This design comes from an exercise in tuning for small area and a short achievable clock period on the open sky130 flow, not from production work. At most, simulation tests tie the RTL to the original design; equivalence was not proved. Not every run is shown, and edits may drop behaviour that the tests do not exercise. The RTL of run 9 was laid out without a check of its function.

## design/flow/design.v

```verilog
module BigALU(
    output reg [24 : 0] out,  
    input [24 - 1 : 0] op1,
    input [24 - 1 : 0] op2,
    input operator       
);
reg [24 - 1 : 0] neg_op2;
always @(op1, op2, operator) begin
    if(!operator) begin
        out = op1 + op2;
        neg_op2 = 0;
    end
    else begin
        neg_op2 = ~op2 + 1'b1;
        out = op1 + neg_op2;
    end
end
endmodule
module NormalizedDecoder (
    output reg [25 - 3 : 0] result, 
    output reg [4 : 0] shift_times,
    input [25 - 1 : 0] in      
);
    reg [25 - 1 : 0] shifted_value;
    always @(in) begin
        casex (in)
            25'b1_1xxx_xxxx_xxxx_xxxx_xxxx_xxxx: begin 
                shift_times = 5'd0;
                shifted_value = in;
            end
            25'b1_01xx_xxxx_xxxx_xxxx_xxxx_xxxx: begin 
                shift_times = 5'd1;
                shifted_value = in << 1;
            end
            25'b1_001x_xxxx_xxxx_xxxx_xxxx_xxxx: begin 
                shift_times = 5'd2;
                shifted_value = in << 2;
            end
            25'b1_0001_xxxx_xxxx_xxxx_xxxx_xxxx: begin 
                shift_times = 5'd3; 
                shifted_value = in << 3;
            end
            25'b1_0000_1xxx_xxxx_xxxx_xxxx_xxxx: begin 
                shift_times = 5'd4;
                shifted_value = in << 4;
            end
            25'b1_0000_01xx_xxxx_xxxx_xxxx_xxxx: begin 
                shift_times = 5'd5;
                shifted_value = in << 5;
            end
            25'b1_0000_001x_xxxx_xxxx_xxxx_xxxx: begin 
                shift_times = 5'd6; 
                shifted_value = in << 6;
            end
            25'b1_0000_0001_xxxx_xxxx_xxxx_xxxx: begin 
                shift_times = 5'd7; 
                shifted_value = in << 7;
            end
            25'b1_0000_0000_1xxx_xxxx_xxxx_xxxx: begin 
                shift_times = 5'd8; 
                shifted_value = in << 8;
            end
            25'b1_0000_0000_01xx_xxxx_xxxx_xxxx: begin 
                shift_times = 5'd9; 
                shifted_value = in << 9;
            end
            25'b1_0000_0000_001x_xxxx_xxxx_xxxx: begin 
                shift_times = 5'd10; 
                shifted_value = in << 10;
            end
            25'b1_0000_0000_0001_0xxx_xxxx_xxxx: begin 
                shift_times = 5'd11; 
                shifted_value = in << 11;
            end
            25'b1_0000_0000_0000_10xx_xxxx_xxxx: begin 
                shift_times = 5'd12; 
                shifted_value = in << 12;
            end
            25'b1_0000_0000_0000_01xx_xxxx_xxxx: begin 
                shift_times = 5'd13; 
                shifted_value = in << 13;
            end
            25'b1_0000_0000_0000_001x_xxxx_xxxx: begin 
                shift_times = 5'd14; 
                shifted_value = in << 14;
            end
            25'b1_0000_0000_0000_0001_xxxx_xxxx: begin 
                shift_times = 5'd15; 
                shifted_value = in << 15;
            end
            25'b1_0000_0000_0000_0000_1xxx_xxxx: begin 
                shift_times = 5'd16; 
                shifted_value = in << 16;
            end
            25'b1_0000_0000_0000_0000_01xx_xxxx: begin 
                shift_times = 5'd17; 
                shifted_value = in << 17;
            end
            25'b1_0000_0000_0000_0000_001x_xxxx: begin 
                shift_times = 5'd18; 
                shifted_value = in << 18;
            end
            25'b1_0000_0000_0000_0000_0001_xxxx: begin 
                shift_times = 5'd19; 
                shifted_value = in << 19;
            end
            25'b1_0000_0000_0000_0000_0000_1xxx: begin 
                shift_times = 5'd20; 
                shifted_value = in << 20;
            end
            25'b1_0000_0000_0000_0000_0000_01xx: begin 
                shift_times = 5'd21; 
                shifted_value = in << 21;
            end
            25'b1_0000_0000_0000_0000_0000_001x: begin 
                shift_times = 5'd22; 
                shifted_value = in << 22;
            end
            25'b1_0000_0000_0000_0000_0000_0001: begin 
                shift_times = 5'd23; 
                shifted_value = in << 23;
            end
            25'b1_0000_0000_0000_0000_0000_0000: begin 
                shift_times = 5'd24; 
                shifted_value = in | 25'h1800000;
            end
            default: begin
                shifted_value = ~in + 1'b1;
                shift_times = 5'd0;
            end
        endcase
        result = shifted_value[25 - 3 : 0];
    end
endmodule
module AddOp (
    output reg [32 - 1 : 0] out,
    output reg under_overflow,
    input [32 - 1 : 0] para1,
    input [32 - 1 : 0] para2
);
localparam E_WIDTH = 8;          
localparam F_WIDTH = 23;         
reg [32 - 1 : 0] op1;   
reg [32 - 1 : 0] op2;
reg [F_WIDTH : 0] S_op1;  
reg [F_WIDTH : 0] S_op2; 
reg [E_WIDTH - 1 : 0] E_op1;  
reg [E_WIDTH - 1 : 0] E_op2;  
reg operator;        
reg [F_WIDTH : 0] S_shifted_op2; 
wire [F_WIDTH + 1 : 0] ALU_result;  
reg [F_WIDTH + 1 : 0] ALU_pos_result;  
wire [F_WIDTH - 1 : 0] normalized_result;  
wire [4 : 0] shift_times;
reg add_with_zero;
reg is_result_zero;
reg S_out; 
reg [E_WIDTH - 1 : 0] E_out; 
reg [F_WIDTH - 1 : 0] F_out;
always @(para1 or para2) begin
    operator = para1[32 - 1] ^ para2[32 - 1];
    {op1, op2} = (para1[32 - 2 : 0] >= para2[32 - 2 : 0])
                ? {para1, para2}
                : {para2, para1};  
    is_result_zero = (para1[32 - 2 : 0] == para2[32 - 2 : 0]) 
                    && (para1[32 - 1] != para2[32 - 1]);
    add_with_zero = ~|para1[32 - 2 : 0] | ~|para2[32 - 2 : 0];
end
always @(op1, op2) begin
    S_op1 = {1'b1, op1[F_WIDTH - 1 : 0]};
    S_op2 = {1'b1, op2[F_WIDTH - 1 : 0]};
    E_op1 = op1[32 - 2 : F_WIDTH];
    E_op2 = op2[32 - 2 : F_WIDTH];
end
always @(E_op1, E_op2, S_op2) begin
    if(E_op1 - E_op2 != 1'b0) S_shifted_op2 =  (S_op2 >> (E_op1 - E_op2)) + (((E_op1 - E_op2) <= 8'd24) ? S_op2[(E_op1 - E_op2) - 1] : 1'b0);
    else S_shifted_op2 = S_op2;
end 
BigALU ALU(.out(ALU_result), .op1(S_op1), .op2(S_shifted_op2), .operator(operator));
always @(ALU_result) begin
    if(ALU_result[F_WIDTH + 1] == 1'b0) begin
         ALU_pos_result = ~ALU_result + 1'b1;
    end
    else begin
        ALU_pos_result = ALU_result;
    end
end
NormalizedDecoder normalized_decoder(.result(normalized_result), .shift_times(shift_times), .in(ALU_pos_result));
always @(*) begin
    S_out = op1[32 - 1];
    if (is_result_zero) begin
        under_overflow = 0;
        {S_out, E_out, F_out} = 32'd0;
    end
    else if (add_with_zero) begin
        under_overflow = 0;
        S_out = op1[32 - 1] | op2[32 - 1];
        E_out = E_op1 | E_op2;
        F_out = op1[F_WIDTH - 1 : 0] | op2[F_WIDTH - 1 : 0];
    end
    else if (operator == 1'b0 && ALU_result[F_WIDTH + 1]) begin
        E_out = E_op1 + 1'b1;
        under_overflow = (E_out == 8'd255);
        F_out = (under_overflow) ? 23'd0 : ALU_result[F_WIDTH : 1] + ALU_result[0];
    end
    else if (operator == 1'b0) begin
        E_out = E_op1;
        under_overflow = 0;
        F_out = ALU_result[F_WIDTH - 1 : 0];
    end
    else begin
        E_out = (E_op1 > shift_times) ? E_op1 - shift_times : 8'hff;
        under_overflow = ~(E_op1 > shift_times);
        F_out = (under_overflow) ? 23'd0 : normalized_result;
    end
end
always @(S_out, E_out, F_out) begin
    out = {S_out, E_out, F_out};
end
endmodule   
module SubOp (
    output [32 - 1 : 0] out,
    output under_overflow,
    input [32 - 1 : 0] para1,
    input [32 - 1 : 0] para2
);
wire [32 - 1 : 0] inverse_para2;
assign inverse_para2 = {!para2[32 - 1], para2[32 - 2 : 0]};
AddOp add (.out(out), .under_overflow(under_overflow), .para1(para1), .para2(inverse_para2));
endmodule
module MultiOp(
    output reg [32 - 1 : 0] out,
    output reg under_overflow,
    input [32 - 1 : 0] para1,
    input [32 - 1 : 0] para2
);
localparam E_WIDTH = 8;          
localparam F_WIDTH = 23;         
localparam E_BIAS = 127;         
localparam MULTI_WIDTH = (F_WIDTH + 1) * 2;  
reg [F_WIDTH : 0] S_para1;  
reg [F_WIDTH : 0] S_para2; 
reg [E_WIDTH - 1 : 0] E_para1;  
reg [E_WIDTH - 1 : 0] E_para2;  
reg [MULTI_WIDTH - 1 : 0] multi_res;  
reg [F_WIDTH + 1 : 0] handled_multi_res;  
reg is_normalized;
reg [E_WIDTH : 0] add_res;  
reg multi_with_zero;
reg [F_WIDTH - 1 : 0] F_out;  
reg [E_WIDTH - 1 : 0] E_out;  
reg S_out;                    
reg overflow;
reg underflow;
always @(para1 or para2) begin
    S_para1 = {1'b1, para1[F_WIDTH - 1 : 0]};
    S_para2 = {1'b1, para2[F_WIDTH - 1 : 0]};
    E_para1 = para1[32 - 2 : F_WIDTH];
    E_para2 = para2[32 - 2 : F_WIDTH];
    multi_with_zero = ~|para1 | ~|para2;
end
always @(S_para1 or S_para2) begin
    multi_res = S_para1 * S_para2;
    handled_multi_res = multi_res[MULTI_WIDTH - 1 : F_WIDTH] + multi_res[F_WIDTH - 1];
    if (handled_multi_res[F_WIDTH + 1] == 1'b1) begin
        is_normalized = 1'b1;
        F_out = handled_multi_res[F_WIDTH : 1];   
    end 
    else begin
        is_normalized = 1'b0;
        F_out = handled_multi_res[F_WIDTH - 1 : 0];
    end
end
always @(E_para1, E_para2, is_normalized) begin
    add_res = E_para1 + E_para2 + is_normalized;
    overflow = 1'b0;
    underflow = 1'b0;
    E_out = 8'd0;
    if (add_res >= 9'd255 + E_BIAS) begin
        overflow = 1'b1;
    end
    else if (add_res >= E_BIAS) begin
        E_out = add_res - E_BIAS;
    end
    else begin
        underflow = 1'b1;
    end
end
always @(para1, para2) begin
    S_out = para1[32 - 1] ^ para2[32 - 1];
end
always @(underflow, overflow, S_out, E_out, F_out, multi_with_zero) begin
    under_overflow = (multi_with_zero) ? 1'b0 :  (underflow | overflow) ;
    if (multi_with_zero == 1'b1) begin
        out = 32'd0;
    end
    else if (underflow == 1'b1) begin
        out = 32'hff800000;
    end
    else if (overflow == 1'b1) begin
        out = 32'h7f800000;
    end
    else begin
        out = {S_out, E_out, F_out};
    end
end
endmodule
module FP_ALU_SYN (
    output reg [32 - 1 : 0] out,
    output reg under_overflow,
    output reg zero,
    input [32 - 1 : 0] para1,
    input [32 - 1 : 0] para2,
    input [1:0] ALU_op, 
    input clk
);
reg [32 - 1 : 0] out_ff;
reg under_overflow_ff, zero_ff;
reg [32 - 1 : 0] para1_ff;
reg [32 - 1 : 0] para2_ff;
reg [1:0] ALU_op_ff;
wire [32 - 1 : 0] add_result, multi_result, sub_result;
wire add_under_overflow, multi_under_overflow, sub_under_overflow;
always @(posedge clk) begin
    para1_ff <= para1;
    para2_ff <= para2;
    ALU_op_ff <= ALU_op;
end
AddOp add (.out(add_result), .under_overflow(add_under_overflow), .para1(para1_ff), .para2(para2_ff));
MultiOp multi (.out(multi_result), .under_overflow(multi_under_overflow), .para1(para1_ff), .para2(para2_ff));
SubOp sub (.out(sub_result), .under_overflow(sub_under_overflow), .para1(para1_ff), .para2(para2_ff));
always @(*) begin
    case (ALU_op_ff)
        2'b00: begin
            out_ff = add_result;
            under_overflow_ff = add_under_overflow;
        end
        2'b01: begin
            out_ff = sub_result;
            under_overflow_ff = sub_under_overflow;
        end
        2'b10: begin
            out_ff = multi_result;
            under_overflow_ff = multi_under_overflow;
        end
        default: begin
            out_ff = 32'd0;
            under_overflow_ff = 1'b0;
        end
    endcase
    zero_ff = ~|out_ff;
end
always @(posedge clk) begin
    out <= out_ff;
    zero <= zero_ff;
    under_overflow <= under_overflow_ff;
end
endmodule
```

## design/flow/run.sh

```bash
#!/bin/bash
# synth_recipe.tcl (not shown) runs the flow's synth.tcl, then flattens the netlist and writes it again
# the make line also repeats each setting of config.mk as NAME=value (left out here)
make -C /OpenROAD-flow-scripts/flow DESIGN_CONFIG=/design/flow/config.mk WORK_HOME=/design/flow/orfs CLKGATE_MAP_FILE= SYNTH_SCRIPT=/design/flow/synth_recipe.tcl finish
```

## design/flow/config.mk

```make
export PLATFORM = sky130hd
export DESIGN_NAME = FP_ALU_SYN
export DESIGN_NICKNAME = FP_ALU_SYN
export VERILOG_FILES = /design/flow/design.v
export SDC_FILE = /design/flow/constraint.sdc
export NUM_CORES = 4
export LEC_CHECK = 0
export CAP_MARGIN = 20
export CORE_MARGIN = 2
export CORE_UTILIZATION = 40
export SLEW_MARGIN = 20
```

## design/flow/constraint.sdc

```tcl
create_clock -name core_clock -period 16.0 [get_ports {clk}]
set_input_delay 3.2000 -clock core_clock [delete_from_list [all_inputs] [get_ports {clk}]]
set_output_delay 3.2000 -clock core_clock [all_outputs]
set_load 0.01 [all_outputs]
```

run_1/detail.png
Region (68, 68) to (98, 98) um. Cells in grey, sequential cells in the stronger grey; small squares are vias.
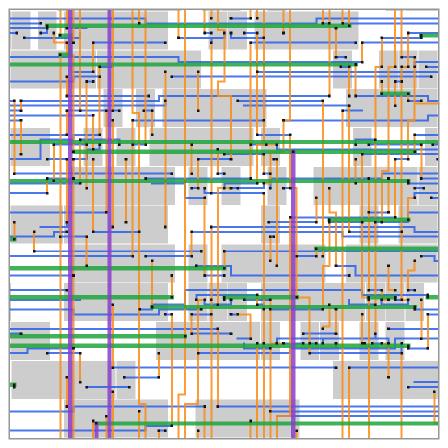
| colour | layer |
|---|---|
| orange | metal 2 |
| purple | metal 4 |
| green | metal 3 |
| blue | metal 1 |
sequential cells in the window: 0
cells with their middle in the window: 55
most frequent: fa_1 (21), nor2_1 (19), inv_1 (12)

run_1/placement_by_type.png
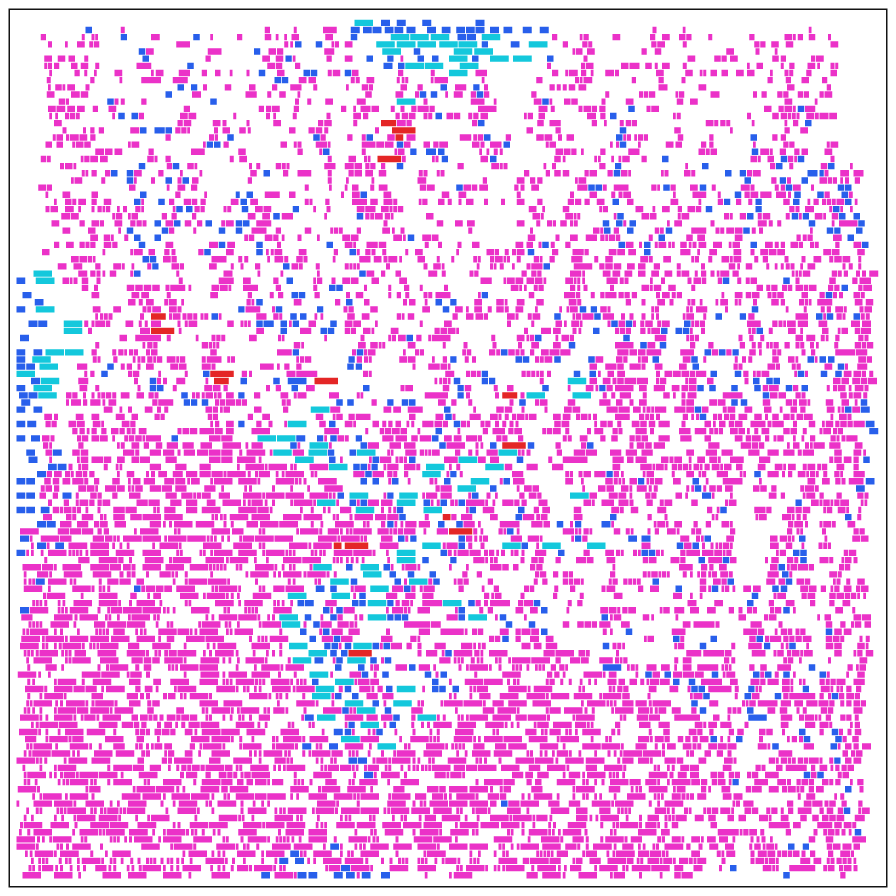
| colour | class | cells |
|---|---|---|
| red | clock drivers and dummy loads | 16 |
| cyan | sequential cells | 100 |
| blue | remaining buffers and delay cells | 626 |
| magenta | combinational and other logic | 5,320 |
sequential share of cell area: 4.021%
area of the core: 0.1071 mm^2
Layout Utilization: 46.51%
finished layout cell area: 0.04979 mm^2
num rows: 120

run_1/chip.png
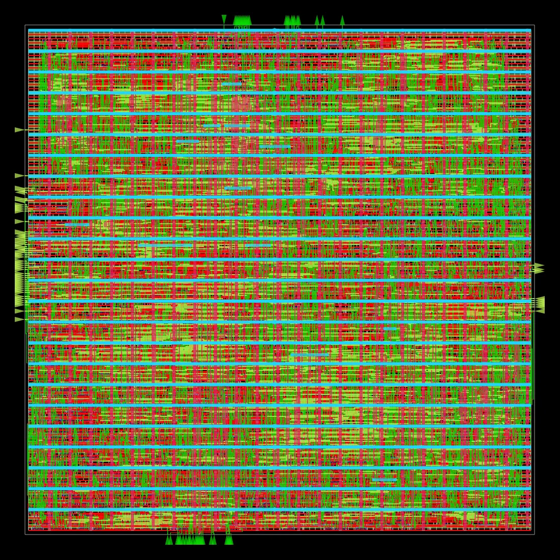
die height: 332.6 um
Die ar.: 0.1107 mm^2
Ports: 101
Cell Count, Final, Fillers Out: 7,481

run_1/layer_met2.png
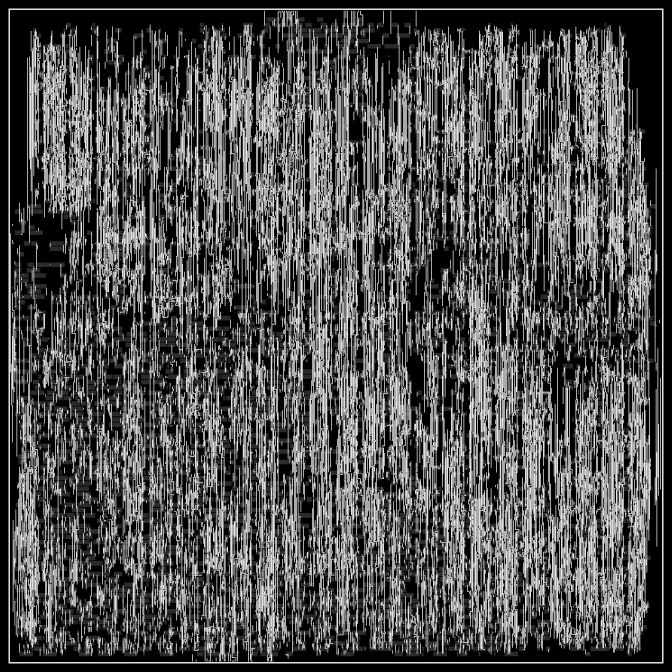
wire length on this layer: 96.3 mm
longest straight run: 113 um
vias: 48,576
met2 global-route usage: 60.50%

==> results.py, run 1 <==
metrics = {
    "run_status": {
        "status": "finished clean",
    },
    "synth": {
        "yosysMostFrequentCell": "inv_1",
        "async_reset_ff_share_pct": 0,
        "seq_area_frac_synth_pct": 4.634,
        "ys_ff_latch": 100,
        "synth_top_area_share_pct": 22.57,
        "yosysTopAreaCell": "fa_1",
        "ys_types": 113,
        "avgSynthCellArea_um2": 7.467,
        "synthTopCellsByCount": "inv_1 (671), nand2_1 (665), nor2_1 (538)",
        "syn_area_mm2": 0.04320,
        "syn_inst": 5786,
        "synth_ff_type": "dfxtp_1",
    },
    "min_path": {
        "hold_depth": 4,
        "min_path_type": "reg -> reg",
        "hp-start": "para1_ff[27]",
    },
    "timing": {
        "drv_slew": 0,
        "fmax_mhz": 65.24,
        "hold_ws_ns": 0.9422,
        "setup_viol_count_final": 0,
        "fin_tns_setup_ns": 0,
        "timing.final.crit_share_pct": 95.80,
        "finalHoldViolations": 0,
        "worst_slack_ns": 0.6713,
        "finalClockSkew_ns": 0.01916,
        "fin_crit_ns": 15.33,
    },
    "final_layout": {
        "mostFrequentLayoutCell": "inv_1",
        "fin_nets": 6953,
        "largestRegisters": "out (32), para1_ff (32), para2_ff (32)",
    },
    "placement": {
        "placed_cells": 7420,
        "dp_slack_ns": -0.3298,
    },
    "clocking": {
        "htreeDepth": 3,
        "clkTransAtPathRegs_ns": 0.09,
        "ctsResizeCount": 4,
        "cts_tree": "built",
        "clk_latency_ns": 0.41,
        "clkSinkCount": 100,
        "cts.hold.buffers_added": 0,
        "cts_inserted_buffers": 9,
        "cts_buffer_depth": 2,
        "cts_setup_buffers": 0,
    },
    "critical_path": {
        "worst-endpoint-arrival_ns": 15.63,
        "cp.depth": 70,
        "ff2ff_path_depth": 70,
        "r2r-end": "zero",
        "reg2reg_setup_slack_ns": 0.67,
        "worstReg2RegStart": "para2_ff[14]",
        "path_buf_inv": 8,
        "cp-startpoint": "para2_ff[14]",
        "slowest_stage": "or4b_2",
        "required_ns": 16.30,
        "setup.worst_path.end": "zero",
        "end_kind": "flip-flop",
    },
    "global_route": {
        "grt_usage_pct": 41.31,
        "antenna_found_initial": 29,
    },
    "routing": {
        "drc": 0,
        "routed_wl_um": 233900,
        "vias_per_cell": 6.493,
        "drt_pre_antenna_iters": 8,
    },
}
[run 1: cell families after synthesis]
family                   count (synthesis)  synth area share (%)
flip-flops                             100                 4.634
AO/OA/AOI/OAI                         1333                 21.59
buffers and inverters                 1049                 9.291
adder cells (fa/ha/maj)                829                 32.47
XOR/XNOR                               324                 6.586
multiplexers                           126                 3.189
AND/OR/NAND/NOR                       2025                 22.24
[run 1: metal layers]
layer	vias up	global-route usage (%)	wire, um
met5	-	0	186
met4	24	17.39	12300
met3	660	10.93	27700
met2	3052	60.50	96260
met1	24095	57.11	97480
li1	20745	-	-
[run 1: worst min-delay path: cells and delay by family, from the launching register on]
family,cells,cell delay (ns)
flops,1,0.33
fa+ha+maj,1,0.23
compound gates,1,0.14
buf+inv,2,0.20
[run 1: final cells by class]
| type | count | area (um^2) |
|---|---|---|
| inverters | 682 | 2564 |
| clock buffers | 9 | 225.2 |
| multi-input cells | 4638 | 38120 |
| fillers | 10978 | 57260 |
| repair buffers | 626 | 4997 |
| flip-flops and latches | 100 | 2002 |
| diodes | 16 | 40.04 |
| well taps | 1403 | 1755 |
| clock inverters | 7 | 91.34 |
--- run 2 (changed files replaced; the others as in run 1) ---
==> design/flow/design.v <==
module NormalizedDecoder (
    output [22:0] result,
    output [4:0]  shift_times,
    input  [23:0] in
);
wire        z16 = ~|in[23:8];
wire [23:0] s16 = z16 ? {in[7:0], 16'd0} : in;
wire        z8  = ~|s16[23:16];
wire [23:0] s8  = z8 ? {s16[15:0], 8'd0} : s16;
wire        z4  = ~|s8[23:20];
wire [23:0] s4  = z4 ? {s8[19:0], 4'd0} : s8;
wire        z2  = ~|s4[23:22];
wire [23:0] s2  = z2 ? {s4[21:0], 2'd0} : s4;
wire        z1  = ~s2[23];
wire [23:0] s1  = z1 ? {s2[22:0], 1'b0} : s2;
wire in_zero = z16 & ~|in[7:0];
wire defect  = (in[23:11] == 13'b0000000000011) |
               (in[23:10] == 14'b00000000000011);
wire [22:0] neg = -in[22:0];
assign result      = defect ? neg : s1[22:0];
assign shift_times = defect ? 5'd0 : in_zero ? 5'd24 : {z16, z8, z4, z2, z1};
endmodule
module AddOp (
    output reg [31:0] out,
    output reg under_overflow,
    input  [31:0] op1,
    input  [31:0] op2
);
wire        sub = op1[31] ^ op2[31];
wire [7:0]  E1  = op1[30:23];
wire [7:0]  E2  = op2[30:23];
wire [23:0] S1  = {1'b1, op1[22:0]};
wire [23:0] S2  = {1'b1, op2[22:0]};
wire is_result_zero = sub && (op1[30:0] == op2[30:0]);
wire add_with_zero  = ~|op2[30:0];
wire [7:0]  d   = E1 - E2;
wire        big = d > 8'd24;                     
wire [24:0] aligned = {S2, 1'b0} >> d[4:0];
wire [23:0] U = big ? 24'd0 : aligned[24:1];
wire        r = ~big & aligned[0];
wire        sub_big = sub & big;
wire [23:0] xa = S1 ^ {24{sub_big}};
wire [23:0] ya = U  ^ {24{sub & ~big}};
wire [24:0] sum = {1'b0, xa} + {1'b0, ya} + (r ^ sub);
wire [22:0] norm_frac;
wire [4:0]  shift;
NormalizedDecoder nd (.result(norm_frac), .shift_times(shift), .in(sum[23:0]));
wire [8:0] e_sub = {1'b0, E1} - {4'd0, shift};
wire       sub_uf = e_sub[8] | (e_sub[7:0] == 8'd0);    
wire       add_of = (E1 == 8'd254);
always @(*) begin
    out = {op1[31], 31'd0};
    under_overflow = 1'b0;
    if (is_result_zero) begin
        out = 32'd0;
    end
    else if (add_with_zero) begin
        out = op1 | op2;
    end
    else if (!sub && sum[24]) begin
        under_overflow = add_of;
        out[30:23] = E1 + 8'd1;
        out[22:0]  = add_of ? 23'd0 : sum[23:1] + sum[0];
    end
    else if (!sub) begin
        out[30:0] = {E1, sum[22:0]};
    end
    else begin
        under_overflow = sub_uf;
        out[30:0] = sub_uf ? {8'hff, 23'd0} : {e_sub[7:0], norm_frac};
    end
end
endmodule
module MultiOp (
    output reg [31:0] out,
    output reg under_overflow,
    input  [31:0] para1,
    input  [31:0] para2
);
wire [23:0] Sa = {1'b1, para1[22:0]};
wire [23:0] Sb = {1'b1, para2[22:0]};
wire [47:0] prod = Sa * Sb + 48'h400000;
wire [24:0] h    = prod[47:23];
wire        norm = h[24];
wire [22:0] frac = norm ? h[23:1] : h[22:0];
wire [8:0] es = para1[30:23] + para2[30:23];
wire [8:0] e0 = es - 9'd127;
wire [8:0] e1 = es - 9'd126;
wire of0 = es >= 9'd382;
wire of1 = es >= 9'd381;
wire uf0 = es < 9'd127;
wire uf1 = es < 9'd126;
wire       of = norm ? of1 : of0;
wire       uf = norm ? uf1 : uf0;
wire [7:0] e  = norm ? e1[7:0] : e0[7:0];
wire mzero = ~|para1 | ~|para2;
always @(*) begin
    under_overflow = ~mzero & (uf | of);
    if (mzero)   out = 32'd0;
    else if (uf) out = 32'hff800000;
    else if (of) out = 32'h7f800000;
    else         out = {para1[31] ^ para2[31], e, frac};
end
endmodule
module FP_ALU_SYN (
    output reg [31:0] out,
    output reg under_overflow,
    output zero,
    input  [31:0] para1,
    input  [31:0] para2,
    input  [1:0]  ALU_op,
    input  clk
);
wire [31:0] p2_eff = {para2[31] ^ (ALU_op == 2'b01), para2[30:0]};
wire        keep   = para1[30:0] >= para2[30:0];
reg [31:0] op1_ff, op2_ff;
reg [1:0]  ALU_op_ff;
always @(posedge clk) begin
    op1_ff    <= keep ? para1  : p2_eff;
    op2_ff    <= keep ? p2_eff : para1;
    ALU_op_ff <= ALU_op;
end
wire [31:0] add_result, multi_result;
wire        add_under_overflow, multi_under_overflow;
AddOp   add   (.out(add_result),   .under_overflow(add_under_overflow),
               .op1(op1_ff), .op2(op2_ff));
MultiOp multi (.out(multi_result), .under_overflow(multi_under_overflow),
               .para1(op1_ff), .para2(op2_ff));
reg [31:0] out_d;
reg        uo_d;
always @(*) begin
    case (ALU_op_ff)
        2'b00, 2'b01: begin out_d = add_result;   uo_d = add_under_overflow;   end
        2'b10:        begin out_d = multi_result; uo_d = multi_under_overflow; end
        default:      begin out_d = 32'd0;        uo_d = 1'b0;                 end
    endcase
end
always @(posedge clk) begin
    out            <= out_d;
    under_overflow <= uo_d;
end
assign zero = ~|out;
endmodule
run_2/layer_met2.png
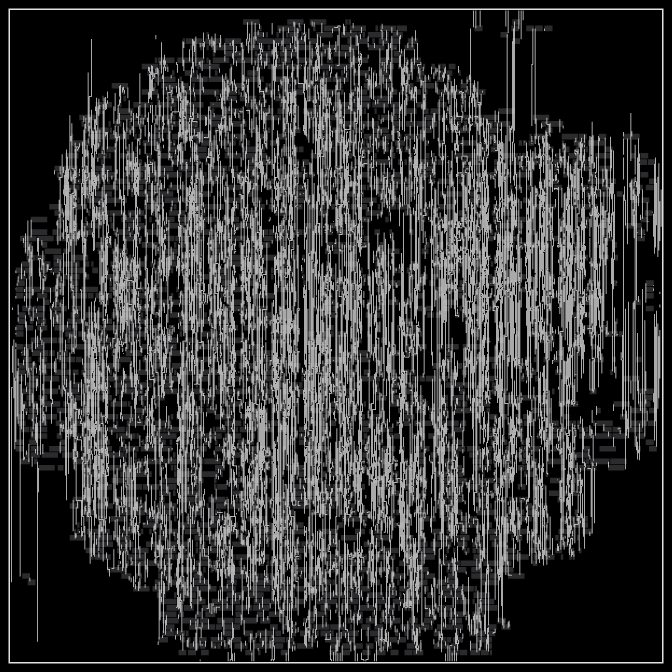
longest straight run: 108 um
share of all routed wire: 44%
wire length on this layer: 49.9 mm
nets with wire on the layer: 3,717
main direction: vertical
met2 global-route usage: 46.74%
total wire length: 113,400 um
vias: 26,349

run_2/detail.png
Region (55, 55) to (85, 85) um. Cells in grey, sequential cells in the stronger grey; small squares are vias.
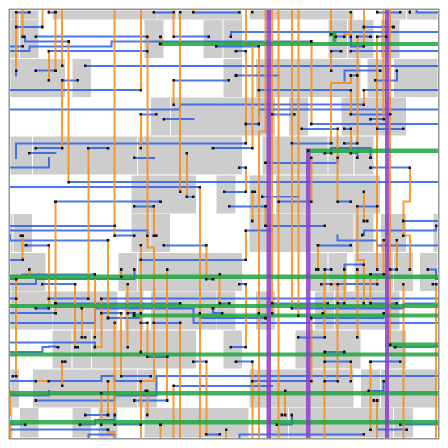
| colour | layer |
|---|---|
| purple | metal 4 |
| orange | metal 2 |
| blue | metal 1 |
| green | metal 3 |
cells with their middle in the window: 64
most frequent: inv_1 (28), fa_1 (14), ha_1 (8)
sequential cells in the window: 0

run_2/metal_density.png
28 x 28 tiles, from dark purple (low) to yellow (high), scaled to the fullest tile. Values are wire area over tile area, all layers added.
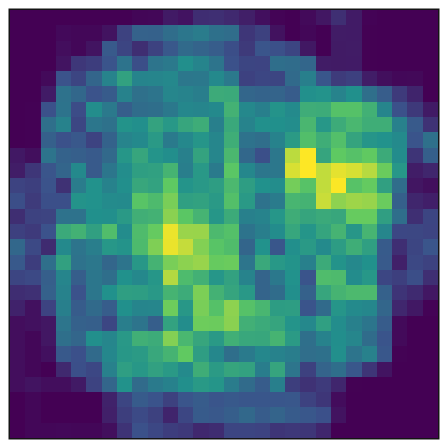
mean over tiles: 0.25
densest ninth of the die: centre
tiles over half the peak: 29%
GRT Total Usage: 29.78%
DR WL/cell: 24.37 um

==> run 2 against run 1 <==
Critical path type unchanged. Still clean on timing, DRC and antenna. Sequential share of layout area rose by 2.1 points. Routed wire length fell by 52%.
==> results.py, run 2 <==
metrics = {
    "synth": {
        "synth_top_area_share_pct": 32.35,
        "synth_ff_type": "dfxtp_1",
        "yosysTopAreaCell": "fa_1",
        "yosys.area_share.simple_pct": 15.49,
        "synth-adder-area-share_pct": 45.84,
    },
    "clocking": {
        "cts.hold.buffers_added": 0,
        "cts_tree": "built",
        "ctsResizeCount": 0,
        "clk_latency_ns": 0.42,
        "cts_setup_buffers": 0,
        "cts_inserted_buffers": 9,
        "clkTransAtPathRegs_ns": 0.08,
        "cts_buffer_depth": 2,
    },
    "final_layout": {
        "num-multi-input-gates": 2698,
        "bufAreaShareNonClock_pct": 5.344,
        "clkCellAreaFrac_pct": 0.9661,
        "n_all_buffers": 199,
        "seq_share_pct": 6.072,
        "multi_input_area_share_pct": 76.18,
        "nFillCells": 7562,
    },
    "die": {
        "die-area_mm2": 0.07755,
        "io-pin-count": 101,
        "nWellTaps": 969,
        "fp-row-count": 100,
    },
    "critical_path": {
        "r2r-end": "out[4]",
        "reg2reg_setup_slack_ns": 4.06,
        "worst-endpoint-arrival_ns": 12.21,
    },
    "routing": {
        "top_layer": "met5",
        "met3_length_um": 9101,
        "drc": 0,
        "drt_pre_antenna_iters": 6,
        "wirelength_met1_um": 47430,
        "met2_length_um": 49920,
    },
    "min_path": {
        "hp-start": "op1_ff[31]",
        "min_path_type": "reg -> reg",
    },
    "timing": {
        "fin_crit_ns": 11.94,
        "fin_tns_setup_ns": 0,
    },
    "run_status": {
        "status": "finished clean",
    },
    "global_route": {
        "use_met1_pct": 39.61,
    },
}
-- run 2: cell count changes after synthesis, moves of 98 or more --
cell      delta
a21oi_1     -98
clkbuf_1   -107
nand2_1    -197
nand3_1    -109
nor2_1     -179
nor3_1     -100
o21ai_0    -162
xnor2_1    -129
-- run 2: cell families after synthesis --
| group | after synthesis |
|---|---|
| compound gates | 517 |
| simple gates | 1089 |
| mux | 126 |
| flops | 99 |
| xor+xnor | 154 |
| buf+inv | 882 |
| fa+ha+maj | 812 |
-- run 2: stage by stage --
step	worst slack, ns	std cells	util (%)	hold WS, ns	cell area, um^2
global placement	4.515	4636	43.34	0.6937	32320
finish	4.056	4652	43.77	0.7723	32640
global route	3.265	4651	43.76	0.7923	32640
detailed placement	4.323	4636	43.34	0.7218	32320
CTS	4.314	4651	43.76	0.7512	32640
floorplan	6.361	3679	-	0.5469	30140
-- run 2: worst reg2reg max path: cells and delay by family, from the launching register on --
kind                       cells  cell delay, ns
DFF                            1            0.64
AOI/OAI and AO/OA             16            4.10
and+or+nand+nor               13            4.01
adders and majority gates      4            1.38
buffers and inverters          3            0.81
xor gates and xnor gates       4            0.86
==> run 3: too many edits to list; what changed since run 2 <==
design/flow/design.v: 143 -> 1373 lines; modules unchanged: 1
  BigALU: new, 8 lines
  AddOp: edited, 51 -> 51 lines
  MultiOp: edited, 31 -> 30 lines
  MulCore: new, 1201 lines
  MulFA: new, 4 lines
  MulBoothEnc: new, 4 lines
  MulBoothPP: new, 3 lines
  MulHA: new, 4 lines
  FP_ALU_SYN: edited, 39 -> 46 lines
==> module AddOp as of run 3 <==
module AddOp (
    output reg [31:0] out,
    output reg under_overflow,
    input  [31:0] op1,
    input  [31:0] op2,
    input  [4:0]  d,
    input         big
);
wire        sub = op1[31] ^ op2[31];
wire [7:0]  E1  = op1[30:23];
wire [23:0] S1  = {1'b1, op1[22:0]};
wire [23:0] S2  = {1'b1, op2[22:0]};
wire is_result_zero = sub && (op1[30:0] == op2[30:0]);
wire add_with_zero  = ~|op2[30:0];
wire [24:0] aligned = {S2, 1'b0} >> d;
wire [23:0] U = big ? 24'd0 : aligned[24:1];
wire        r = ~big & aligned[0];
wire        sub_big = sub & big;
wire [23:0] xa = S1 ^ {24{sub_big}};
wire [23:0] ya = U  ^ {24{sub & ~big}};
wire [24:0] sum;
BigALU alu (.out(sum), .op1(xa), .op2(ya), .cin(r ^ sub));
wire [22:0] norm_frac;
wire [4:0]  shift;
NormalizedDecoder nd (.result(norm_frac), .shift_times(shift), .in(sum[23:0]));
wire [8:0] e_sub = {1'b0, E1} - {4'd0, shift};
wire       sub_uf = e_sub[8] | (e_sub[7:0] == 8'd0);    
wire       add_of = (E1 == 8'd254);
always @(*) begin
    out = {op1[31], 31'd0};
    under_overflow = 1'b0;
    if (is_result_zero) begin
        out = 32'd0;
    end
    else if (add_with_zero) begin
        out = op1 | op2;
    end
    else if (!sub && sum[24]) begin
        under_overflow = add_of;
        out[30:23] = E1 + 8'd1;
        out[22:0]  = add_of ? 23'd0 : sum[23:1] + sum[0];
    end
    else if (!sub) begin
        out[30:0] = {E1, sum[22:0]};
    end
    else begin
        under_overflow = sub_uf;
        out[30:0] = sub_uf ? {8'hff, 23'd0} : {e_sub[7:0], norm_frac};
    end
end
endmodule
==> module MulFA as of run 3 <==
module MulFA (output s, output co, input a, input b, input c);
assign s  = a ^ b ^ c;
assign co = (a & b) | (c & (a ^ b));
endmodule
==> module MulHA as of run 3 <==
module MulHA (output s, output co, input a, input b);
assign s  = a ^ b;
assign co = a & b;
endmodule
==> module BigALU as of run 3 <==
module BigALU (
    output [24:0] out,
    input  [23:0] op1,
    input  [23:0] op2,
    input         cin
);
assign out = {1'b0, op1} + {1'b0, op2} + {24'd0, cin};
endmodule
==> module MulBoothEnc as of run 3 <==
module MulBoothEnc (output one, output two, input b2, input b1, input b0);
assign one = b1 ^ b0;
assign two = (b2 & ~b1 & ~b0) | (~b2 & b1 & b0);
endmodule
==> module MultiOp as of run 3 <==
module MultiOp (
    output reg [31:0] out,
    output reg under_overflow,
    input  [31:0] para1,
    input  [31:0] para2
);
wire [47:0] prod;
MulCore core (.p(prod), .fa(para1[22:0]), .fb(para2[22:0]));
wire [24:0] h    = prod[47:23];
wire        norm = h[24];
wire [22:0] frac = norm ? h[23:1] : h[22:0];
wire [8:0] es = para1[30:23] + para2[30:23];
wire [8:0] e0 = es - 9'd127;
wire [8:0] e1 = es - 9'd126;
wire of0 = es >= 9'd382;
wire of1 = es >= 9'd381;
wire uf0 = es < 9'd127;
wire uf1 = es < 9'd126;
wire       of = norm ? of1 : of0;
wire       uf = norm ? uf1 : uf0;
wire [7:0] e  = norm ? e1[7:0] : e0[7:0];
wire mzero = ~|para1 | ~|para2;
always @(*) begin
    under_overflow = ~mzero & (uf | of);
    if (mzero)   out = 32'd0;
    else if (uf) out = 32'hff800000;
    else if (of) out = 32'h7f800000;
    else         out = {para1[31] ^ para2[31], e, frac};
end
endmodule
==> module FP_ALU_SYN as of run 3 <==
module FP_ALU_SYN (
    output reg [31:0] out,
    output reg under_overflow,
    output zero,
    input  [31:0] para1,
    input  [31:0] para2,
    input  [1:0]  ALU_op,
    input  clk
);
wire [31:0] p2_eff = {para2[31] ^ (ALU_op == 2'b01), para2[30:0]};
wire        keep   = para1[30:0] >= para2[30:0];
wire [7:0]  d12    = para1[30:23] - para2[30:23];
wire [7:0]  d21    = para2[30:23] - para1[30:23];
wire [7:0]  d      = keep ? d12 : d21;
reg [31:0] op1_ff, op2_ff;
reg [1:0]  ALU_op_ff;
reg [4:0]  d_ff;
reg        big_ff;
always @(posedge clk) begin
    op1_ff    <= keep ? para1  : p2_eff;
    op2_ff    <= keep ? p2_eff : para1;
    ALU_op_ff <= ALU_op;
    d_ff      <= d[4:0];
    big_ff    <= d > 8'd24;
end
wire [31:0] add_result, multi_result;
wire        add_under_overflow, multi_under_overflow;
AddOp   add   (.out(add_result),   .under_overflow(add_under_overflow),
               .op1(op1_ff), .op2(op2_ff), .d(d_ff), .big(big_ff));
MultiOp multi (.out(multi_result), .under_overflow(multi_under_overflow),
               .para1(op1_ff), .para2(op2_ff));
reg [31:0] out_d;
reg        uo_d;
always @(*) begin
    case (ALU_op_ff)
        2'b00, 2'b01: begin out_d = add_result;   uo_d = add_under_overflow;   end
        2'b10:        begin out_d = multi_result; uo_d = multi_under_overflow; end
        default:      begin out_d = 32'd0;        uo_d = 1'b0;                 end
    endcase
end
always @(posedge clk) begin
    out            <= out_d;
    under_overflow <= uo_d;
end
assign zero = ~|out;
endmodule
==> module MulBoothPP as of run 3 <==
module MulBoothPP (output p, input a1, input a0, input one, input two, input neg);
assign p = ((a1 & one) | (a0 & two)) ^ neg;
endmodule
==> design/flow/flow/run.sh (new file) <==
#!/bin/bash
set -euo pipefail
bash standard.sh synth > synth.log 2>&1
bash standard.sh finish SETUP_SLACK_MARGIN=10.5 TNS_END_PERCENT=100 > layout.log 2>&1
==> design/flow/standard.sh (new file) <==
#!/bin/bash
# synth_recipe.tcl (not shown) runs the flow's synth.tcl, then flattens the netlist and writes it again
# the make line also repeats each setting of config.mk as NAME=value (left out here)
make -C /OpenROAD-flow-scripts/flow DESIGN_CONFIG=/design/flow/config.mk WORK_HOME=/design/flow/orfs CLKGATE_MAP_FILE= SYNTH_SCRIPT=/design/flow/synth_recipe.tcl "${@:-finish}"
--- a/design/flow/config.mk
+++ b/design/flow/config.mk
@@ -10,2 +10,3 @@
 export CORE_UTILIZATION = 40
 export SLEW_MARGIN = 20
+export SYNTH_HIERARCHICAL = 1
removed: design/flow/run.sh
==> run 3 against run 2 <==
Still clean on timing, DRC and antenna. Die area decreased by 7.8%. Synthesized cell count decreased by 16%. Area after synthesis decreased by 7.9%. Critical path depth decreased by 5. Final area increased by 3.2%. Maximum frequency increased by 43%. Clock skew decreased by 0.0048 ns. Highest routed layer unchanged.
==> results.py, run 3 <==
metrics = {
    "run_status": {
        "status": "finished clean",
    },
    "routing": {
        "top_layer": "met5",
        "vias_per_cell": 6.327,
        "wirelength_met1_um": 44320,
        "met3_length_um": 11140,
        "drt-initial-drc-count": 2925,
        "drtAntennaViolNets": 0,
        "drc": 0,
        "met2_length_um": 50990,
        "drt_pre_antenna_iters": 6,
    },
    "job": {
        "cap_violations": 0,
    },
    "synth": {
        "syn_area_mm2": 0.02776,
        "syn_inst": 3085,
        "avgSynthCellArea_um2": 8.999,
    },
    "min_path": {
        "min_path_type": "reg -> reg",
    },
    "timing": {
        "finalClockSkew_ns": 0.01201,
        "drv_slew": 0,
        "fmax_mhz": 119.4,
        "fin_crit_ns": 8.376,
        "setup_viol_count_final": 0,
        "fin_tns_setup_ns": 0,
        "worst_slack_ns": 7.624,
        "hold_ws_ns": 0.6558,
        "timing.final.crit_share_pct": 52.35,
        "finalHoldViolations": 0,
    },
    "final_layout": {
        "final_area_mm2": 0.03368,
        "mostFrequentLayoutCell": "xnor2_1",
        "finalNonFillerCells": 4247,
        "fin_nets": 3840,
        "largestRegisters": "op1_ff (32), op2_ff (32), out (32)",
        "synthToLayoutAreaGrowth_pct": 21.33,
        "antenna_cells": 0,
    },
    "critical_path": {
        "critical_path_class": "reg -> reg",
        "end_kind": "flip-flop",
        "worst-endpoint-arrival_ns": 8.66,
        "reg2reg_setup_slack_ns": 7.62,
        "slowest_stage": "or4_4",
        "required_ns": 16.28,
    },
    "placement": {
        "dp_slack_ns": 5.986,
        "port_buffers": 100,
        "placed_cells": 4085,
        "post-dp-hpwl_um": 72350,
        "placed_area_mm2": 0.03034,
    },
    "global_route": {
        "antenna_found_initial": 3,
        "grt_most_used_layer": "met2",
        "use_met1_pct": 41.01,
        "gr-total-overflow": 0,
        "grtUsageMet3_pct": 5.885,
        "use_met2_pct": 49.28,
    },
    "clocking": {
        "cts_inserted_buffers": 9,
        "htreeDepth": 3,
        "clkTransAtPathRegs_ns": 0.08,
        "cts_root_buf": "clkbuf_16",
        "cts.hold.buffers_added": 0,
        "clk_latency_ns": 0.37,
        "cts_buffer_depth": 2,
        "cts_tree": "built",
        "clkSinkCount": 105,
    },
    "die": {
        "die_w_um": 267.5,
        "fp-row-count": 96,
        "io-pin-count": 101,
        "die_h_um": 267.5,
        "die-area_mm2": 0.07153,
    },
}
[run 3: what timing repair did]
action                     4_1_cts  5_1_grt
setup endpoints to repair      102       58
resized for setup              314       60
cloned                          19        0
setup buffers                  114       13
pin swaps                       92       47
[run 3: cell type report]
type / instances / area, um^2
repair inverters: 1 / 5.005
multi-input cells: 2636 / 25590
clock inverters: 5 / 38.79
well taps: 931 / 1165
repair buffers: 325 / 3548
fillers: 6476 / 35020
clock buffers: 11 / 252.7
flip-flops and latches: 105 / 2203
inverters: 233 / 878.3
[run 3: worst paths after layout]
| path | from | to | depth (start not counted) |
|---|---|---|---|
| setup / recovery | d_ff[1] | out[28] | 35 |
| hold / removal | ALU_op_ff[0] | out[10] | 2 |
| setup reg to reg | d_ff[1] | out[28] | 35 |
| hold reg to reg | ALU_op_ff[0] | out[10] | 2 |
[run 3: critical path: cells and delay by family (launching register included)]
family / cells / cell delay (ns)
flops: 1 / 0.37
xor+xnor: 3 / 0.46
compound gates: 15 / 2.87
fa+ha+maj: 4 / 1.35
simple gates: 4 / 1.57
buf+inv: 6 / 0.69
mux: 3 / 1.00
run_3/placement_by_type.png
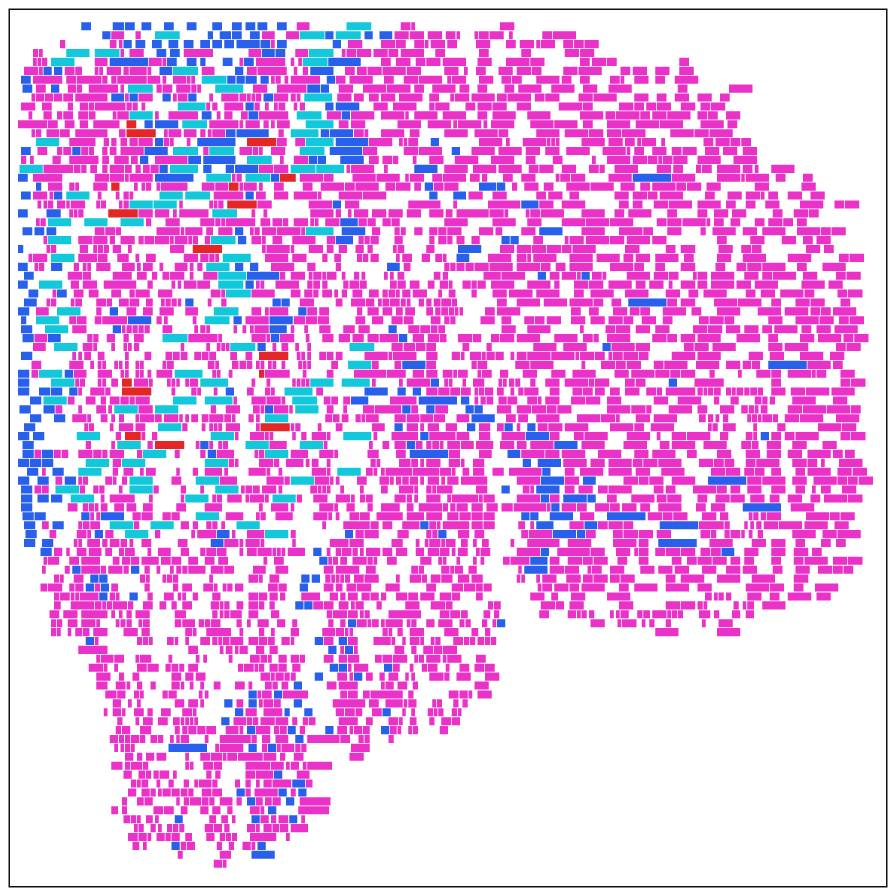
| colour | class | cells |
|---|---|---|
| red | clock drivers and dummy loads | 16 |
| blue | remaining buffers and delay cells | 325 |
| magenta | combinational and other logic | 2,870 |
| cyan | sequential cells | 105 |
Layout Utilization: 49.03%
sequential share of cell area: 6.541%
area of the core: 0.06871 mm^2

run_3/layer_met2.png
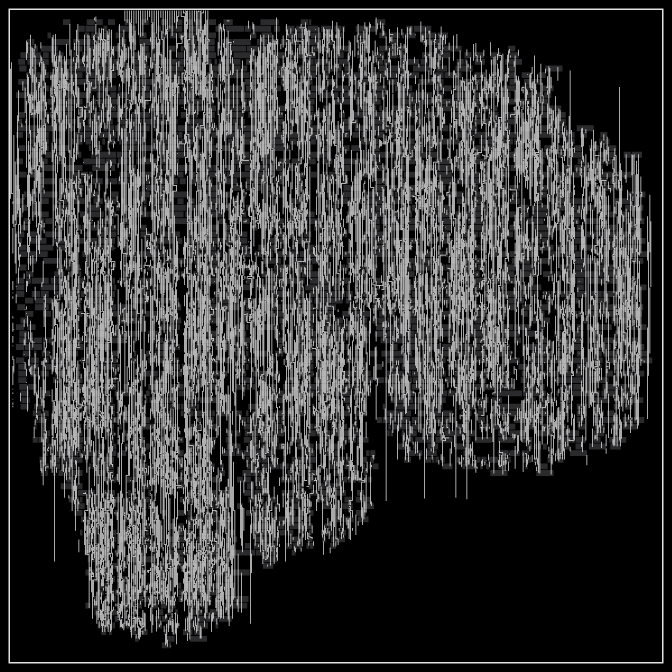
share of all routed wire: 45%
main direction: vertical
longest straight run: 71.4 um
total wire length: 112,300 um
vias: 26,869

run_3/metal_density.png
27 x 27 tiles, from dark purple (low) to yellow (high), scaled to the fullest tile. Values are wire area over tile area, all layers added.
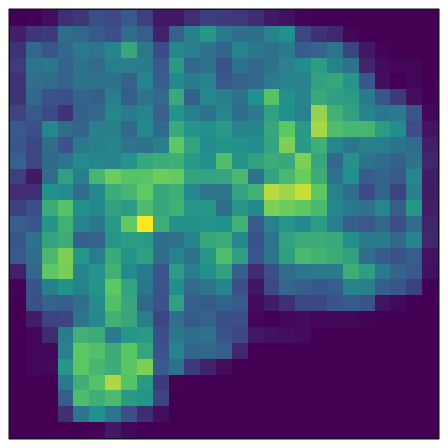
emptiest ninth of the die: south-east
nearly empty tiles: 23%
mean over tiles: 0.27
tiles over half the peak: 24%
fullest tile: 0.86
DR WL/cell: 26.45 um
GRT Total Usage: 30.91%

run_3/detail.png
Region (52, 52) to (82, 82) um. Cells in grey, sequential cells in the stronger grey; small squares are vias.
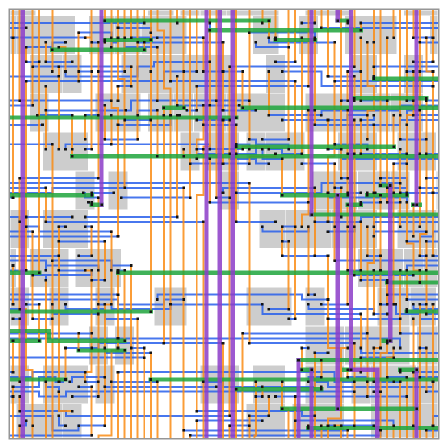

## Run 4: what changed since run 3
==> design/flow/run.sh (new file) <==
#!/bin/bash
# synth_recipe.tcl (not shown) runs the flow's synth.tcl, then flattens the netlist and writes it again
# the make line also repeats each setting of config.mk as NAME=value (left out here)
make -C /OpenROAD-flow-scripts/flow DESIGN_CONFIG=/design/flow/config.mk WORK_HOME=/design/flow/orfs CLKGATE_MAP_FILE= SYNTH_SCRIPT=/design/flow/synth_recipe.tcl finish
removed: design/flow/flow/run.sh
removed: design/flow/standard.sh
run_4/detail.png
Region (52, 52) to (82, 82) um. Cells in grey, sequential cells in the stronger grey; small squares are vias.
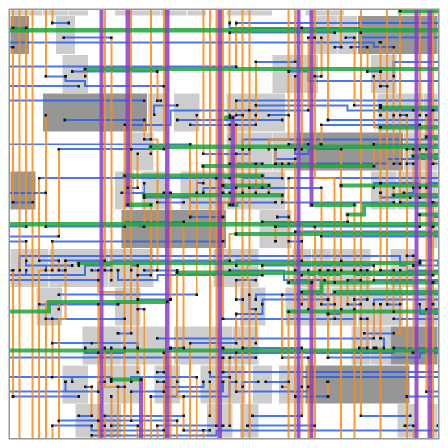
| colour | layer |
|---|---|
| orange | metal 2 |
| purple | metal 4 |
| green | metal 3 |
| blue | metal 1 |
netlist names of flops here include: out (5)
sequential cells in the window: 5
most frequent: inv_1 (11), o21ai_0 (10), dfxtp_1 (5)
cells with their middle in the window: 57

run_4/chip.png
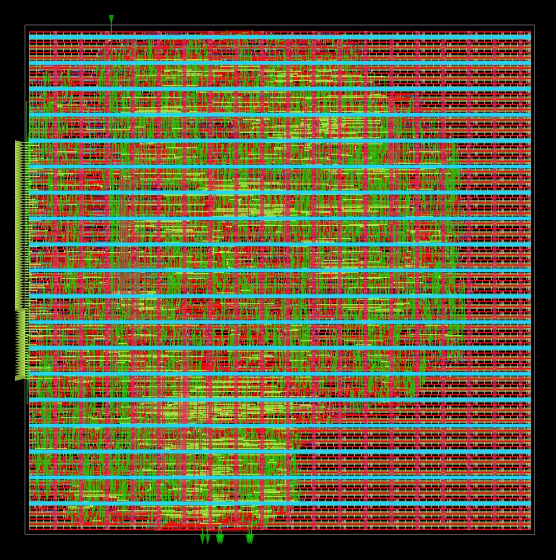
Die ar.: 0.07153 mm^2
num rows: 96
Layout Utilization: 44.43%
die width: 267.5 um

==> run 4 against run 3 <==
Routed wire length fell by 9.2%. Sequential share of layout area increased by 0.48 points. Final area fell by 9.4%. Synthesized cell count unchanged. Final cell count shrank 3.2%. Worst setup slack worse by 2.2 ns. Global-route usage decreased by 2.5 points. Utilization fell by 4.6 points. Die area unchanged. Critical endpoint is now out[19]. Highest routed layer is now met4.
==> results.py, run 4 <==
metrics = {
    "critical_path": {
        "worstReg2RegStart": "d_ff[2]",
        "cp-startpoint": "d_ff[2]",
        "required_ns": 16.24,
        "critPathMaxStageDelay_ns": 0.73,
        "critical_path_class": "reg -> reg",
        "r2r-end": "out[19]",
        "ff2ff_path_depth": 31,
        "end_kind": "flip-flop",
        "reg2reg_setup_slack_ns": 5.45,
        "slowest_stage": "or4_1",
        "critical_path.max_fanout": 20,
        "setup.worst_path.end": "out[19]",
        "worst-endpoint-arrival_ns": 10.79,
    },
    "routing": {
        "routed_wl_um": 102000,
        "vias_per_cell": 6.147,
        "drt-initial-drc-count": 2715,
        "drt_pre_antenna_iters": 6,
        "drtAntennaViolNets": 0,
        "drc": 0,
    },
    "placement": {
        "placed_cells": 4095,
        "post-dp-hpwl_um": 73140,
        "finalWeightedCongestion": 0.9580,
        "port_buffers": 100,
        "dp_slack_ns": 5.607,
        "placed_area_mm2": 0.03021,
    },
    "global_route": {
        "use_met2_pct": 44.37,
        "antenna_found_initial": 0,
        "gr-total-overflow": 0,
        "grt_pass1_wl_um": 155400,
        "grt_max_degree": 62,
        "grt_most_used_layer": "met2",
        "grt_usage_pct": 28.42,
        "grt_pass1_vias": 24737,
        "use_met1_pct": 40.06,
        "grtUsageMet3_pct": 4.312,
    },
    "final_layout": {
        "drive_above_1_share_pct": 17.32,
        "fin_nets": 3705,
        "design.seq.count": 105,
        "antenna_cells": 0,
        "seq_share_pct": 7.018,
        "nFillCells": 6928,
        "bufAreaShareNonClock_pct": 5.591,
        "dominant_cells": "multi-input gates",
        "synthToLayoutAreaGrowth_pct": 9.942,
        "multi_input_area_mm2": 0.02433,
        "n_all_buffers": 194,
        "seqCellArea_mm2": 0.002142,
        "num-multi-input-gates": 2633,
        "clkCellAreaFrac_pct": 1.008,
        "mostFrequentLayoutCell": "xnor2_1",
        "multi_input_area_share_pct": 79.70,
        "largestRegisters": "op1_ff (32), op2_ff (32), out (32)",
        "finalNonFillerCells": 4112,
        "final_cell_mix": "xnor2_1 (369), a22oi_2 (264), fa_1 (262)",
        "nClkBuffers": 9,
        "n_all_inverters": 233,
        "final_area_mm2": 0.03052,
    },
    "synth": {
        "ys_warn_count": 9,
        "avgSynthCellArea_um2": 8.999,
        "syn_area_mm2": 0.02776,
        "syn_inst": 3085,
    },
    "clocking": {
        "cts_buffer_depth": 2,
        "clk_latency_ns": 0.38,
        "ctsResizeCount": 0,
        "cts_inserted_buffers": 9,
        "clkSinkCount": 105,
        "clkTransAtPathRegs_ns": 0.08,
        "cts_setup_buffers": 0,
        "cts_tree": "built",
        "cts_root_buf": "clkbuf_16",
        "htreeDepth": 3,
        "cts.hold.buffers_added": 0,
    },
    "timing": {
        "worst_pin_slew_ns": 1.221,
        "fin_crit_ns": 10.55,
        "finalClockSkew_ns": 0.01591,
        "slew_headroom_pct": 18.57,
        "worst_slack_ns": 5.449,
        "fmax_mhz": 94.78,
        "finalHoldViolations": 0,
        "timing.final.crit_share_pct": 65.94,
        "fin_tns_setup_ns": 0,
        "rsz0062_at_grt": "false",
        "drv_slew": 0,
        "setup_viol_count_final": 0,
        "hold_ws_ns": 0.5663,
    },
    "run_status": {
        "status": "finished clean",
    },
    "die": {
        "core_area_mm2": 0.06871,
        "initial_core_util_pct": 40.41,
        "nWellTaps": 931,
        "io-pin-count": 101,
    },
    "job": {
        "cap_violations": 0,
    },
    "min_path": {
        "min_path_type": "reg -> reg",
    },
}
run_4/metal_density.png
27 x 27 tiles, from dark purple (low) to yellow (high), scaled to the fullest tile. Values are wire area over tile area, all layers added.
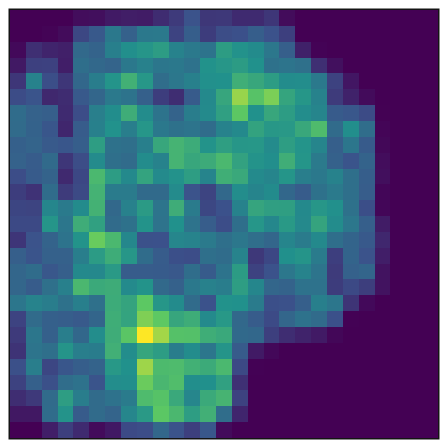
fullest tile: 0.82
tiles over half the peak: 19%
emptiest ninth of the die: south-east
mean over tiles: 0.24
nearly empty tiles: 24%
vias: 25,278
DR WL/cell: 24.81 um

-- run 4: critical path, delay by kind of cell, from the launching register on --
kind / cells / cell delay [ns]
AO/OA/AOI/OAI: 14 / 3.57
adder cells (fa/ha/maj): 4 / 1.48
flip-flops: 1 / 0.46
buffers and inverters: 3 / 0.83
XOR/XNOR: 3 / 0.54
multiplexers: 2 / 0.90
AND/OR/NAND/NOR: 5 / 2.60
-- run 4: layer usage --
metal | vias up | part of all wire, %
li1 | 11354 | -
met1 | 12421 | 43
met2 | 1303 | 44
met3 | 200 | 8.6
met4 | 0 | 3.6
met5 | - | 0
-- run 4: how the worst min path moves through the flow --
stage	startpoint	end	cells after the start
after global placement	ALU_op_ff[0]	out[10]	2
final	ALU_op_ff[0]	out[10]	2
after global routing	ALU_op_ff[0]	out[10]	2
after CTS	ALU_op_ff[0]	out[10]	2
after floorplan	ALU_op_ff[0]	out[10]	2
after detailed placement	ALU_op_ff[0]	out[10]	2
## Run 5: what changed since run 4
--- a/design/flow/design.v
+++ b/design/flow/design.v
@@ -11,22 +11,38 @@
     output [4:0]  shift_times,
     input  [23:0] in
 );
-wire        z16 = ~|in[23:8];
-wire [23:0] s16 = z16 ? {in[7:0], 16'd0} : in;
-wire        z8  = ~|s16[23:16];
-wire [23:0] s8  = z8 ? {s16[15:0], 8'd0} : s16;
-wire        z4  = ~|s8[23:20];
-wire [23:0] s4  = z4 ? {s8[19:0], 4'd0} : s8;
-wire        z2  = ~|s4[23:22];
-wire [23:0] s2  = z2 ? {s4[21:0], 2'd0} : s4;
-wire        z1  = ~s2[23];
-wire [23:0] s1  = z1 ? {s2[22:0], 1'b0} : s2;
-wire in_zero = z16 & ~|in[7:0];
-wire defect  = (in[23:11] == 13'b0000000000011) |
-               (in[23:10] == 14'b00000000000011);
-wire [22:0] neg = -in[22:0];
-assign result      = defect ? neg : s1[22:0];
-assign shift_times = defect ? 5'd0 : in_zero ? 5'd24 : {z16, z8, z4, z2, z1};
+wire [31:0] x = {in, 8'hff};
+wire [7:0]  v4;
+wire [15:0] c4;
+genvar k;
+generate for (k = 0; k < 8; k = k + 1) begin : nib
+    wire [3:0] n = x[4*k+3:4*k];
+    assign v4[k] = |n;
+    assign c4[2*k+1:2*k] = n[3] ? 2'd0 : n[2] ? 2'd1 : n[1] ? 2'd2 : 2'd3;
+end endgenerate
+wire [3:0]  v8;
+wire [11:0] c8;
+generate for (k = 0; k < 4; k = k + 1) begin : byt
+    assign v8[k] = v4[2*k+1] | v4[2*k];
+    assign c8[3*k+2:3*k] = v4[2*k+1] ? {1'b0, c4[4*k+3:4*k+2]} : {1'b1, c4[4*k+1:4*k]};
+end endgenerate
+wire [1:0] v16;
+wire [7:0] c16;
+generate for (k = 0; k < 2; k = k + 1) begin : hlf
+    assign v16[k] = v8[2*k+1] | v8[2*k];
+    assign c16[4*k+3:4*k] = v8[2*k+1] ? {1'b0, c8[6*k+5:6*k+3]} : {1'b1, c8[6*k+2:6*k]};
+end endgenerate
+wire [4:0] lz = v16[1] ? {1'b0, c16[7:4]} : {1'b1, c16[3:0]};
+wire [23:0] s16 = lz[4] ? {in[7:0], 16'd0} : in;
+wire [23:0] s8  = lz[3] ? {s16[15:0], 8'd0} : s16;
+wire [23:0] s4  = lz[2] ? {s8[19:0], 4'd0} : s8;
+wire [23:0] s2  = lz[1] ? {s4[21:0], 2'd0} : s4;
+wire [23:0] s1  = lz[0] ? {s2[22:0], 1'b0} : s2;
+wire defect = (in[23:11] == 13'b0000000000011) |
+              (in[23:10] == 14'b00000000000011);
+wire [12:0] neg = -in[12:0];
+assign result      = defect ? {10'h3ff, neg} : s1[22:0];
+assign shift_times = defect ? 5'd0 : lz;
 endmodule
 module AddOp (
     output reg [31:0] out,
@@ -34,7 +50,9 @@
     input  [31:0] op1,
     input  [31:0] op2,
     input  [4:0]  d,
-    input         big
+    input         big,
+    input         dz,
+    input         d1
 );
 wire        sub = op1[31] ^ op2[31];
 wire [7:0]  E1  = op1[30:23];
@@ -42,40 +60,66 @@
 wire [23:0] S2  = {1'b1, op2[22:0]};
 wire is_result_zero = sub && (op1[30:0] == op2[30:0]);
 wire add_with_zero  = ~|op2[30:0];
+wire near = sub & (dz | d1 | big);
 wire [24:0] aligned = {S2, 1'b0} >> d;
 wire [23:0] U = big ? 24'd0 : aligned[24:1];
 wire        r = ~big & aligned[0];
-wire        sub_big = sub & big;
-wire [23:0] xa = S1 ^ {24{sub_big}};
-wire [23:0] ya = U  ^ {24{sub & ~big}};
-wire [24:0] sum;
-BigALU alu (.out(sum), .op1(xa), .op2(ya), .cin(r ^ sub));
+wire [24:0] R;
+BigALU far_alu (.out(R), .op1(S1), .op2(U ^ {24{sub}}), .cin(r ^ sub));
+wire [22:0] R_inc = R[23:1] + R[0];
+wire        add_of = (E1 == 8'd254);
+wire [7:0]  E1p1 = E1 + 8'd1;
+wire [7:0]  E1m1 = E1 - 8'd1;
+reg [31:0] far_out;
+reg        far_uo;
+always @(*) begin
+    far_out = {op1[31], 31'd0};
+    far_uo  = 1'b0;
+    if (!sub) begin
+        if (R[24]) begin
+            far_uo = add_of;
+            far_out[30:0] = {E1p1, add_of ? 23'd0 : R_inc};
+        end
+        else
+            far_out[30:0] = {E1, R[22:0]};
+    end
+    else if (R[23]) begin
+        far_uo = (E1 == 8'd0);
+        far_out[30:0] = far_uo ? {8'hff, 23'd0} : {E1, R[22:0]};
+    end
+    else begin
+        far_uo = (E1[7:1] == 7'd0);
+        far_out[30:0] = far_uo ? {8'hff, 23'd0} : {E1m1, R[21:0], 1'b0};
+    end
+end
+wire [23:0] nA  = big ? 24'd0 : S1;
+wire [23:0] nB  = big ? S1 : (dz ? S2 : {1'b0, S2[23:1]});
+wire        nci = big | dz | ~S2[0];
+wire [24:0] Dsum;
+BigALU near_alu (.out(Dsum), .op1(nA), .op2(~nB), .cin(nci));
 wire [22:0] norm_frac;
 wire [4:0]  shift;
-NormalizedDecoder nd (.result(norm_frac), .shift_times(shift), .in(sum[23:0]));
+NormalizedDecoder nd (.result(norm_frac), .shift_times(shift), .in(Dsum[23:0]));
 wire [8:0] e_sub = {1'b0, E1} - {4'd0, shift};
-wire       sub_uf = e_sub[8] | (e_sub[7:0] == 8'd0);    
-wire       add_of = (E1 == 8'd254);
+wire       near_uo = e_sub[8] | (e_sub[7:0] == 8'd0);    
+wire [31:0] near_out = near_uo ? {op1[31], 8'hff, 23'd0}
+                               : {op1[31], e_sub[7:0], norm_frac};
 always @(*) begin
-    out = {op1[31], 31'd0};
-    under_overflow = 1'b0;
     if (is_result_zero) begin
         out = 32'd0;
+        under_overflow = 1'b0;
     end
     else if (add_with_zero) begin
         out = op1 | op2;
+        under_overflow = 1'b0;
     end
-    else if (!sub && sum[24]) begin
-        under_overflow = add_of;
-        out[30:23] = E1 + 8'd1;
-        out[22:0]  = add_of ? 23'd0 : sum[23:1] + sum[0];
-    end
-    else if (!sub) begin
-        out[30:0] = {E1, sum[22:0]};
+    else if (near) begin
+        out = near_out;
+        under_overflow = near_uo;
     end
     else begin
-        under_overflow = sub_uf;
-        out[30:0] = sub_uf ? {8'hff, 23'd0} : {e_sub[7:0], norm_frac};
+        out = far_out;
+        under_overflow = far_uo;
     end
 end
 endmodule
@@ -1342,18 +1386,21 @@
 reg [31:0] op1_ff, op2_ff;
 reg [1:0]  ALU_op_ff;
 reg [4:0]  d_ff;
-reg        big_ff;
+reg        big_ff, dz_ff, d1_ff;
 always @(posedge clk) begin
     op1_ff    <= keep ? para1  : p2_eff;
     op2_ff    <= keep ? p2_eff : para1;
     ALU_op_ff <= ALU_op;
     d_ff      <= d[4:0];
     big_ff    <= d > 8'd24;
+    dz_ff     <= d == 8'd0;
+    d1_ff     <= d == 8'd1;
 end
 wire [31:0] add_result, multi_result;
 wire        add_under_overflow, multi_under_overflow;
 AddOp   add   (.out(add_result),   .under_overflow(add_under_overflow),
-               .op1(op1_ff), .op2(op2_ff), .d(d_ff), .big(big_ff));
+               .op1(op1_ff), .op2(op2_ff), .d(d_ff), .big(big_ff),
+               .dz(dz_ff), .d1(d1_ff));
 MultiOp multi (.out(multi_result), .under_overflow(multi_under_overflow),
                .para1(op1_ff), .para2(op2_ff));
 reg [31:0] out_d;
==> design/flow/flow/run.sh (new file) <==
#!/bin/bash
set -euo pipefail
bash standard.sh synth > synth.log 2>&1
bash standard.sh finish SETUP_SLACK_MARGIN=10.5 TNS_END_PERCENT=100 > layout.log 2>&1
==> design/flow/standard.sh (new file) <==
#!/bin/bash
# synth_recipe.tcl (not shown) runs the flow's synth.tcl, then flattens the netlist and writes it again
# the make line also repeats each setting of config.mk as NAME=value (left out here)
make -C /OpenROAD-flow-scripts/flow DESIGN_CONFIG=/design/flow/config.mk WORK_HOME=/design/flow/orfs CLKGATE_MAP_FILE= SYNTH_SCRIPT=/design/flow/synth_recipe.tcl "${@:-finish}"
removed: design/flow/run.sh
==> run 5 against run 4 <==
Still clean on timing, DRC and antenna. Final cell count is 14% higher. Utilization is 4.3 points higher. Synthesized cell count grew 11%. Area after synthesis increased by 9.6%. First-iteration DRC count grew 33%. Non-clock buffer count grew 189.
==> results.py, run 5 <==
metrics = {
    "run_status": {
        "status": "finished clean",
    },
    "clocking": {
        "ctsResizeCount": 188,
        "cts_buffer_depth": 2,
        "cts_inserted_buffers": 9,
        "cts_tree": "built",
        "cts.hold.buffers_added": 0,
        "clk_latency_ns": 0.39,
        "clkTransAtPathRegs_ns": 0.08,
        "htreeDepth": 3,
        "clkSinkCount": 107,
        "cts_setup_buffers": 156,
        "cts_root_buf": "clkbuf_16",
    },
    "die": {
        "core_area_mm2": 0.07557,
        "die_w_um": 279.8,
        "fp-row-count": 101,
        "initial_core_util_pct": 40.25,
        "io-pin-count": 101,
    },
    "critical_path": {
        "crit_path_start_kind": "flip-flop",
        "critPathMaxStageDelay_ns": 0.67,
        "slowest_stage": "fa_1",
        "crit_top_cell": "fa_1",
        "required_ns": 16.24,
        "end_kind": "flip-flop",
        "crit_family": "adder cells",
        "path_buf_inv": 5,
        "critical_path.max_fanout": 6,
        "critical_path_class": "reg -> reg",
        "worst-endpoint-arrival_ns": 8.00,
    },
    "final_layout": {
        "largestRegisters": "op1_ff (32), op2_ff (32), out (32)",
        "final_cell_mix": "xnor2_1 (361), a22oi_2 (264), fa_1 (247)",
        "fin_nets": 4251,
        "nFillCells": 7039,
        "synthToLayoutAreaGrowth_pct": 21.17,
        "drive_above_1_share_pct": 25.16,
        "multi_input_area_mm2": 0.02805,
        "seqCellArea_mm2": 0.002242,
        "mostFrequentLayoutCell": "xnor2_1",
        "finalNonFillerCells": 4680,
        "fin_util_pct": 48.77,
        "final_area_mm2": 0.03686,
    },
    "placement": {
        "dp_slack_ns": 6.646,
        "finalWeightedCongestion": 0.9692,
        "post-dp-hpwl_um": 79300,
        "port_buffers": 100,
        "placed_cells": 4438,
        "placed_area_mm2": 0.03277,
    },
    "global_route": {
        "grt_pass1_wl_um": 178200,
        "grt_max_degree": 83,
        "grt_pass1_vias": 28265,
        "antenna_found_initial": 2,
        "gr-total-overflow": 0,
    },
    "timing": {
        "fmax_mhz": 128.9,
        "worst_pin_slew_ns": 1.245,
        "hold_ws_ns": 0.7875,
        "fin_tns_setup_ns": 0,
        "timing.final.crit_share_pct": 48.49,
        "finalHoldViolations": 0,
        "fin_crit_ns": 7.759,
        "setup_viol_count_final": 0,
        "worst_slack_ns": 8.241,
        "finalClockSkew_ns": 0.01192,
        "rsz0062_at_grt": "true",
        "drv_slew": 0,
        "slew_headroom_pct": 17.00,
    },
    "routing": {
        "drtAntennaViolNets": 0,
        "drt_pre_antenna_iters": 7,
        "drc": 0,
        "vias_per_cell": 6.275,
        "drt-initial-drc-count": 3598,
    },
    "synth": {
        "avgSynthCellArea_um2": 8.850,
        "ys_warn_count": 9,
        "syn_inst": 3437,
        "syn_area_mm2": 0.03042,
    },
    "job": {
        "cap_violations": 0,
    },
    "min_path": {
        "min_path_type": "reg -> reg",
    },
}
-- run 5: path summary, 6_finish.rpt --
| kind | to | slack [ns] | start | depth (start not counted) |
|---|---|---|---|---|
| max reg2reg | out[18] | 8.24 | op2_ff[4] | 30 |
| min reg2reg | out[20] | 0.79 | ALU_op_ff[1] | 1 |
| min | out[20] | 0.79 | ALU_op_ff[1] | 1 |
| max | out[18] | 8.24 | op2_ff[4] | 30 |
-- run 5: layout make-up --
class	instances	share of cell area (%)
clock buffers	9	0.6111
flip-flops and latches	107	6.084
multi-input cells	2965	76.11
clock inverters	7	0.1867
diodes	1	0.006790
inverters	230	2.349
repair buffers	383	11.34
well taps	978	3.320
-- run 5: layer usage --
metal  up-vias  share of wire, %  wire [um]  track usage [%]
li1      13014                 -          -                -
met1     14284                42      50180            40.87
met2      1694                42      50460            44.29
met3       373               9.8      11630            5.329
met4         2               5.8       6956            14.22
met5         -             0.011         13                0
run_5/metal_density.png
28 x 28 tiles, from dark purple (low) to yellow (high), scaled to the fullest tile. Values are wire area over tile area, all layers added.
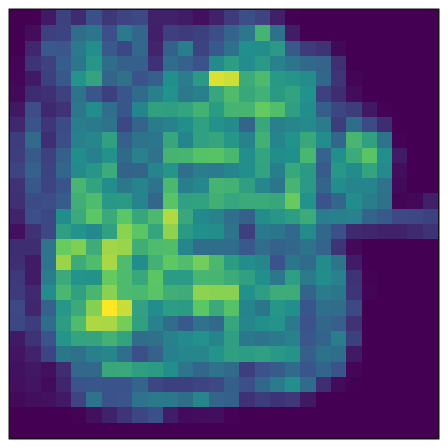
nearly empty tiles: 22%
fullest tile: 0.84
densest ninth of the die: centre
GRT Total Usage: 29.54%
vias: 29,367
DR WL/cell: 25.48 um
total wire length: 119,200 um

run_5/layer_met2.png
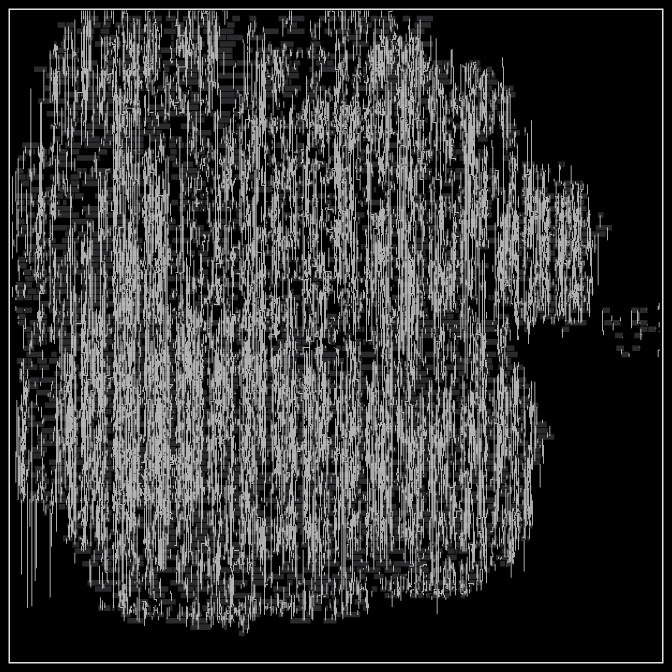
wire length on this layer: 50.5 mm
longest straight run: 112 um
met2 global-route usage: 44.29%

run_5/chip.png
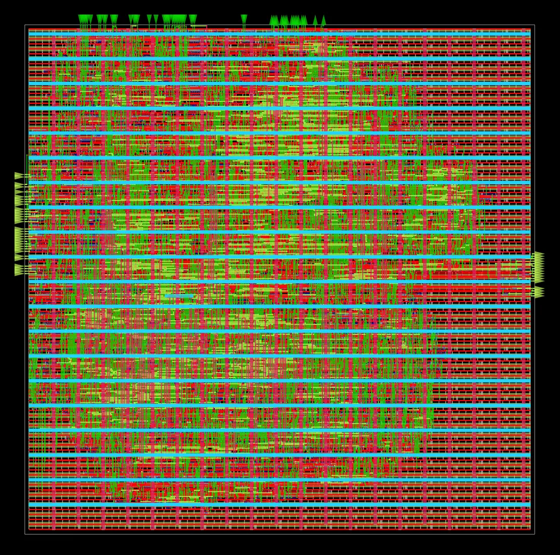
die height: 279.8 um
Die ar.: 0.07826 mm^2

## Run 6: what changed since run 5
==> design/flow/run.sh (new file) <==
#!/bin/bash
# synth_recipe.tcl (not shown) runs the flow's synth.tcl, then flattens the netlist and writes it again
# the make line also repeats each setting of config.mk as NAME=value (left out here)
make -C /OpenROAD-flow-scripts/flow DESIGN_CONFIG=/design/flow/config.mk WORK_HOME=/design/flow/orfs CLKGATE_MAP_FILE= SYNTH_SCRIPT=/design/flow/synth_recipe.tcl finish
removed: design/flow/flow/run.sh
removed: design/flow/standard.sh
run_6/detail.png
Region (55, 55) to (85, 85) um. Cells in grey, sequential cells in the stronger grey; small squares are vias.
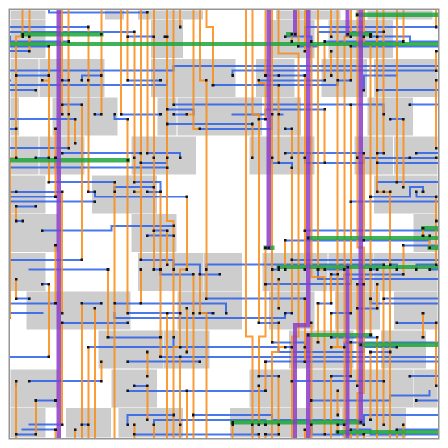
| colour | layer |
|---|---|
| blue | metal 1 |
| green | metal 3 |
| orange | metal 2 |
| purple | metal 4 |
most frequent: xnor2_1 (17), a22oi_2 (15)
sequential cells in the window: 0
cells with their middle in the window: 46

run_6/chip.png
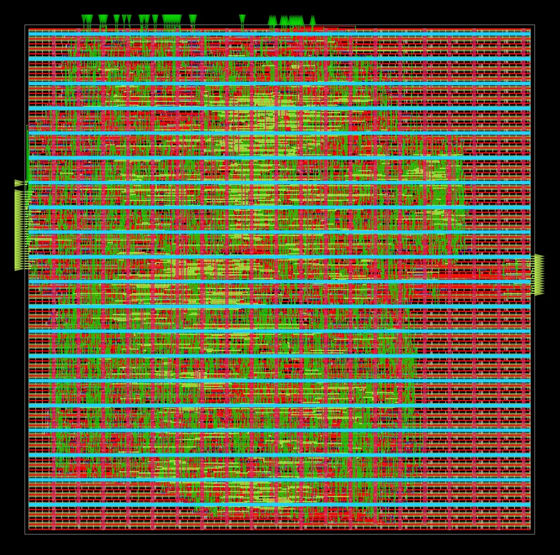
Layout Utilization: 43.63%
die width: 279.8 um
num rows: 101
Cell Count, Final, Fillers Out: 4,477
finished layout cell area: 0.03297 mm^2

==> run 6 against run 5 <==
Sequential share of layout area grew 0.54 points. Still clean. Final cell count down 4.3%. Flip-flop and latch count is the same. Utilization down 5.1 points. First-iteration DRC count fell by 30%. Global-route usage fell by 2.6 points. Critical path type unchanged.
==> results.py, run 6 <==
metrics = {
    "run_status": {
        "status": "finished clean",
    },
    "synth": {
        "avgSynthCellArea_um2": 8.850,
        "ys_warn_count": 9,
        "syn_area_mm2": 0.03042,
        "syn_inst": 3437,
    },
    "timing": {
        "hold_ws_ns": 0.7711,
        "setup_viol_count_final": 0,
        "slew_headroom_pct": 23.16,
        "fin_tns_setup_ns": 0,
        "finalClockSkew_ns": 0.02300,
        "finalHoldViolations": 0,
        "fmax_mhz": 106.5,
        "timing.final.crit_share_pct": 58.69,
        "worst_pin_slew_ns": 1.138,
        "drv_slew": 0,
        "rsz0062_at_grt": "false",
        "worst_slack_ns": 6.609,
        "fin_crit_ns": 9.391,
    },
    "critical_path": {
        "critical_path.max_fanout": 41,
        "slowest_stage": "o211ai_4",
        "required_ns": 16.25,
        "reg2reg_setup_slack_ns": 6.61,
        "cp-startpoint": "op2_ff[9]",
        "cp.depth": 29,
        "crit_family": "compound AO/OA/AOI/OAI gates",
        "end_kind": "flip-flop",
        "crit_path_start_kind": "flip-flop",
        "worst-endpoint-arrival_ns": 9.64,
        "r2r-end": "out[9]",
        "critPathMaxStageDelay_ns": 0.74,
        "worstReg2RegStart": "op2_ff[9]",
        "critical_path_class": "reg -> reg",
        "path_buf_inv": 3,
        "ff2ff_path_depth": 29,
        "setup.worst_path.end": "out[9]",
        "crit_top_cell": "fa_1",
    },
    "routing": {
        "drt_pre_antenna_iters": 6,
        "vias_per_cell": 6.112,
        "wl_per_cell_um": 23.72,
        "drtAntennaViolNets": 0,
        "drt-initial-drc-count": 2504,
        "drc": 0,
    },
    "global_route": {
        "grt_pass1_wl_um": 164600,
        "gr-total-overflow": 0,
        "grt_usage_pct": 26.90,
        "grt_max_degree": 83,
        "antenna_found_initial": 0,
        "grt_pass1_vias": 27244,
    },
    "final_layout": {
        "seqCellArea_mm2": 0.002183,
        "antenna_cells": 0,
        "nFillCells": 7534,
        "mostFrequentLayoutCell": "xnor2_1",
        "fin_nets": 4049,
        "multi_input_area_mm2": 0.02666,
        "synthToLayoutAreaGrowth_pct": 8.408,
        "largestRegisters": "op1_ff (32), op2_ff (32), out (32)",
        "drive_above_1_share_pct": 16.78,
        "final_cell_mix": "xnor2_1 (381), fa_1 (264), a22oi_2 (264)",
    },
    "clocking": {
        "htreeDepth": 3,
        "cts.hold.buffers_added": 0,
        "cts_root_buf": "clkbuf_16",
        "ctsResizeCount": 0,
        "cts_tree": "built",
        "cts_inserted_buffers": 9,
        "clkTransAtPathRegs_ns": 0.10,
        "cts_setup_buffers": 0,
        "clk_latency_ns": 0.40,
        "cts_buffer_depth": 2,
        "clkSinkCount": 107,
    },
    "placement": {
        "finalWeightedCongestion": 0.9404,
        "post-dp-hpwl_um": 77440,
        "placed_cells": 4461,
        "port_buffers": 100,
        "dp_slack_ns": 6.724,
        "placed_area_mm2": 0.03263,
    },
    "die": {
        "core_area_mm2": 0.07557,
        "die-area_mm2": 0.07826,
        "initial_core_util_pct": 40.25,
        "io-pin-count": 101,
    },
    "job": {
        "cap_violations": 0,
    },
    "min_path": {
        "min_path_type": "reg -> reg",
    },
}
run_6/layer_met2.png
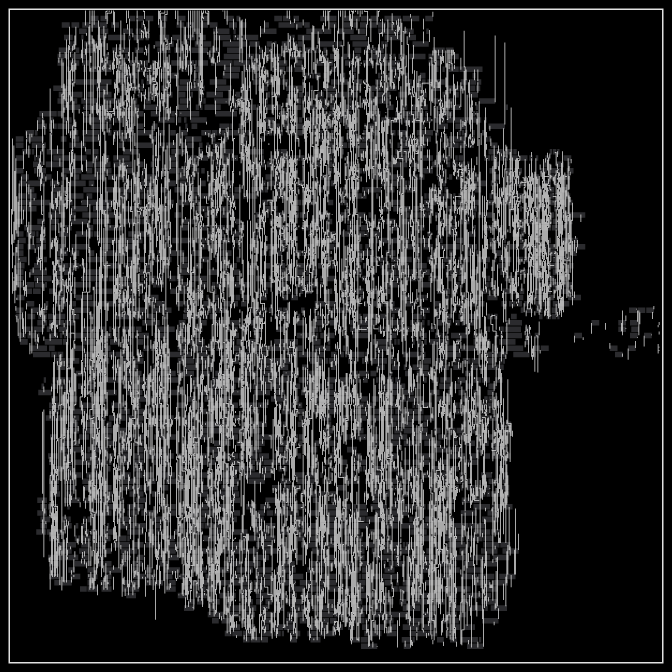
share of all routed wire: 44%
nets with wire on the layer: 3,260
wire length on this layer: 46.3 mm
longest straight run: 97.2 um
vias: 27,365
total wire length: 106,200 um

[run 6: cell type report]
cell class / count / area share [%]
clock buffers: 9 / 0.6830
clock inverters: 7 / 0.3529
inverters: 230 / 2.618
multi-input cells: 2952 / 80.84
flip-flops and latches: 107 / 6.621
well taps: 978 / 3.711
repair buffers: 194 / 5.176
[run 6: worst min-delay path by stage]
stage,from,to,slack [ns],cells past startpoint
2_1_floorplan,ALU_op_ff[1],out[0],0.49,1
3_3_place_gp,ALU_op_ff[1],out[22],0.73,2
3_5_place_dp,ALU_op_ff[1],out[20],0.74,2
4_1_cts,ALU_op_ff[1],out[30],0.77,2
5_1_grt,ALU_op_ff[1],out[28],0.81,2
6_report,ALU_op_ff[1],out[30],0.77,2
[run 6: routing by layer]
metal | vias up | routed length [um] | GRT usage (%)
met4 | 0 | 2914 | 7.281
met1 | 13391 | 47750 | 38.67
met2 | 1236 | 46330 | 41.45
met5 | - | 0 | 0
met3 | 177 | 9207 | 4.529
li1 | 12561 | - | -
run_6/placement_by_type.png
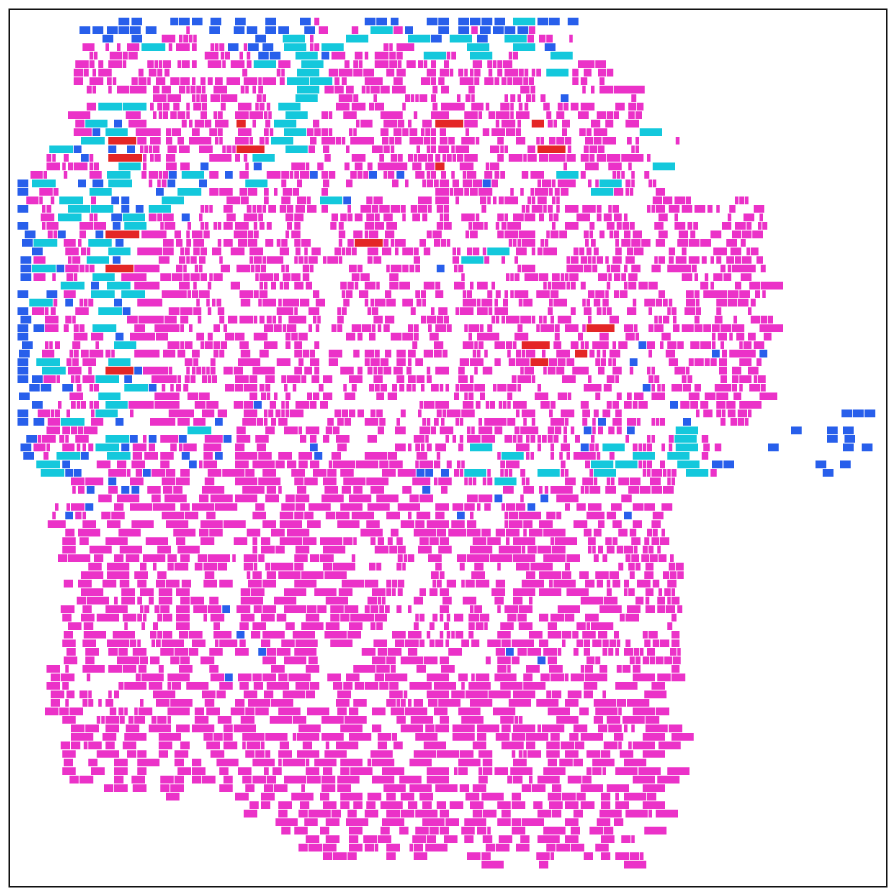

==> run 7: too many edits to list; what changed since run 6 <==
design/flow/design.v: 1420 -> 1768 lines; modules unchanged: 5
  BigALU: edited, 8 -> 116 lines
  PfxGP: new, 4 lines
  PfxG: new, 3 lines
  Inc23: new, 14 lines
  AddOp: edited, 79 -> 80 lines
  MultiOp: edited, 30 -> 30 lines
  MulCore: edited, 1201 -> 1203 lines
  MulCPA: new, 216 lines
  FP_ALU_SYN: edited, 49 -> 49 lines
==> module FP_ALU_SYN as of run 7 <==
module FP_ALU_SYN (
    output [31:0] out,
    output under_overflow,
    output zero,
    input  [31:0] para1,
    input  [31:0] para2,
    input  [1:0]  ALU_op,
    input  clk
);
wire [31:0] p2_eff = {para2[31] ^ (ALU_op == 2'b01), para2[30:0]};
wire        keep   = para1[30:0] >= para2[30:0];
wire [7:0]  d12    = para1[30:23] - para2[30:23];
wire [7:0]  d21    = para2[30:23] - para1[30:23];
wire [7:0]  d      = keep ? d12 : d21;
reg [31:0] op1_ff, op2_ff;
reg [1:0]  ALU_op_ff;
reg [4:0]  d_ff;
reg        big_ff, dz_ff, d1_ff;
always @(posedge clk) begin
    op1_ff    <= keep ? para1  : p2_eff;
    op2_ff    <= keep ? p2_eff : para1;
    ALU_op_ff <= ALU_op;
    d_ff      <= d[4:0];
    big_ff    <= d > 8'd24;
    dz_ff     <= d == 8'd0;
    d1_ff     <= d == 8'd1;
end
wire [31:0] add_result, multi_result;
wire        add_under_overflow, multi_under_overflow;
AddOp   add   (.out(add_result),   .under_overflow(add_under_overflow),
               .op1(op1_ff), .op2(op2_ff), .d(d_ff), .big(big_ff),
               .dz(dz_ff), .d1(d1_ff));
MultiOp multi (.out(multi_result), .under_overflow(multi_under_overflow),
               .para1(op1_ff), .para2(op2_ff));
reg [31:0] add_r, mul_r;
reg        add_uo_r, mul_uo_r;
reg        sel_add, sel_mul;
always @(posedge clk) begin
    add_r    <= add_result;
    add_uo_r <= add_under_overflow;
    mul_r    <= multi_result;
    mul_uo_r <= multi_under_overflow;
    sel_add  <= ~ALU_op_ff[1];
    sel_mul  <= ALU_op_ff == 2'b10;
end
assign out = ({32{sel_add}} & add_r) | ({32{sel_mul}} & mul_r);
assign under_overflow = (sel_add & add_uo_r) | (sel_mul & mul_uo_r);
assign zero = ~((sel_add & |add_r) | (sel_mul & |mul_r));
endmodule
==> module BigALU as of run 7 <==
module BigALU (
    output [24:0] out,
    input  [23:0] op1,
    input  [23:0] op2,
    input  cin
);
wire [23:0] p0 = op1 ^ op2;
wire [23:0] g0 = op1 & op2;
wire c0;
PfxG cg0 (.g(c0), .gh(g0[0]), .ph(p0[0]), .gl(cin));
wire G1;
PfxG c1 (.g(G1), .gh(g0[1]), .ph(p0[1]), .gl(c0));
wire G2, P2;
PfxGP c2 (.g(G2), .p(P2), .gh(g0[3]), .ph(p0[3]), .gl(g0[2]), .pl(p0[2]));
wire G3, P3;
PfxGP c3 (.g(G3), .p(P3), .gh(g0[5]), .ph(p0[5]), .gl(g0[4]), .pl(p0[4]));
wire G4, P4;
PfxGP c4 (.g(G4), .p(P4), .gh(g0[7]), .ph(p0[7]), .gl(g0[6]), .pl(p0[6]));
wire G5, P5;
PfxGP c5 (.g(G5), .p(P5), .gh(g0[9]), .ph(p0[9]), .gl(g0[8]), .pl(p0[8]));
wire G6, P6;
PfxGP c6 (.g(G6), .p(P6), .gh(g0[11]), .ph(p0[11]), .gl(g0[10]), .pl(p0[10]));
wire G7, P7;
PfxGP c7 (.g(G7), .p(P7), .gh(g0[13]), .ph(p0[13]), .gl(g0[12]), .pl(p0[12]));
wire G8, P8;
PfxGP c8 (.g(G8), .p(P8), .gh(g0[15]), .ph(p0[15]), .gl(g0[14]), .pl(p0[14]));
wire G9, P9;
PfxGP c9 (.g(G9), .p(P9), .gh(g0[17]), .ph(p0[17]), .gl(g0[16]), .pl(p0[16]));
wire G10, P10;
PfxGP c10 (.g(G10), .p(P10), .gh(g0[19]), .ph(p0[19]), .gl(g0[18]), .pl(p0[18]));
wire G11, P11;
PfxGP c11 (.g(G11), .p(P11), .gh(g0[21]), .ph(p0[21]), .gl(g0[20]), .pl(p0[20]));
wire G12, P12;
PfxGP c12 (.g(G12), .p(P12), .gh(g0[23]), .ph(p0[23]), .gl(g0[22]), .pl(p0[22]));
wire G13;
PfxG c13 (.g(G13), .gh(g0[2]), .ph(p0[2]), .gl(G1));
wire G14;
PfxG c14 (.g(G14), .gh(G2), .ph(P2), .gl(G1));
wire G15, P15;
PfxGP c15 (.g(G15), .p(P15), .gh(g0[6]), .ph(p0[6]), .gl(G3), .pl(P3));
wire G16, P16;
PfxGP c16 (.g(G16), .p(P16), .gh(G4), .ph(P4), .gl(G3), .pl(P3));
wire G17, P17;
PfxGP c17 (.g(G17), .p(P17), .gh(g0[10]), .ph(p0[10]), .gl(G5), .pl(P5));
wire G18, P18;
PfxGP c18 (.g(G18), .p(P18), .gh(G6), .ph(P6), .gl(G5), .pl(P5));
wire G19, P19;
PfxGP c19 (.g(G19), .p(P19), .gh(g0[14]), .ph(p0[14]), .gl(G7), .pl(P7));
wire G20, P20;
PfxGP c20 (.g(G20), .p(P20), .gh(G8), .ph(P8), .gl(G7), .pl(P7));
wire G21, P21;
PfxGP c21 (.g(G21), .p(P21), .gh(g0[18]), .ph(p0[18]), .gl(G9), .pl(P9));
wire G22, P22;
PfxGP c22 (.g(G22), .p(P22), .gh(G10), .ph(P10), .gl(G9), .pl(P9));
wire G23, P23;
PfxGP c23 (.g(G23), .p(P23), .gh(g0[22]), .ph(p0[22]), .gl(G11), .pl(P11));
wire G24, P24;
PfxGP c24 (.g(G24), .p(P24), .gh(G12), .ph(P12), .gl(G11), .pl(P11));
wire G25;
PfxG c25 (.g(G25), .gh(g0[4]), .ph(p0[4]), .gl(G14));
wire G26;
PfxG c26 (.g(G26), .gh(G3), .ph(P3), .gl(G14));
wire G27;
PfxG c27 (.g(G27), .gh(G15), .ph(P15), .gl(G14));
wire G28;
PfxG c28 (.g(G28), .gh(G16), .ph(P16), .gl(G14));
wire G29, P29;
PfxGP c29 (.g(G29), .p(P29), .gh(g0[12]), .ph(p0[12]), .gl(G18), .pl(P18));
wire G30, P30;
PfxGP c30 (.g(G30), .p(P30), .gh(G7), .ph(P7), .gl(G18), .pl(P18));
wire G31, P31;
PfxGP c31 (.g(G31), .p(P31), .gh(G19), .ph(P19), .gl(G18), .pl(P18));
wire G32, P32;
PfxGP c32 (.g(G32), .p(P32), .gh(G20), .ph(P20), .gl(G18), .pl(P18));
wire G33, P33;
PfxGP c33 (.g(G33), .p(P33), .gh(g0[20]), .ph(p0[20]), .gl(G22), .pl(P22));
wire G34, P34;
PfxGP c34 (.g(G34), .p(P34), .gh(G11), .ph(P11), .gl(G22), .pl(P22));
wire G35, P35;
PfxGP c35 (.g(G35), .p(P35), .gh(G23), .ph(P23), .gl(G22), .pl(P22));
wire G36, P36;
PfxGP c36 (.g(G36), .p(P36), .gh(G24), .ph(P24), .gl(G22), .pl(P22));
wire G37;
PfxG c37 (.g(G37), .gh(g0[8]), .ph(p0[8]), .gl(G28));
wire G38;
PfxG c38 (.g(G38), .gh(G5), .ph(P5), .gl(G28));
wire G39;
PfxG c39 (.g(G39), .gh(G17), .ph(P17), .gl(G28));
wire G40;
PfxG c40 (.g(G40), .gh(G18), .ph(P18), .gl(G28));
wire G41;
PfxG c41 (.g(G41), .gh(G29), .ph(P29), .gl(G28));
wire G42;
PfxG c42 (.g(G42), .gh(G30), .ph(P30), .gl(G28));
wire G43;
PfxG c43 (.g(G43), .gh(G31), .ph(P31), .gl(G28));
wire G44;
PfxG c44 (.g(G44), .gh(G32), .ph(P32), .gl(G28));
wire G45;
PfxG c45 (.g(G45), .gh(g0[16]), .ph(p0[16]), .gl(G44));
wire G46;
PfxG c46 (.g(G46), .gh(G9), .ph(P9), .gl(G44));
wire G47;
PfxG c47 (.g(G47), .gh(G21), .ph(P21), .gl(G44));
wire G48;
PfxG c48 (.g(G48), .gh(G22), .ph(P22), .gl(G44));
wire G49;
PfxG c49 (.g(G49), .gh(G33), .ph(P33), .gl(G44));
wire G50;
PfxG c50 (.g(G50), .gh(G34), .ph(P34), .gl(G44));
wire G51;
PfxG c51 (.g(G51), .gh(G35), .ph(P35), .gl(G44));
wire G52;
PfxG c52 (.g(G52), .gh(G36), .ph(P36), .gl(G44));
assign out = {G52, p0[23] ^ G51, p0[22] ^ G50, p0[21] ^ G49, p0[20] ^ G48, p0[19] ^ G47, p0[18] ^ G46, p0[17] ^ G45, p0[16] ^ G44, p0[15] ^ G43, p0[14] ^ G42, p0[13] ^ G41, p0[12] ^ G40, p0[11] ^ G39, p0[10] ^ G38, p0[9] ^ G37, p0[8] ^ G28, p0[7] ^ G27, p0[6] ^ G26, p0[5] ^ G25, p0[4] ^ G14, p0[3] ^ G13, p0[2] ^ G1, p0[1] ^ c0, p0[0] ^ cin};
endmodule
==> module PfxGP as of run 7 <==
module PfxGP (output g, output p, input gh, input ph, input gl, input pl);
assign g = gh | (ph & gl);
assign p = ph & pl;
endmodule
==> module Inc23 as of run 7 <==
module Inc23 (
    output [22:0] out,
    input  [22:0] in,
    input         cin
);
wire [22:0] a0 = in;
wire [22:0] a1 = {a0[22:1] & a0[21:0], a0[0]};
wire [22:0] a2 = {a1[22:2] & a1[20:0], a1[1:0]};
wire [22:0] a4 = {a2[22:4] & a2[18:0], a2[3:0]};
wire [22:0] a8 = {a4[22:8] & a4[14:0], a4[7:0]};
wire [22:0] a16 = {a8[22:16] & a8[6:0], a8[15:0]};
wire [22:0] c = {a16[21:0], 1'b1} & {23{cin}};
assign out = in ^ c;
endmodule
==> module MultiOp as of run 7 <==
module MultiOp (
    output reg [31:0] out,
    output reg under_overflow,
    input  [31:0] para1,
    input  [31:0] para2
);
wire [24:0] h;
MulCore core (.p(h), .fa(para1[22:0]), .fb(para2[22:0]));
wire        norm = h[24];     
wire [8:0] es = para1[30:23] + para2[30:23];
wire [8:0] e0 = es - 9'd127;
wire [8:0] e1 = es - 9'd126;
wire of0 = es >= 9'd382;
wire of1 = es >= 9'd381;
wire uf0 = es < 9'd127;
wire uf1 = es < 9'd126;
wire mzero = ~|para1 | ~|para2;
wire sgn   = para1[31] ^ para2[31];
wire [8:0] top0 = mzero ? 9'h000 : uf0 ? 9'h1ff : of0 ? 9'h0ff : {sgn, e0[7:0]};
wire [8:0] top1 = mzero ? 9'h000 : uf1 ? 9'h1ff : of1 ? 9'h0ff : {sgn, e1[7:0]};
wire keep0 = ~(mzero | uf0 | of0);
wire keep1 = ~(mzero | uf1 | of1);
wire uo0   = ~mzero & (uf0 | of0);
wire uo1   = ~mzero & (uf1 | of1);
always @(*) begin
    under_overflow = norm ? uo1 : uo0;
    out[31:23]     = norm ? top1 : top0;
    out[22:0]      = norm ? (h[23:1] & {23{keep1}}) : (h[22:0] & {23{keep0}});
end
endmodule
==> module PfxG as of run 7 <==
module PfxG (output g, input gh, input ph, input gl);
assign g = gh | (ph & gl);
endmodule
==> design/flow/flow/run.sh (new file) <==
#!/bin/bash
set -euo pipefail
bash standard.sh synth > synth.log 2>&1
bash standard.sh finish SETUP_SLACK_MARGIN=10.5 TNS_END_PERCENT=100 > layout.log 2>&1
==> design/flow/standard.sh (new file) <==
#!/bin/bash
# synth_recipe.tcl (not shown) runs the flow's synth.tcl, then flattens the netlist and writes it again
# the make line also repeats each setting of config.mk as NAME=value (left out here)
make -C /OpenROAD-flow-scripts/flow DESIGN_CONFIG=/design/flow/config.mk WORK_HOME=/design/flow/orfs CLKGATE_MAP_FILE= SYNTH_SCRIPT=/design/flow/synth_recipe.tcl "${@:-finish}"
removed: design/flow/run.sh
run_7/placement_by_type.png
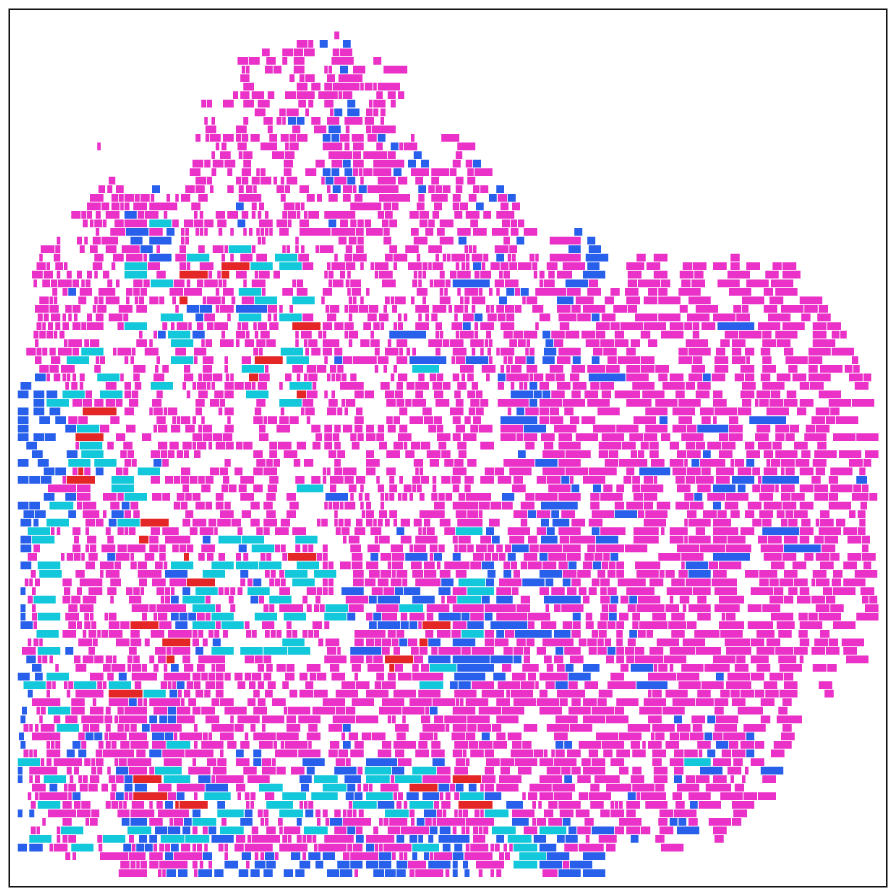
| colour | class | cells |
|---|---|---|
| blue | remaining buffers and delay cells | 445 |
| red | clock drivers and dummy loads | 32 |
| magenta | combinational and other logic | 3,064 |
| cyan | sequential cells | 142 |
finished layout cell area: 0.03881 mm^2
sequential share of cell area: 7.598%
Layout Utilization: 52.05%

run_7/metal_density.png
28 x 28 tiles, from dark purple (low) to yellow (high), scaled to the fullest tile. Values are wire area over tile area, all layers added.
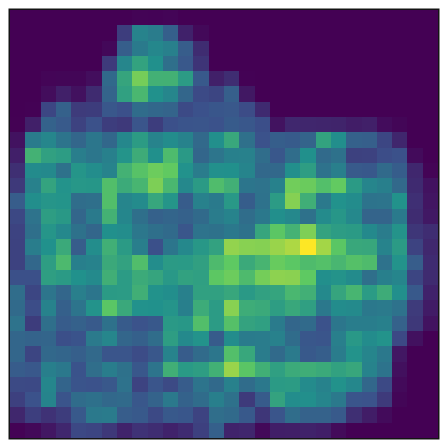
densest ninth of the die: centre
mean over tiles: 0.28
fullest tile: 0.89
tiles over half the peak: 23%
total wire length: 125,800 um
vias: 29,228

==> run 7 against run 6 <==
Register-to-register slack better by 2.7 ns. Synthesized cell count down 3.8%. Critical path type unchanged. Maximum frequency up 40%. Final cell count up 3.9%. Area after synthesis down 0.77%. Critical endpoint is now mul_r[26].
==> results.py, run 7 <==
metrics = {
    "final_layout": {
        "design.seq.count": 142,
        "fin_nets": 4223,
        "multi_input_area_mm2": 0.02837,
        "synthToLayoutAreaGrowth_pct": 28.59,
        "finalNonFillerCells": 4653,
        "n_all_buffers": 445,
        "antenna_cells": 1,
        "nFillCells": 6762,
        "drive_above_1_share_pct": 30.27,
        "multi_input_area_share_pct": 73.10,
        "bufAreaShareNonClock_pct": 12.67,
        "final_cell_mix": "xnor2_1 (300), a22oi_2 (264), fa_1 (227)",
        "n_all_inverters": 193,
        "dominant_cells": "multi-input gates",
        "nClkBuffers": 18,
        "mostFrequentLayoutCell": "xnor2_1",
        "seqCellArea_mm2": 0.002949,
        "num-multi-input-gates": 2871,
        "clkCellAreaFrac_pct": 1.599,
    },
    "critical_path": {
        "reg2reg_setup_slack_ns": 9.29,
        "worstReg2RegStart": "op2_ff[7]",
        "worst-endpoint-arrival_ns": 7.08,
        "critPathMaxStageDelay_ns": 0.57,
        "critical_path.max_fanout": 6,
        "setup.worst_path.end": "mul_r[26]",
        "r2r-end": "mul_r[26]",
        "required_ns": 16.37,
        "ff2ff_path_depth": 27,
        "cp-startpoint": "op2_ff[7]",
        "critical_path_class": "reg -> reg",
        "slowest_stage": "fa_2",
        "crit_path_start_kind": "flip-flop",
        "end_kind": "flip-flop",
    },
    "routing": {
        "drtAntennaViolNets": 0,
        "drc": 0,
        "drt_pre_antenna_iters": 6,
        "drt-initial-drc-count": 3033,
        "vias_per_cell": 6.282,
        "wl_per_cell_um": 27.04,
    },
    "clocking": {
        "cts.hold.buffers_added": 0,
        "clkSinkCount": 142,
        "clk_latency_ns": 0.47,
        "cts_tree": "built",
        "clkTransAtPathRegs_ns": 0.07,
        "cts_inserted_buffers": 17,
        "cts_root_buf": "clkbuf_16",
        "cts_buffer_depth": 2,
        "htreeDepth": 4,
    },
    "die": {
        "die_w_um": 278.7,
        "initial_core_util_pct": 40.47,
        "io-pin-count": 101,
        "die-area_mm2": 0.07767,
        "fp-row-count": 100,
        "die_h_um": 278.7,
        "core_area_mm2": 0.07457,
        "nWellTaps": 969,
    },
    "placement": {
        "dp_slack_ns": 7.678,
        "placed_area_mm2": 0.03323,
        "port_buffers": 100,
        "finalWeightedCongestion": 0.9386,
        "placed_cells": 4351,
        "post-dp-hpwl_um": 77670,
    },
    "timing": {
        "fin_tns_setup_ns": 0,
        "timing.final.crit_share_pct": 41.96,
        "setup_viol_count_final": 0,
        "finalHoldViolations": 0,
        "worst_slack_ns": 9.286,
        "worst_pin_slew_ns": 1.092,
        "hold_ws_ns": 0.3774,
        "rsz0062_at_grt": "true",
        "finalClockSkew_ns": 0.01208,
        "fmax_mhz": 148.9,
        "drv_slew": 0,
        "fin_crit_ns": 6.714,
        "slew_headroom_pct": 27.14,
    },
    "global_route": {
        "grt_max_degree": 73,
        "antenna_found_initial": 4,
        "grt_pass1_wl_um": 188800,
        "grt_pass1_vias": 29681,
        "grt_usage_pct": 32.01,
        "gr-total-overflow": 0,
    },
    "min_path": {
        "hold_path_end": "sel_mul",
        "hp-start": "ALU_op_ff[0]",
        "min_path_type": "reg -> reg",
        "hold_depth": 1,
    },
    "run_status": {
        "status": "finished clean",
    },
    "synth": {
        "ys_warn_count": 9,
        "syn_inst": 3307,
        "syn_area_mm2": 0.03018,
        "avgSynthCellArea_um2": 9.127,
    },
    "job": {
        "cap_violations": 0,
    },
}
run_7/detail.png
Region (55, 55) to (85, 85) um. Cells in grey, sequential cells in the stronger grey; small squares are vias.
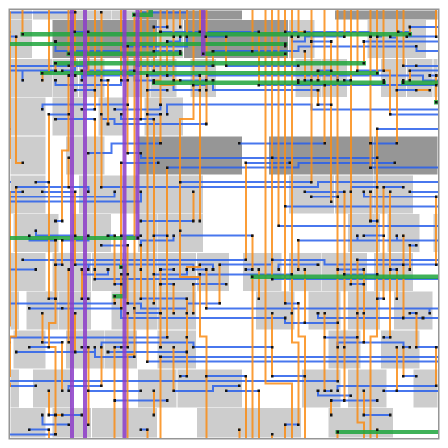
| colour | layer |
|---|---|
| blue | metal 1 |
| purple | metal 4 |
| green | metal 3 |
| orange | metal 2 |
cells with their middle in the window: 65
most frequent: a21o_1 (19), and2_1 (14), xor2_1 (5)
netlist names of flops here include: d_ff (2), mul_r (2)
sequential cells in the window: 5

[run 7: what timing repair did]
| action | in CTS | in global routing |
|---|---|---|
| setup buffers | 208 | 30 |
| pin swaps | 155 | 103 |
| gates resized for setup | 498 | 150 |
| endpoints found under the setup margin | 153 | 109 |
| gates cloned | 31 | 0 |
[run 7: critical path: cells and delay by family, from the launching register on]
kind / cells / cell delay (ns)
adder cells (fa/ha/maj): 6 / 2.68
AO/OA/AOI/OAI: 6 / 1.30
AND/OR/NAND/NOR: 7 / 1.03
buffers and inverters: 6 / 0.84
flip-flops: 1 / 0.37
XOR/XNOR: 2 / 0.36
[run 7: metal layers]
metal | GRT usage, % | vias up | wire [um]
li1 | - | 12720 | -
met1 | 40.32 | 14370 | 48730
met2 | 50.82 | 1698 | 56760
met3 | 7.455 | 432 | 12670
met4 | 17.08 | 8 | 7596
met5 | 0 | - | 57
run_7/chip.png
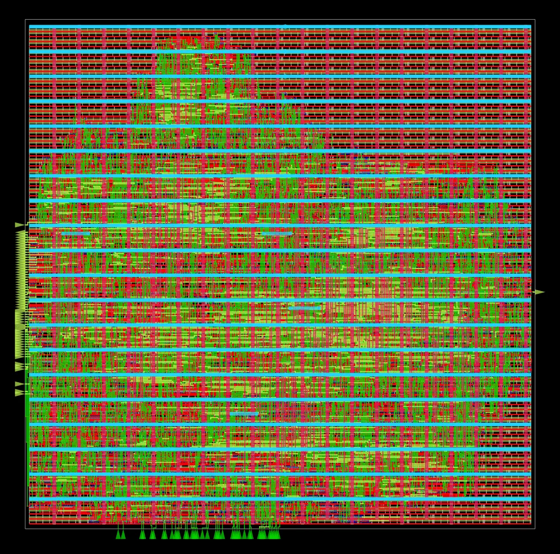

## Run 8: what changed since run 7
==> design/flow/run.sh (new file) <==
#!/bin/bash
# synth_recipe.tcl (not shown) runs the flow's synth.tcl, then flattens the netlist and writes it again
# the make line also repeats each setting of config.mk as NAME=value (left out here)
make -C /OpenROAD-flow-scripts/flow DESIGN_CONFIG=/design/flow/config.mk WORK_HOME=/design/flow/orfs CLKGATE_MAP_FILE= SYNTH_SCRIPT=/design/flow/synth_recipe.tcl finish
removed: design/flow/flow/run.sh
removed: design/flow/standard.sh
run_8/chip.png
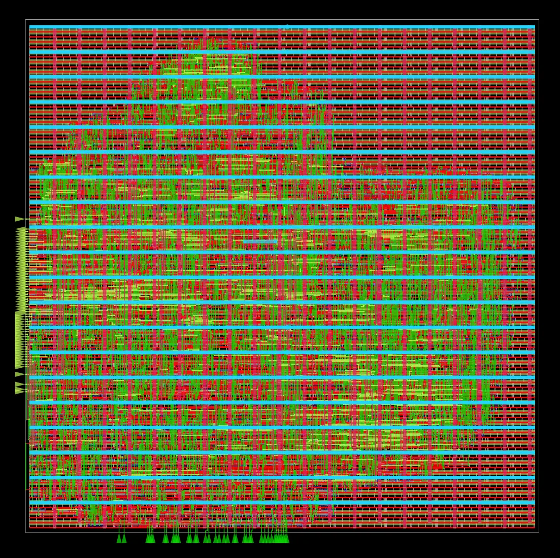
Die ar.: 0.07767 mm^2
die width: 278.7 um
total wire length: 106,200 um
finished layout cell area: 0.03330 mm^2

run_8/detail.png
Region (55, 55) to (85, 85) um. Cells in grey, sequential cells in the stronger grey; small squares are vias.
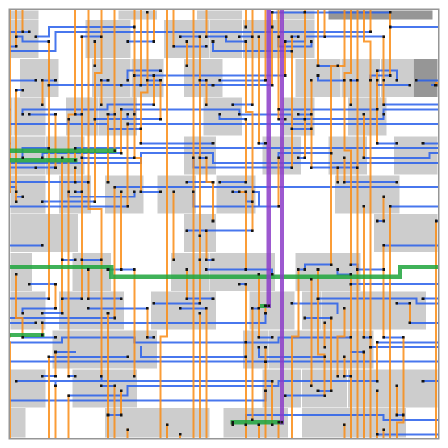
| colour | layer |
|---|---|
| orange | metal 2 |
| blue | metal 1 |
| purple | metal 4 |
| green | metal 3 |
cells with their middle in the window: 54
sequential cells in the window: 0
most frequent: a21o_1 (19), and2_1 (10), fa_1 (7)

==> run 8 against run 7 <==
Worst hold slack better by 0.0017 ns. Clock skew shrank 0.0020 ns. Die area unchanged. Still clean on timing, DRC and antenna. Critical endpoint is now mul_r[7].
==> results.py, run 8 <==
metrics = {
    "placement": {
        "port_buffers": 100,
        "dp_slack_ns": 7.277,
        "finalWeightedCongestion": 0.9375,
        "placed_cells": 4350,
        "post-dp-hpwl_um": 75440,
        "placed_area_mm2": 0.03275,
    },
    "routing": {
        "drtAntennaViolNets": 0,
        "met3_length_um": 7647,
        "top_layer": "met5",
        "wirelength_met1_um": 44200,
        "drt-initial-drc-count": 2434,
        "drc": 0,
        "drt_pre_antenna_iters": 7,
    },
    "timing": {
        "slew_headroom_pct": 23.44,
        "worst_slack_ns": 7.068,
        "fmax_mhz": 112.0,
        "fin_crit_ns": 8.932,
        "setup_viol_count_final": 0,
        "fin_tns_setup_ns": 0,
        "timing.final.crit_share_pct": 55.83,
        "drv_slew": 0,
        "finalHoldViolations": 0,
        "hold_ws_ns": 0.3791,
        "rsz0062_at_grt": "false",
        "finalClockSkew_ns": 0.01008,
        "worst_pin_slew_ns": 1.148,
    },
    "synth": {
        "ys_warn_count": 9,
        "syn_area_mm2": 0.03018,
        "avgSynthCellArea_um2": 9.127,
        "syn_inst": 3307,
    },
    "final_layout": {
        "finalNonFillerCells": 4382,
        "final_cell_mix": "xnor2_1 (332), a22oi_2 (264), fa_1 (260)",
        "drive_above_1_share_pct": 15.47,
        "mostFrequentLayoutCell": "xnor2_1",
        "synthToLayoutAreaGrowth_pct": 10.32,
        "fin_nets": 3953,
    },
    "clocking": {
        "cts_tree": "built",
        "cts_root_buf": "clkbuf_16",
        "cts_setup_buffers": 0,
        "htreeDepth": 4,
        "cts.hold.buffers_added": 0,
        "cts_inserted_buffers": 17,
        "clkTransAtPathRegs_ns": 0.06,
        "ctsResizeCount": 0,
        "clk_latency_ns": 0.45,
        "cts_buffer_depth": 2,
        "clkSinkCount": 142,
    },
    "global_route": {
        "grt_pass1_vias": 27401,
        "grt_pass1_wl_um": 164600,
        "antenna_found_initial": 3,
        "gr-total-overflow": 0,
        "grt_max_degree": 85,
        "grt_usage_pct": 27.32,
    },
    "critical_path": {
        "critical_path.max_fanout": 40,
        "slowest_stage": "xor2_1",
        "required_ns": 16.38,
        "critPathMaxStageDelay_ns": 0.76,
        "end_kind": "flip-flop",
        "worst-endpoint-arrival_ns": 9.31,
        "critical_path_class": "reg -> reg",
        "crit_path_start_kind": "flip-flop",
    },
    "die": {
        "initial_core_util_pct": 40.47,
        "core_area_mm2": 0.07457,
        "io-pin-count": 101,
        "fp-row-count": 100,
    },
    "run_status": {
        "status": "finished clean",
    },
    "job": {
        "cap_violations": 0,
    },
    "min_path": {
        "min_path_type": "reg -> reg",
    },
}
run_8/placement_by_type.png
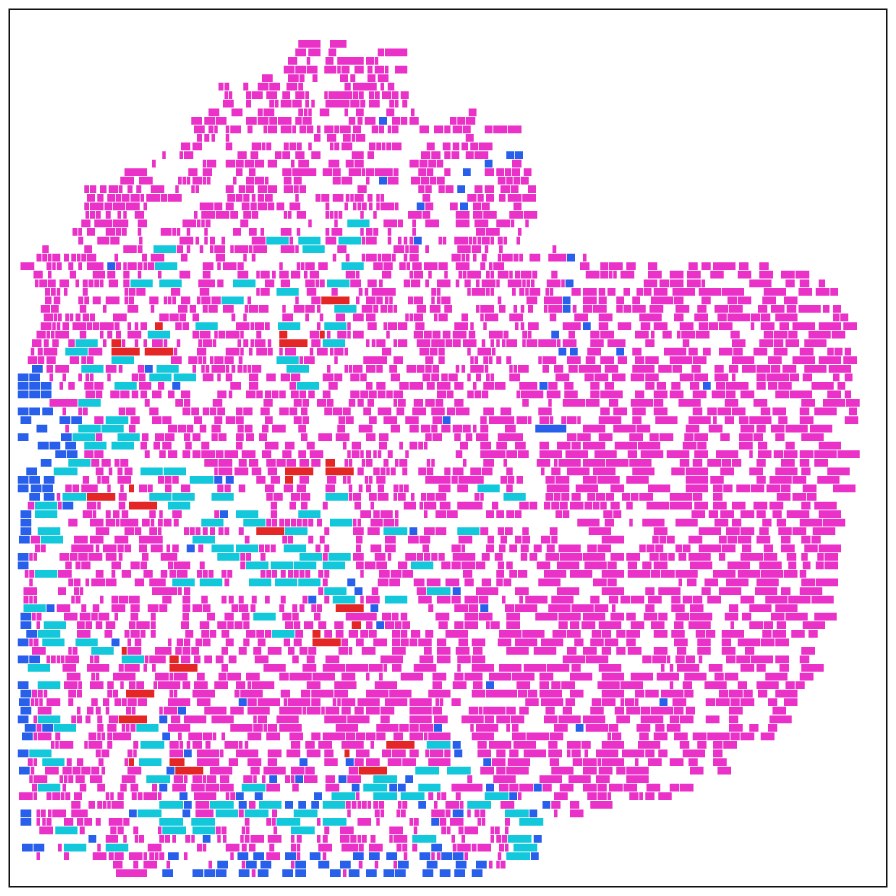
| colour | class | cells |
|---|---|---|
| red | clock drivers and dummy loads | 31 |
| cyan | sequential cells | 142 |
| magenta | combinational and other logic | 3,054 |
| blue | remaining buffers and delay cells | 185 |
Layout Utilization: 44.65%
sequential share of cell area: 8.669%

run 8: area by class of cell:
cell class              count  area [um^2]
fillers                  7358        41270
flip-flops and latches    142         2887
clock inverters            13        90.09
inverters                 193        724.4
diodes                      1        2.502
multi-input cells        2861        26280
well taps                 969         1212
clock buffers              18        439.2
repair buffers            185         1659
run 8: final timing paths:
kind	startpoint	endpoint	slack, ns	depth (start not counted)
max	op2_ff[11]	mul_r[7]	7.07	24
min reg2reg	ALU_op_ff[0]	sel_mul	0.38	1
max reg2reg	op2_ff[11]	mul_r[7]	7.07	24
min	ALU_op_ff[0]	sel_mul	0.38	1
run 8: layer usage:
metal,GRT usage (%),up-vias
met2,45.08,1209
met1,35.58,13228
li1,-,12142
met4,12.05,2
met3,3.824,272
met5,0,-
run 8: worst max-delay path: cells and delay by family, from the launching register on:
kind                       cells  cell delay (ns)
buffers and inverters          2             1.00
and+or+nand+nor                7             1.42
AOI/OAI and AO/OA              7             2.46
DFF                            1             0.31
adders and majority gates      6             2.68
xor gates and xnor gates       2             0.94
## Run 9: what changed since run 8
--- a/design/flow/design.v
+++ b/design/flow/design.v
@@ -230,37 +230,29 @@
 wire [22:0] norm_frac;
 wire [4:0]  shift;
 NormalizedDecoder nd (.result(norm_frac), .shift_times(shift), .in(Dsum[23:0]));
-wire [8:0] e_sub = {1'b0, E1} - {4'd0, shift};
-wire       near_uo = e_sub[8] | (e_sub[7:0] == 8'd0);    
-wire [31:0] near_out = near_uo ? {op1[31], 8'hff, 23'd0}
-                               : {op1[31], e_sub[7:0], norm_frac};
+wire [7:0] e_sub   = E1 - {3'd0, shift};
+wire       near_uo = E1 <= {3'd0, shift};
+wire [31:0] near_out = {op1[31], e_sub | {8{near_uo}}, norm_frac & {23{~near_uo}}};
+wire sel_or   = ~is_result_zero & add_with_zero;
+wire sel_near = ~is_result_zero & ~add_with_zero & near;
+wire sel_far  = ~is_result_zero & ~add_with_zero & ~near;
 always @(*) begin
-    if (is_result_zero) begin
-        out = 32'd0;
-        under_overflow = 1'b0;
-    end
-    else if (add_with_zero) begin
-        out = op1 | op2;
-        under_overflow = 1'b0;
-    end
-    else if (near) begin
-        out = near_out;
-        under_overflow = near_uo;
-    end
-    else begin
-        out = far_out;
-        under_overflow = far_uo;
-    end
+    out = ({32{sel_or}}   & (op1 | op2))
+        | ({32{sel_near}} & near_out)
+        | ({32{sel_far}}  & far_out);
+    under_overflow = (sel_near & near_uo) | (sel_far & far_uo);
 end
 endmodule
 module MultiOp (
     output reg [31:0] out,
     output reg under_overflow,
     input  [31:0] para1,
-    input  [31:0] para2
+    input  [31:0] para2,
+    input  [11:0] one,      
+    input  [11:0] two
 );
 wire [24:0] h;
-MulCore core (.p(h), .fa(para1[22:0]), .fb(para2[22:0]));
+MulCore core (.p(h), .fa(para1[22:0]), .fb(para2[22:0]), .one(one), .two(two));
 wire        norm = h[24];     
 wire [8:0] es = para1[30:23] + para2[30:23];
 wire [8:0] e0 = es - 9'd127;
@@ -286,45 +278,47 @@
 module MulCore (
     output [24:0] p,
     input  [22:0] fa,
-    input  [22:0] fb
+    input  [22:0] fb,
+    input  [11:0] one,    
+    input  [11:0] two     
 );
 wire [23:0] a = {1'b1, fa};
 wire [23:0] b = {1'b1, fb};
-wire one0, two0;
-MulBoothEnc e0 (.one(one0), .two(two0), .b2(b[1]), .b1(b[0]), .b0(1'b0));
+wire one0 = one[0];
+wire two0 = two[0];
 wire neg0 = b[1];
-wire one1, two1;
-MulBoothEnc e1 (.one(one1), .two(two1), .b2(b[3]), .b1(b[2]), .b0(b[1]));
+wire one1 = one[1];
+wire two1 = two[1];
 wire neg1 = b[3];
-wire one2, two2;
-MulBoothEnc e2 (.one(one2), .two(two2), .b2(b[5]), .b1(b[4]), .b0(b[3]));
+wire one2 = one[2];
+wire two2 = two[2];
 wire neg2 = b[5];
-wire one3, two3;
-MulBoothEnc e3 (.one(one3), .two(two3), .b2(b[7]), .b1(b[6]), .b0(b[5]));
+wire one3 = one[3];
+wire two3 = two[3];
 wire neg3 = b[7];
-wire one4, two4;
-MulBoothEnc e4 (.one(one4), .two(two4), .b2(b[9]), .b1(b[8]), .b0(b[7]));
+wire one4 = one[4];
+wire two4 = two[4];
 wire neg4 = b[9];
-wire one5, two5;
-MulBoothEnc e5 (.one(one5), .two(two5), .b2(b[11]), .b1(b[10]), .b0(b[9]));
+wire one5 = one[5];
+wire two5 = two[5];
 wire neg5 = b[11];
-wire one6, two6;
-MulBoothEnc e6 (.one(one6), .two(two6), .b2(b[13]), .b1(b[12]), .b0(b[11]));
+wire one6 = one[6];
+wire two6 = two[6];
 wire neg6 = b[13];
-wire one7, two7;
-MulBoothEnc e7 (.one(one7), .two(two7), .b2(b[15]), .b1(b[14]), .b0(b[13]));
+wire one7 = one[7];
+wire two7 = two[7];
 wire neg7 = b[15];
-wire one8, two8;
-MulBoothEnc e8 (.one(one8), .two(two8), .b2(b[17]), .b1(b[16]), .b0(b[15]));
+wire one8 = one[8];
+wire two8 = two[8];
 wire neg8 = b[17];
-wire one9, two9;
-MulBoothEnc e9 (.one(one9), .two(two9), .b2(b[19]), .b1(b[18]), .b0(b[17]));
+wire one9 = one[9];
+wire two9 = two[9];
 wire neg9 = b[19];
-wire one10, two10;
-MulBoothEnc e10 (.one(one10), .two(two10), .b2(b[21]), .b1(b[20]), .b0(b[19]));
+wire one10 = one[10];
+wire two10 = two[10];
 wire neg10 = b[21];
-wire one11 = b[22] ^ b[21];
-wire two11 = (b[23] & ~b[22] & ~b[21]) | (~b[23] & b[22] & b[21]);
+wire one11 = one[11];
+wire two11 = two[11];
 wire neg11 = b[23];
 wire pp0_0 = ((a[0] & one0) | (1'b0 & two0)) ^ neg0;
 wire pp0_1;
@@ -1731,13 +1725,25 @@
 wire [7:0]  d12    = para1[30:23] - para2[30:23];
 wire [7:0]  d21    = para2[30:23] - para1[30:23];
 wire [7:0]  d      = keep ? d12 : d21;
+wire [31:0] n1 = keep ? para1  : p2_eff;
+wire [31:0] n2 = keep ? p2_eff : para1;
+wire [24:0] bx = {1'b1, n2[22:0], 1'b0};
+wire [11:0] one_n, two_n;
+genvar j;
+generate for (j = 0; j < 12; j = j + 1) begin : booth
+    assign one_n[j] = bx[2*j+1] ^ bx[2*j];
+    assign two_n[j] = (bx[2*j+2] & ~bx[2*j+1] & ~bx[2*j]) | (~bx[2*j+2] & bx[2*j+1] & bx[2*j]);
+end endgenerate
 reg [31:0] op1_ff, op2_ff;
+reg [11:0] one_ff, two_ff;
 reg [1:0]  ALU_op_ff;
 reg [4:0]  d_ff;
 reg        big_ff, dz_ff, d1_ff;
 always @(posedge clk) begin
-    op1_ff    <= keep ? para1  : p2_eff;
-    op2_ff    <= keep ? p2_eff : para1;
+    op1_ff    <= n1;
+    op2_ff    <= n2;
+    one_ff    <= one_n;
+    two_ff    <= two_n;
     ALU_op_ff <= ALU_op;
     d_ff      <= d[4:0];
     big_ff    <= d > 8'd24;
@@ -1750,7 +1756,7 @@
                .op1(op1_ff), .op2(op2_ff), .d(d_ff), .big(big_ff),
                .dz(dz_ff), .d1(d1_ff));
 MultiOp multi (.out(multi_result), .under_overflow(multi_under_overflow),
-               .para1(op1_ff), .para2(op2_ff));
+               .para1(op1_ff), .para2(op2_ff), .one(one_ff), .two(two_ff));
 reg [31:0] add_r, mul_r;
 reg        add_uo_r, mul_uo_r;
 reg        sel_add, sel_mul;
==> design/flow/flow/run.sh (new file) <==
#!/bin/bash
set -euo pipefail
bash standard.sh synth > synth.log 2>&1
bash standard.sh finish SETUP_SLACK_MARGIN=10.5 TNS_END_PERCENT=100 > layout.log 2>&1
==> design/flow/standard.sh (new file) <==
#!/bin/bash
# synth_recipe.tcl (not shown) runs the flow's synth.tcl, then flattens the netlist and writes it again
# the make line also repeats each setting of config.mk as NAME=value (left out here)
make -C /OpenROAD-flow-scripts/flow DESIGN_CONFIG=/design/flow/config.mk WORK_HOME=/design/flow/orfs CLKGATE_MAP_FILE= SYNTH_SCRIPT=/design/flow/synth_recipe.tcl "${@:-finish}"
removed: design/flow/run.sh
run_9/layer_met2.png
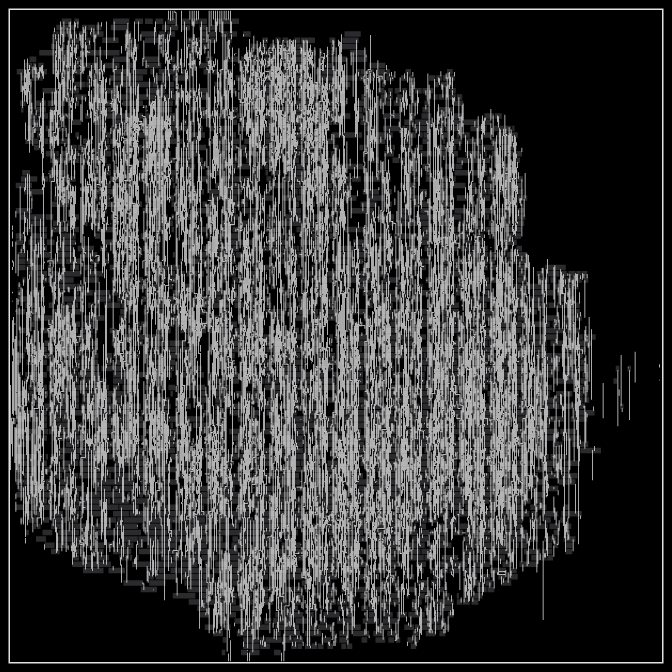
share of all routed wire: 43%
longest straight run: 105 um
vias: 29,777
total wire length: 130,800 um
met2 global-route usage: 49.40%

run_9/placement_by_type.png
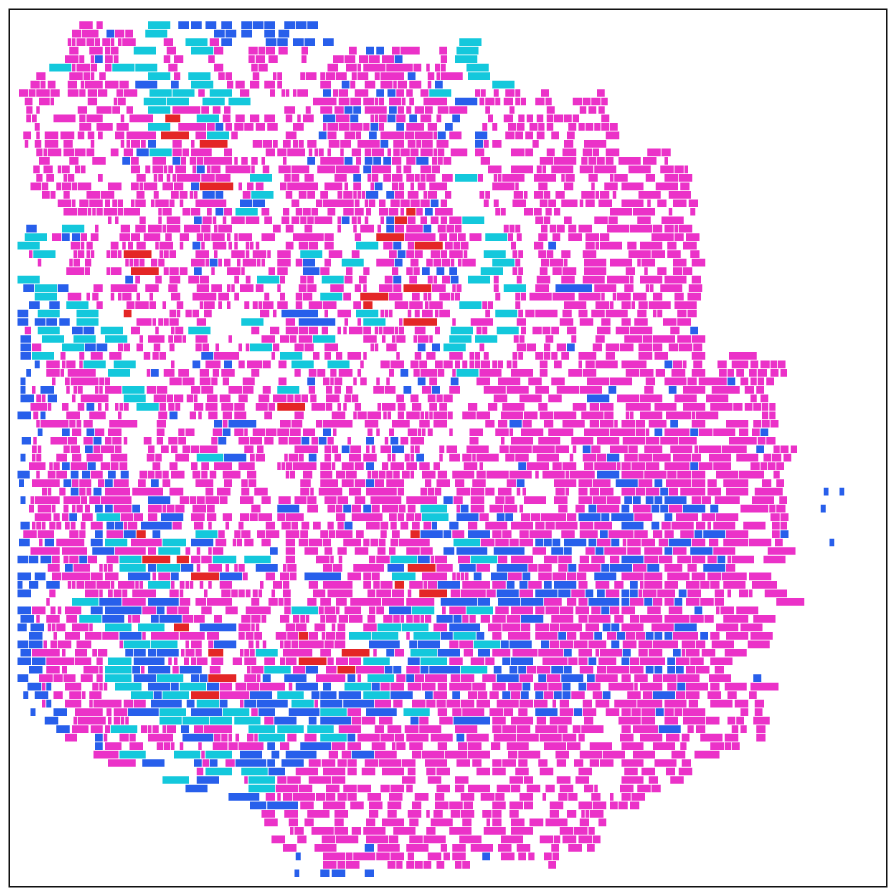
| colour | class | cells |
|---|---|---|
| blue | remaining buffers and delay cells | 510 |
| magenta | combinational and other logic | 2,931 |
| red | clock drivers and dummy loads | 32 |
| cyan | sequential cells | 165 |
sequential share of cell area: 8.783%
area of the core: 0.07595 mm^2
Layout Utilization: 52.69%
finished layout cell area: 0.04001 mm^2

run_9/metal_density.png
28 x 28 tiles, from dark purple (low) to yellow (high), scaled to the fullest tile. Values are wire area over tile area, all layers added.
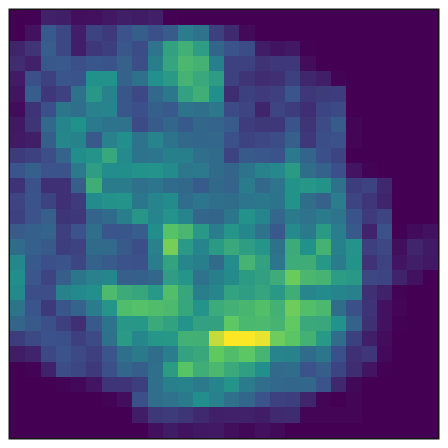
fullest tile: 1.1
emptiest ninth of the die: north-east
tiles over half the peak: 17%
nearly empty tiles: 24%
mean over tiles: 0.29
GRT Total Usage: 32.32%
DR WL/cell: 27.98 um

==> run 9 against run 8 <==
Still clean on timing, DRC and antenna. Maximum frequency increased by 42%. Global-route usage increased by 5.0 points. Clock-buffer cell count increased by 2. Clock skew grew 0.0045 ns. First-iteration DRC count rose by 59%. Sequential share of layout area up 0.11 points. Critical path type unchanged. Highest routed layer unchanged.
==> results.py, run 9 <==
metrics = {
    "run_status": {
        "status": "finished clean",
    },
    "critical_path": {
        "critPathMaxStageDelay_ns": 0.54,
        "crit_path_start_kind": "flip-flop",
        "path_buf_inv": 3,
        "critical_path_class": "reg -> reg",
        "critical_path.max_fanout": 8,
        "slowest_stage": "fa_1",
        "worst-endpoint-arrival_ns": 6.64,
        "end_kind": "flip-flop",
    },
    "die": {
        "nWellTaps": 1030,
        "initial_core_util_pct": 40.39,
        "fp-row-count": 101,
        "die_w_um": 280.9,
        "die_h_um": 280.9,
    },
    "clocking": {
        "htreeDepth": 4,
        "cts.hold.buffers_added": 0,
        "cts_tree": "built",
        "clk_latency_ns": 0.46,
        "ctsResizeCount": 260,
        "clkSinkCount": 165,
        "cts_inserted_buffers": 17,
    },
    "routing": {
        "drt-initial-drc-count": 3871,
        "drt_pre_antenna_iters": 13,
        "drtAntennaViolNets": 0,
        "drc": 0,
        "vias_per_cell": 6.369,
    },
    "final_layout": {
        "mostFrequentLayoutCell": "xnor2_1",
        "multi_input_area_share_pct": 70.26,
        "nClkBuffers": 20,
        "design.seq.count": 165,
        "antenna_cells": 7,
        "bufAreaShareNonClock_pct": 14.44,
        "drive_above_1_share_pct": 33.48,
        "fin_nets": 4177,
        "num-multi-input-gates": 2754,
        "n_all_inverters": 177,
        "largestRegisters": "add_r (32), mul_r (32), op1_ff (32)",
    },
    "global_route": {
        "grt_max_degree": 51,
        "gr-total-overflow": 0,
        "grt_pass1_vias": 29283,
    },
    "timing": {
        "drv_slew": 0,
        "setup_viol_count_final": 0,
        "finalHoldViolations": 0,
        "worst_pin_slew_ns": 1.260,
        "fin_tns_setup_ns": 0,
        "fmax_mhz": 159.4,
        "finalClockSkew_ns": 0.01459,
    },
    "placement": {
        "post-dp-hpwl_um": 77640,
        "finalWeightedCongestion": 1.010,
        "port_buffers": 100,
    },
    "synth": {
        "avgSynthCellArea_um2": 9.611,
        "ys_warn_count": 9,
        "syn_inst": 3192,
    },
    "min_path": {
        "min_path_type": "reg -> reg",
    },
}
-- run 9: per-stage QoR --
step	hold slack (ns)	cell area, um^2	setup slack, ns	instances
final	0.3822	40010	9.727	4675
after global routing	0.4046	40010	9.582	4674
after CTS	0.3871	38600	9.863	4595
after detailed placement	0.3695	33260	8.545	4268
after global placement	0.3648	33230	8.606	4266
after floorplan	0.3567	31330	9.989	3214
-- run 9: final timing paths --
| check | start | endpoint | slack, ns | cells past startpoint |
|---|---|---|---|---|
| setup / recovery | op1_ff[15] | mul_r[27] | 9.73 | 23 |
| hold / removal | ALU_op_ff[1] | sel_add | 0.38 | 1 |
| setup reg to reg | op1_ff[15] | mul_r[27] | 9.73 | 23 |
| hold reg to reg | ALU_op_ff[1] | sel_add | 0.38 | 1 |
-- run 9: layer usage --
metal  global-route usage (%)  wire (um)  up-vias
li1                         -          -    12519
met1                    40.61      50060    14624
met2                    49.40      56230     2034
met3                    10.88      16370      596
met4                    15.71       8078        4
met5                   0.6254         82        -

## afterwards: timing with drivers on the ports
In the flow no input, the clock included, has a driving cell. The finished layouts below were timed again as built, in two steps. Step 1 assumes that a clkbuf_16 drives the clock port and a buf_2 every other input. Step 2 times the ports against the registers' clock, not the clock port: input delays grow and output delays shrink by t, the midpoint of the rising clock arrivals with the driver on. a / b / c = ideal / step 1 / step 2; a / b = the first two.
run | t (ns) | setup WS [ns] | hold WS [ns] | clock arrival spread, ns | pins driven straight from the clock port
run 1 | 0.454 | 0.671 / 0.671 / 0.671 | 0.942 / 0.942 / 0.942 | 0.019 / 0.020 | 1
run 2 | 0.464 | 4.056 / 4.056 / 4.056 | 0.772 / 0.772 / 0.772 | 0.019 / 0.019 | 1
run 3 | 0.403 | 7.624 / 7.624 / 7.624 | 0.656 / 0.656 / 0.656 | 0.012 / 0.012 | 1
run 4 | 0.418 | 5.449 / 5.449 / 5.449 | 0.566 / 0.566 / 0.566 | 0.016 / 0.016 | 1
run 5 | 0.425 | 8.241 / 8.241 / 8.241 | 0.787 / 0.787 / 0.787 | 0.012 / 0.012 | 1
run 6 | 0.422 | 6.609 / 6.609 / 6.609 | 0.771 / 0.771 / 0.771 | 0.024 / 0.025 | 1
run 7 | 0.512 | 9.286 / 9.286 / 9.286 | 0.377 / 0.377 / 0.377 | 0.012 / 0.012 | 1
run 8 | 0.497 | 7.068 / 7.068 / 7.068 | 0.379 / 0.379 / 0.379 | 0.010 / 0.010 | 1
run 9 | 0.508 | 9.727 / 9.727 / 9.727 | 0.382 / 0.382 / 0.382 | 0.016 / 0.017 | 1
After both steps every run listed still meets setup and hold.
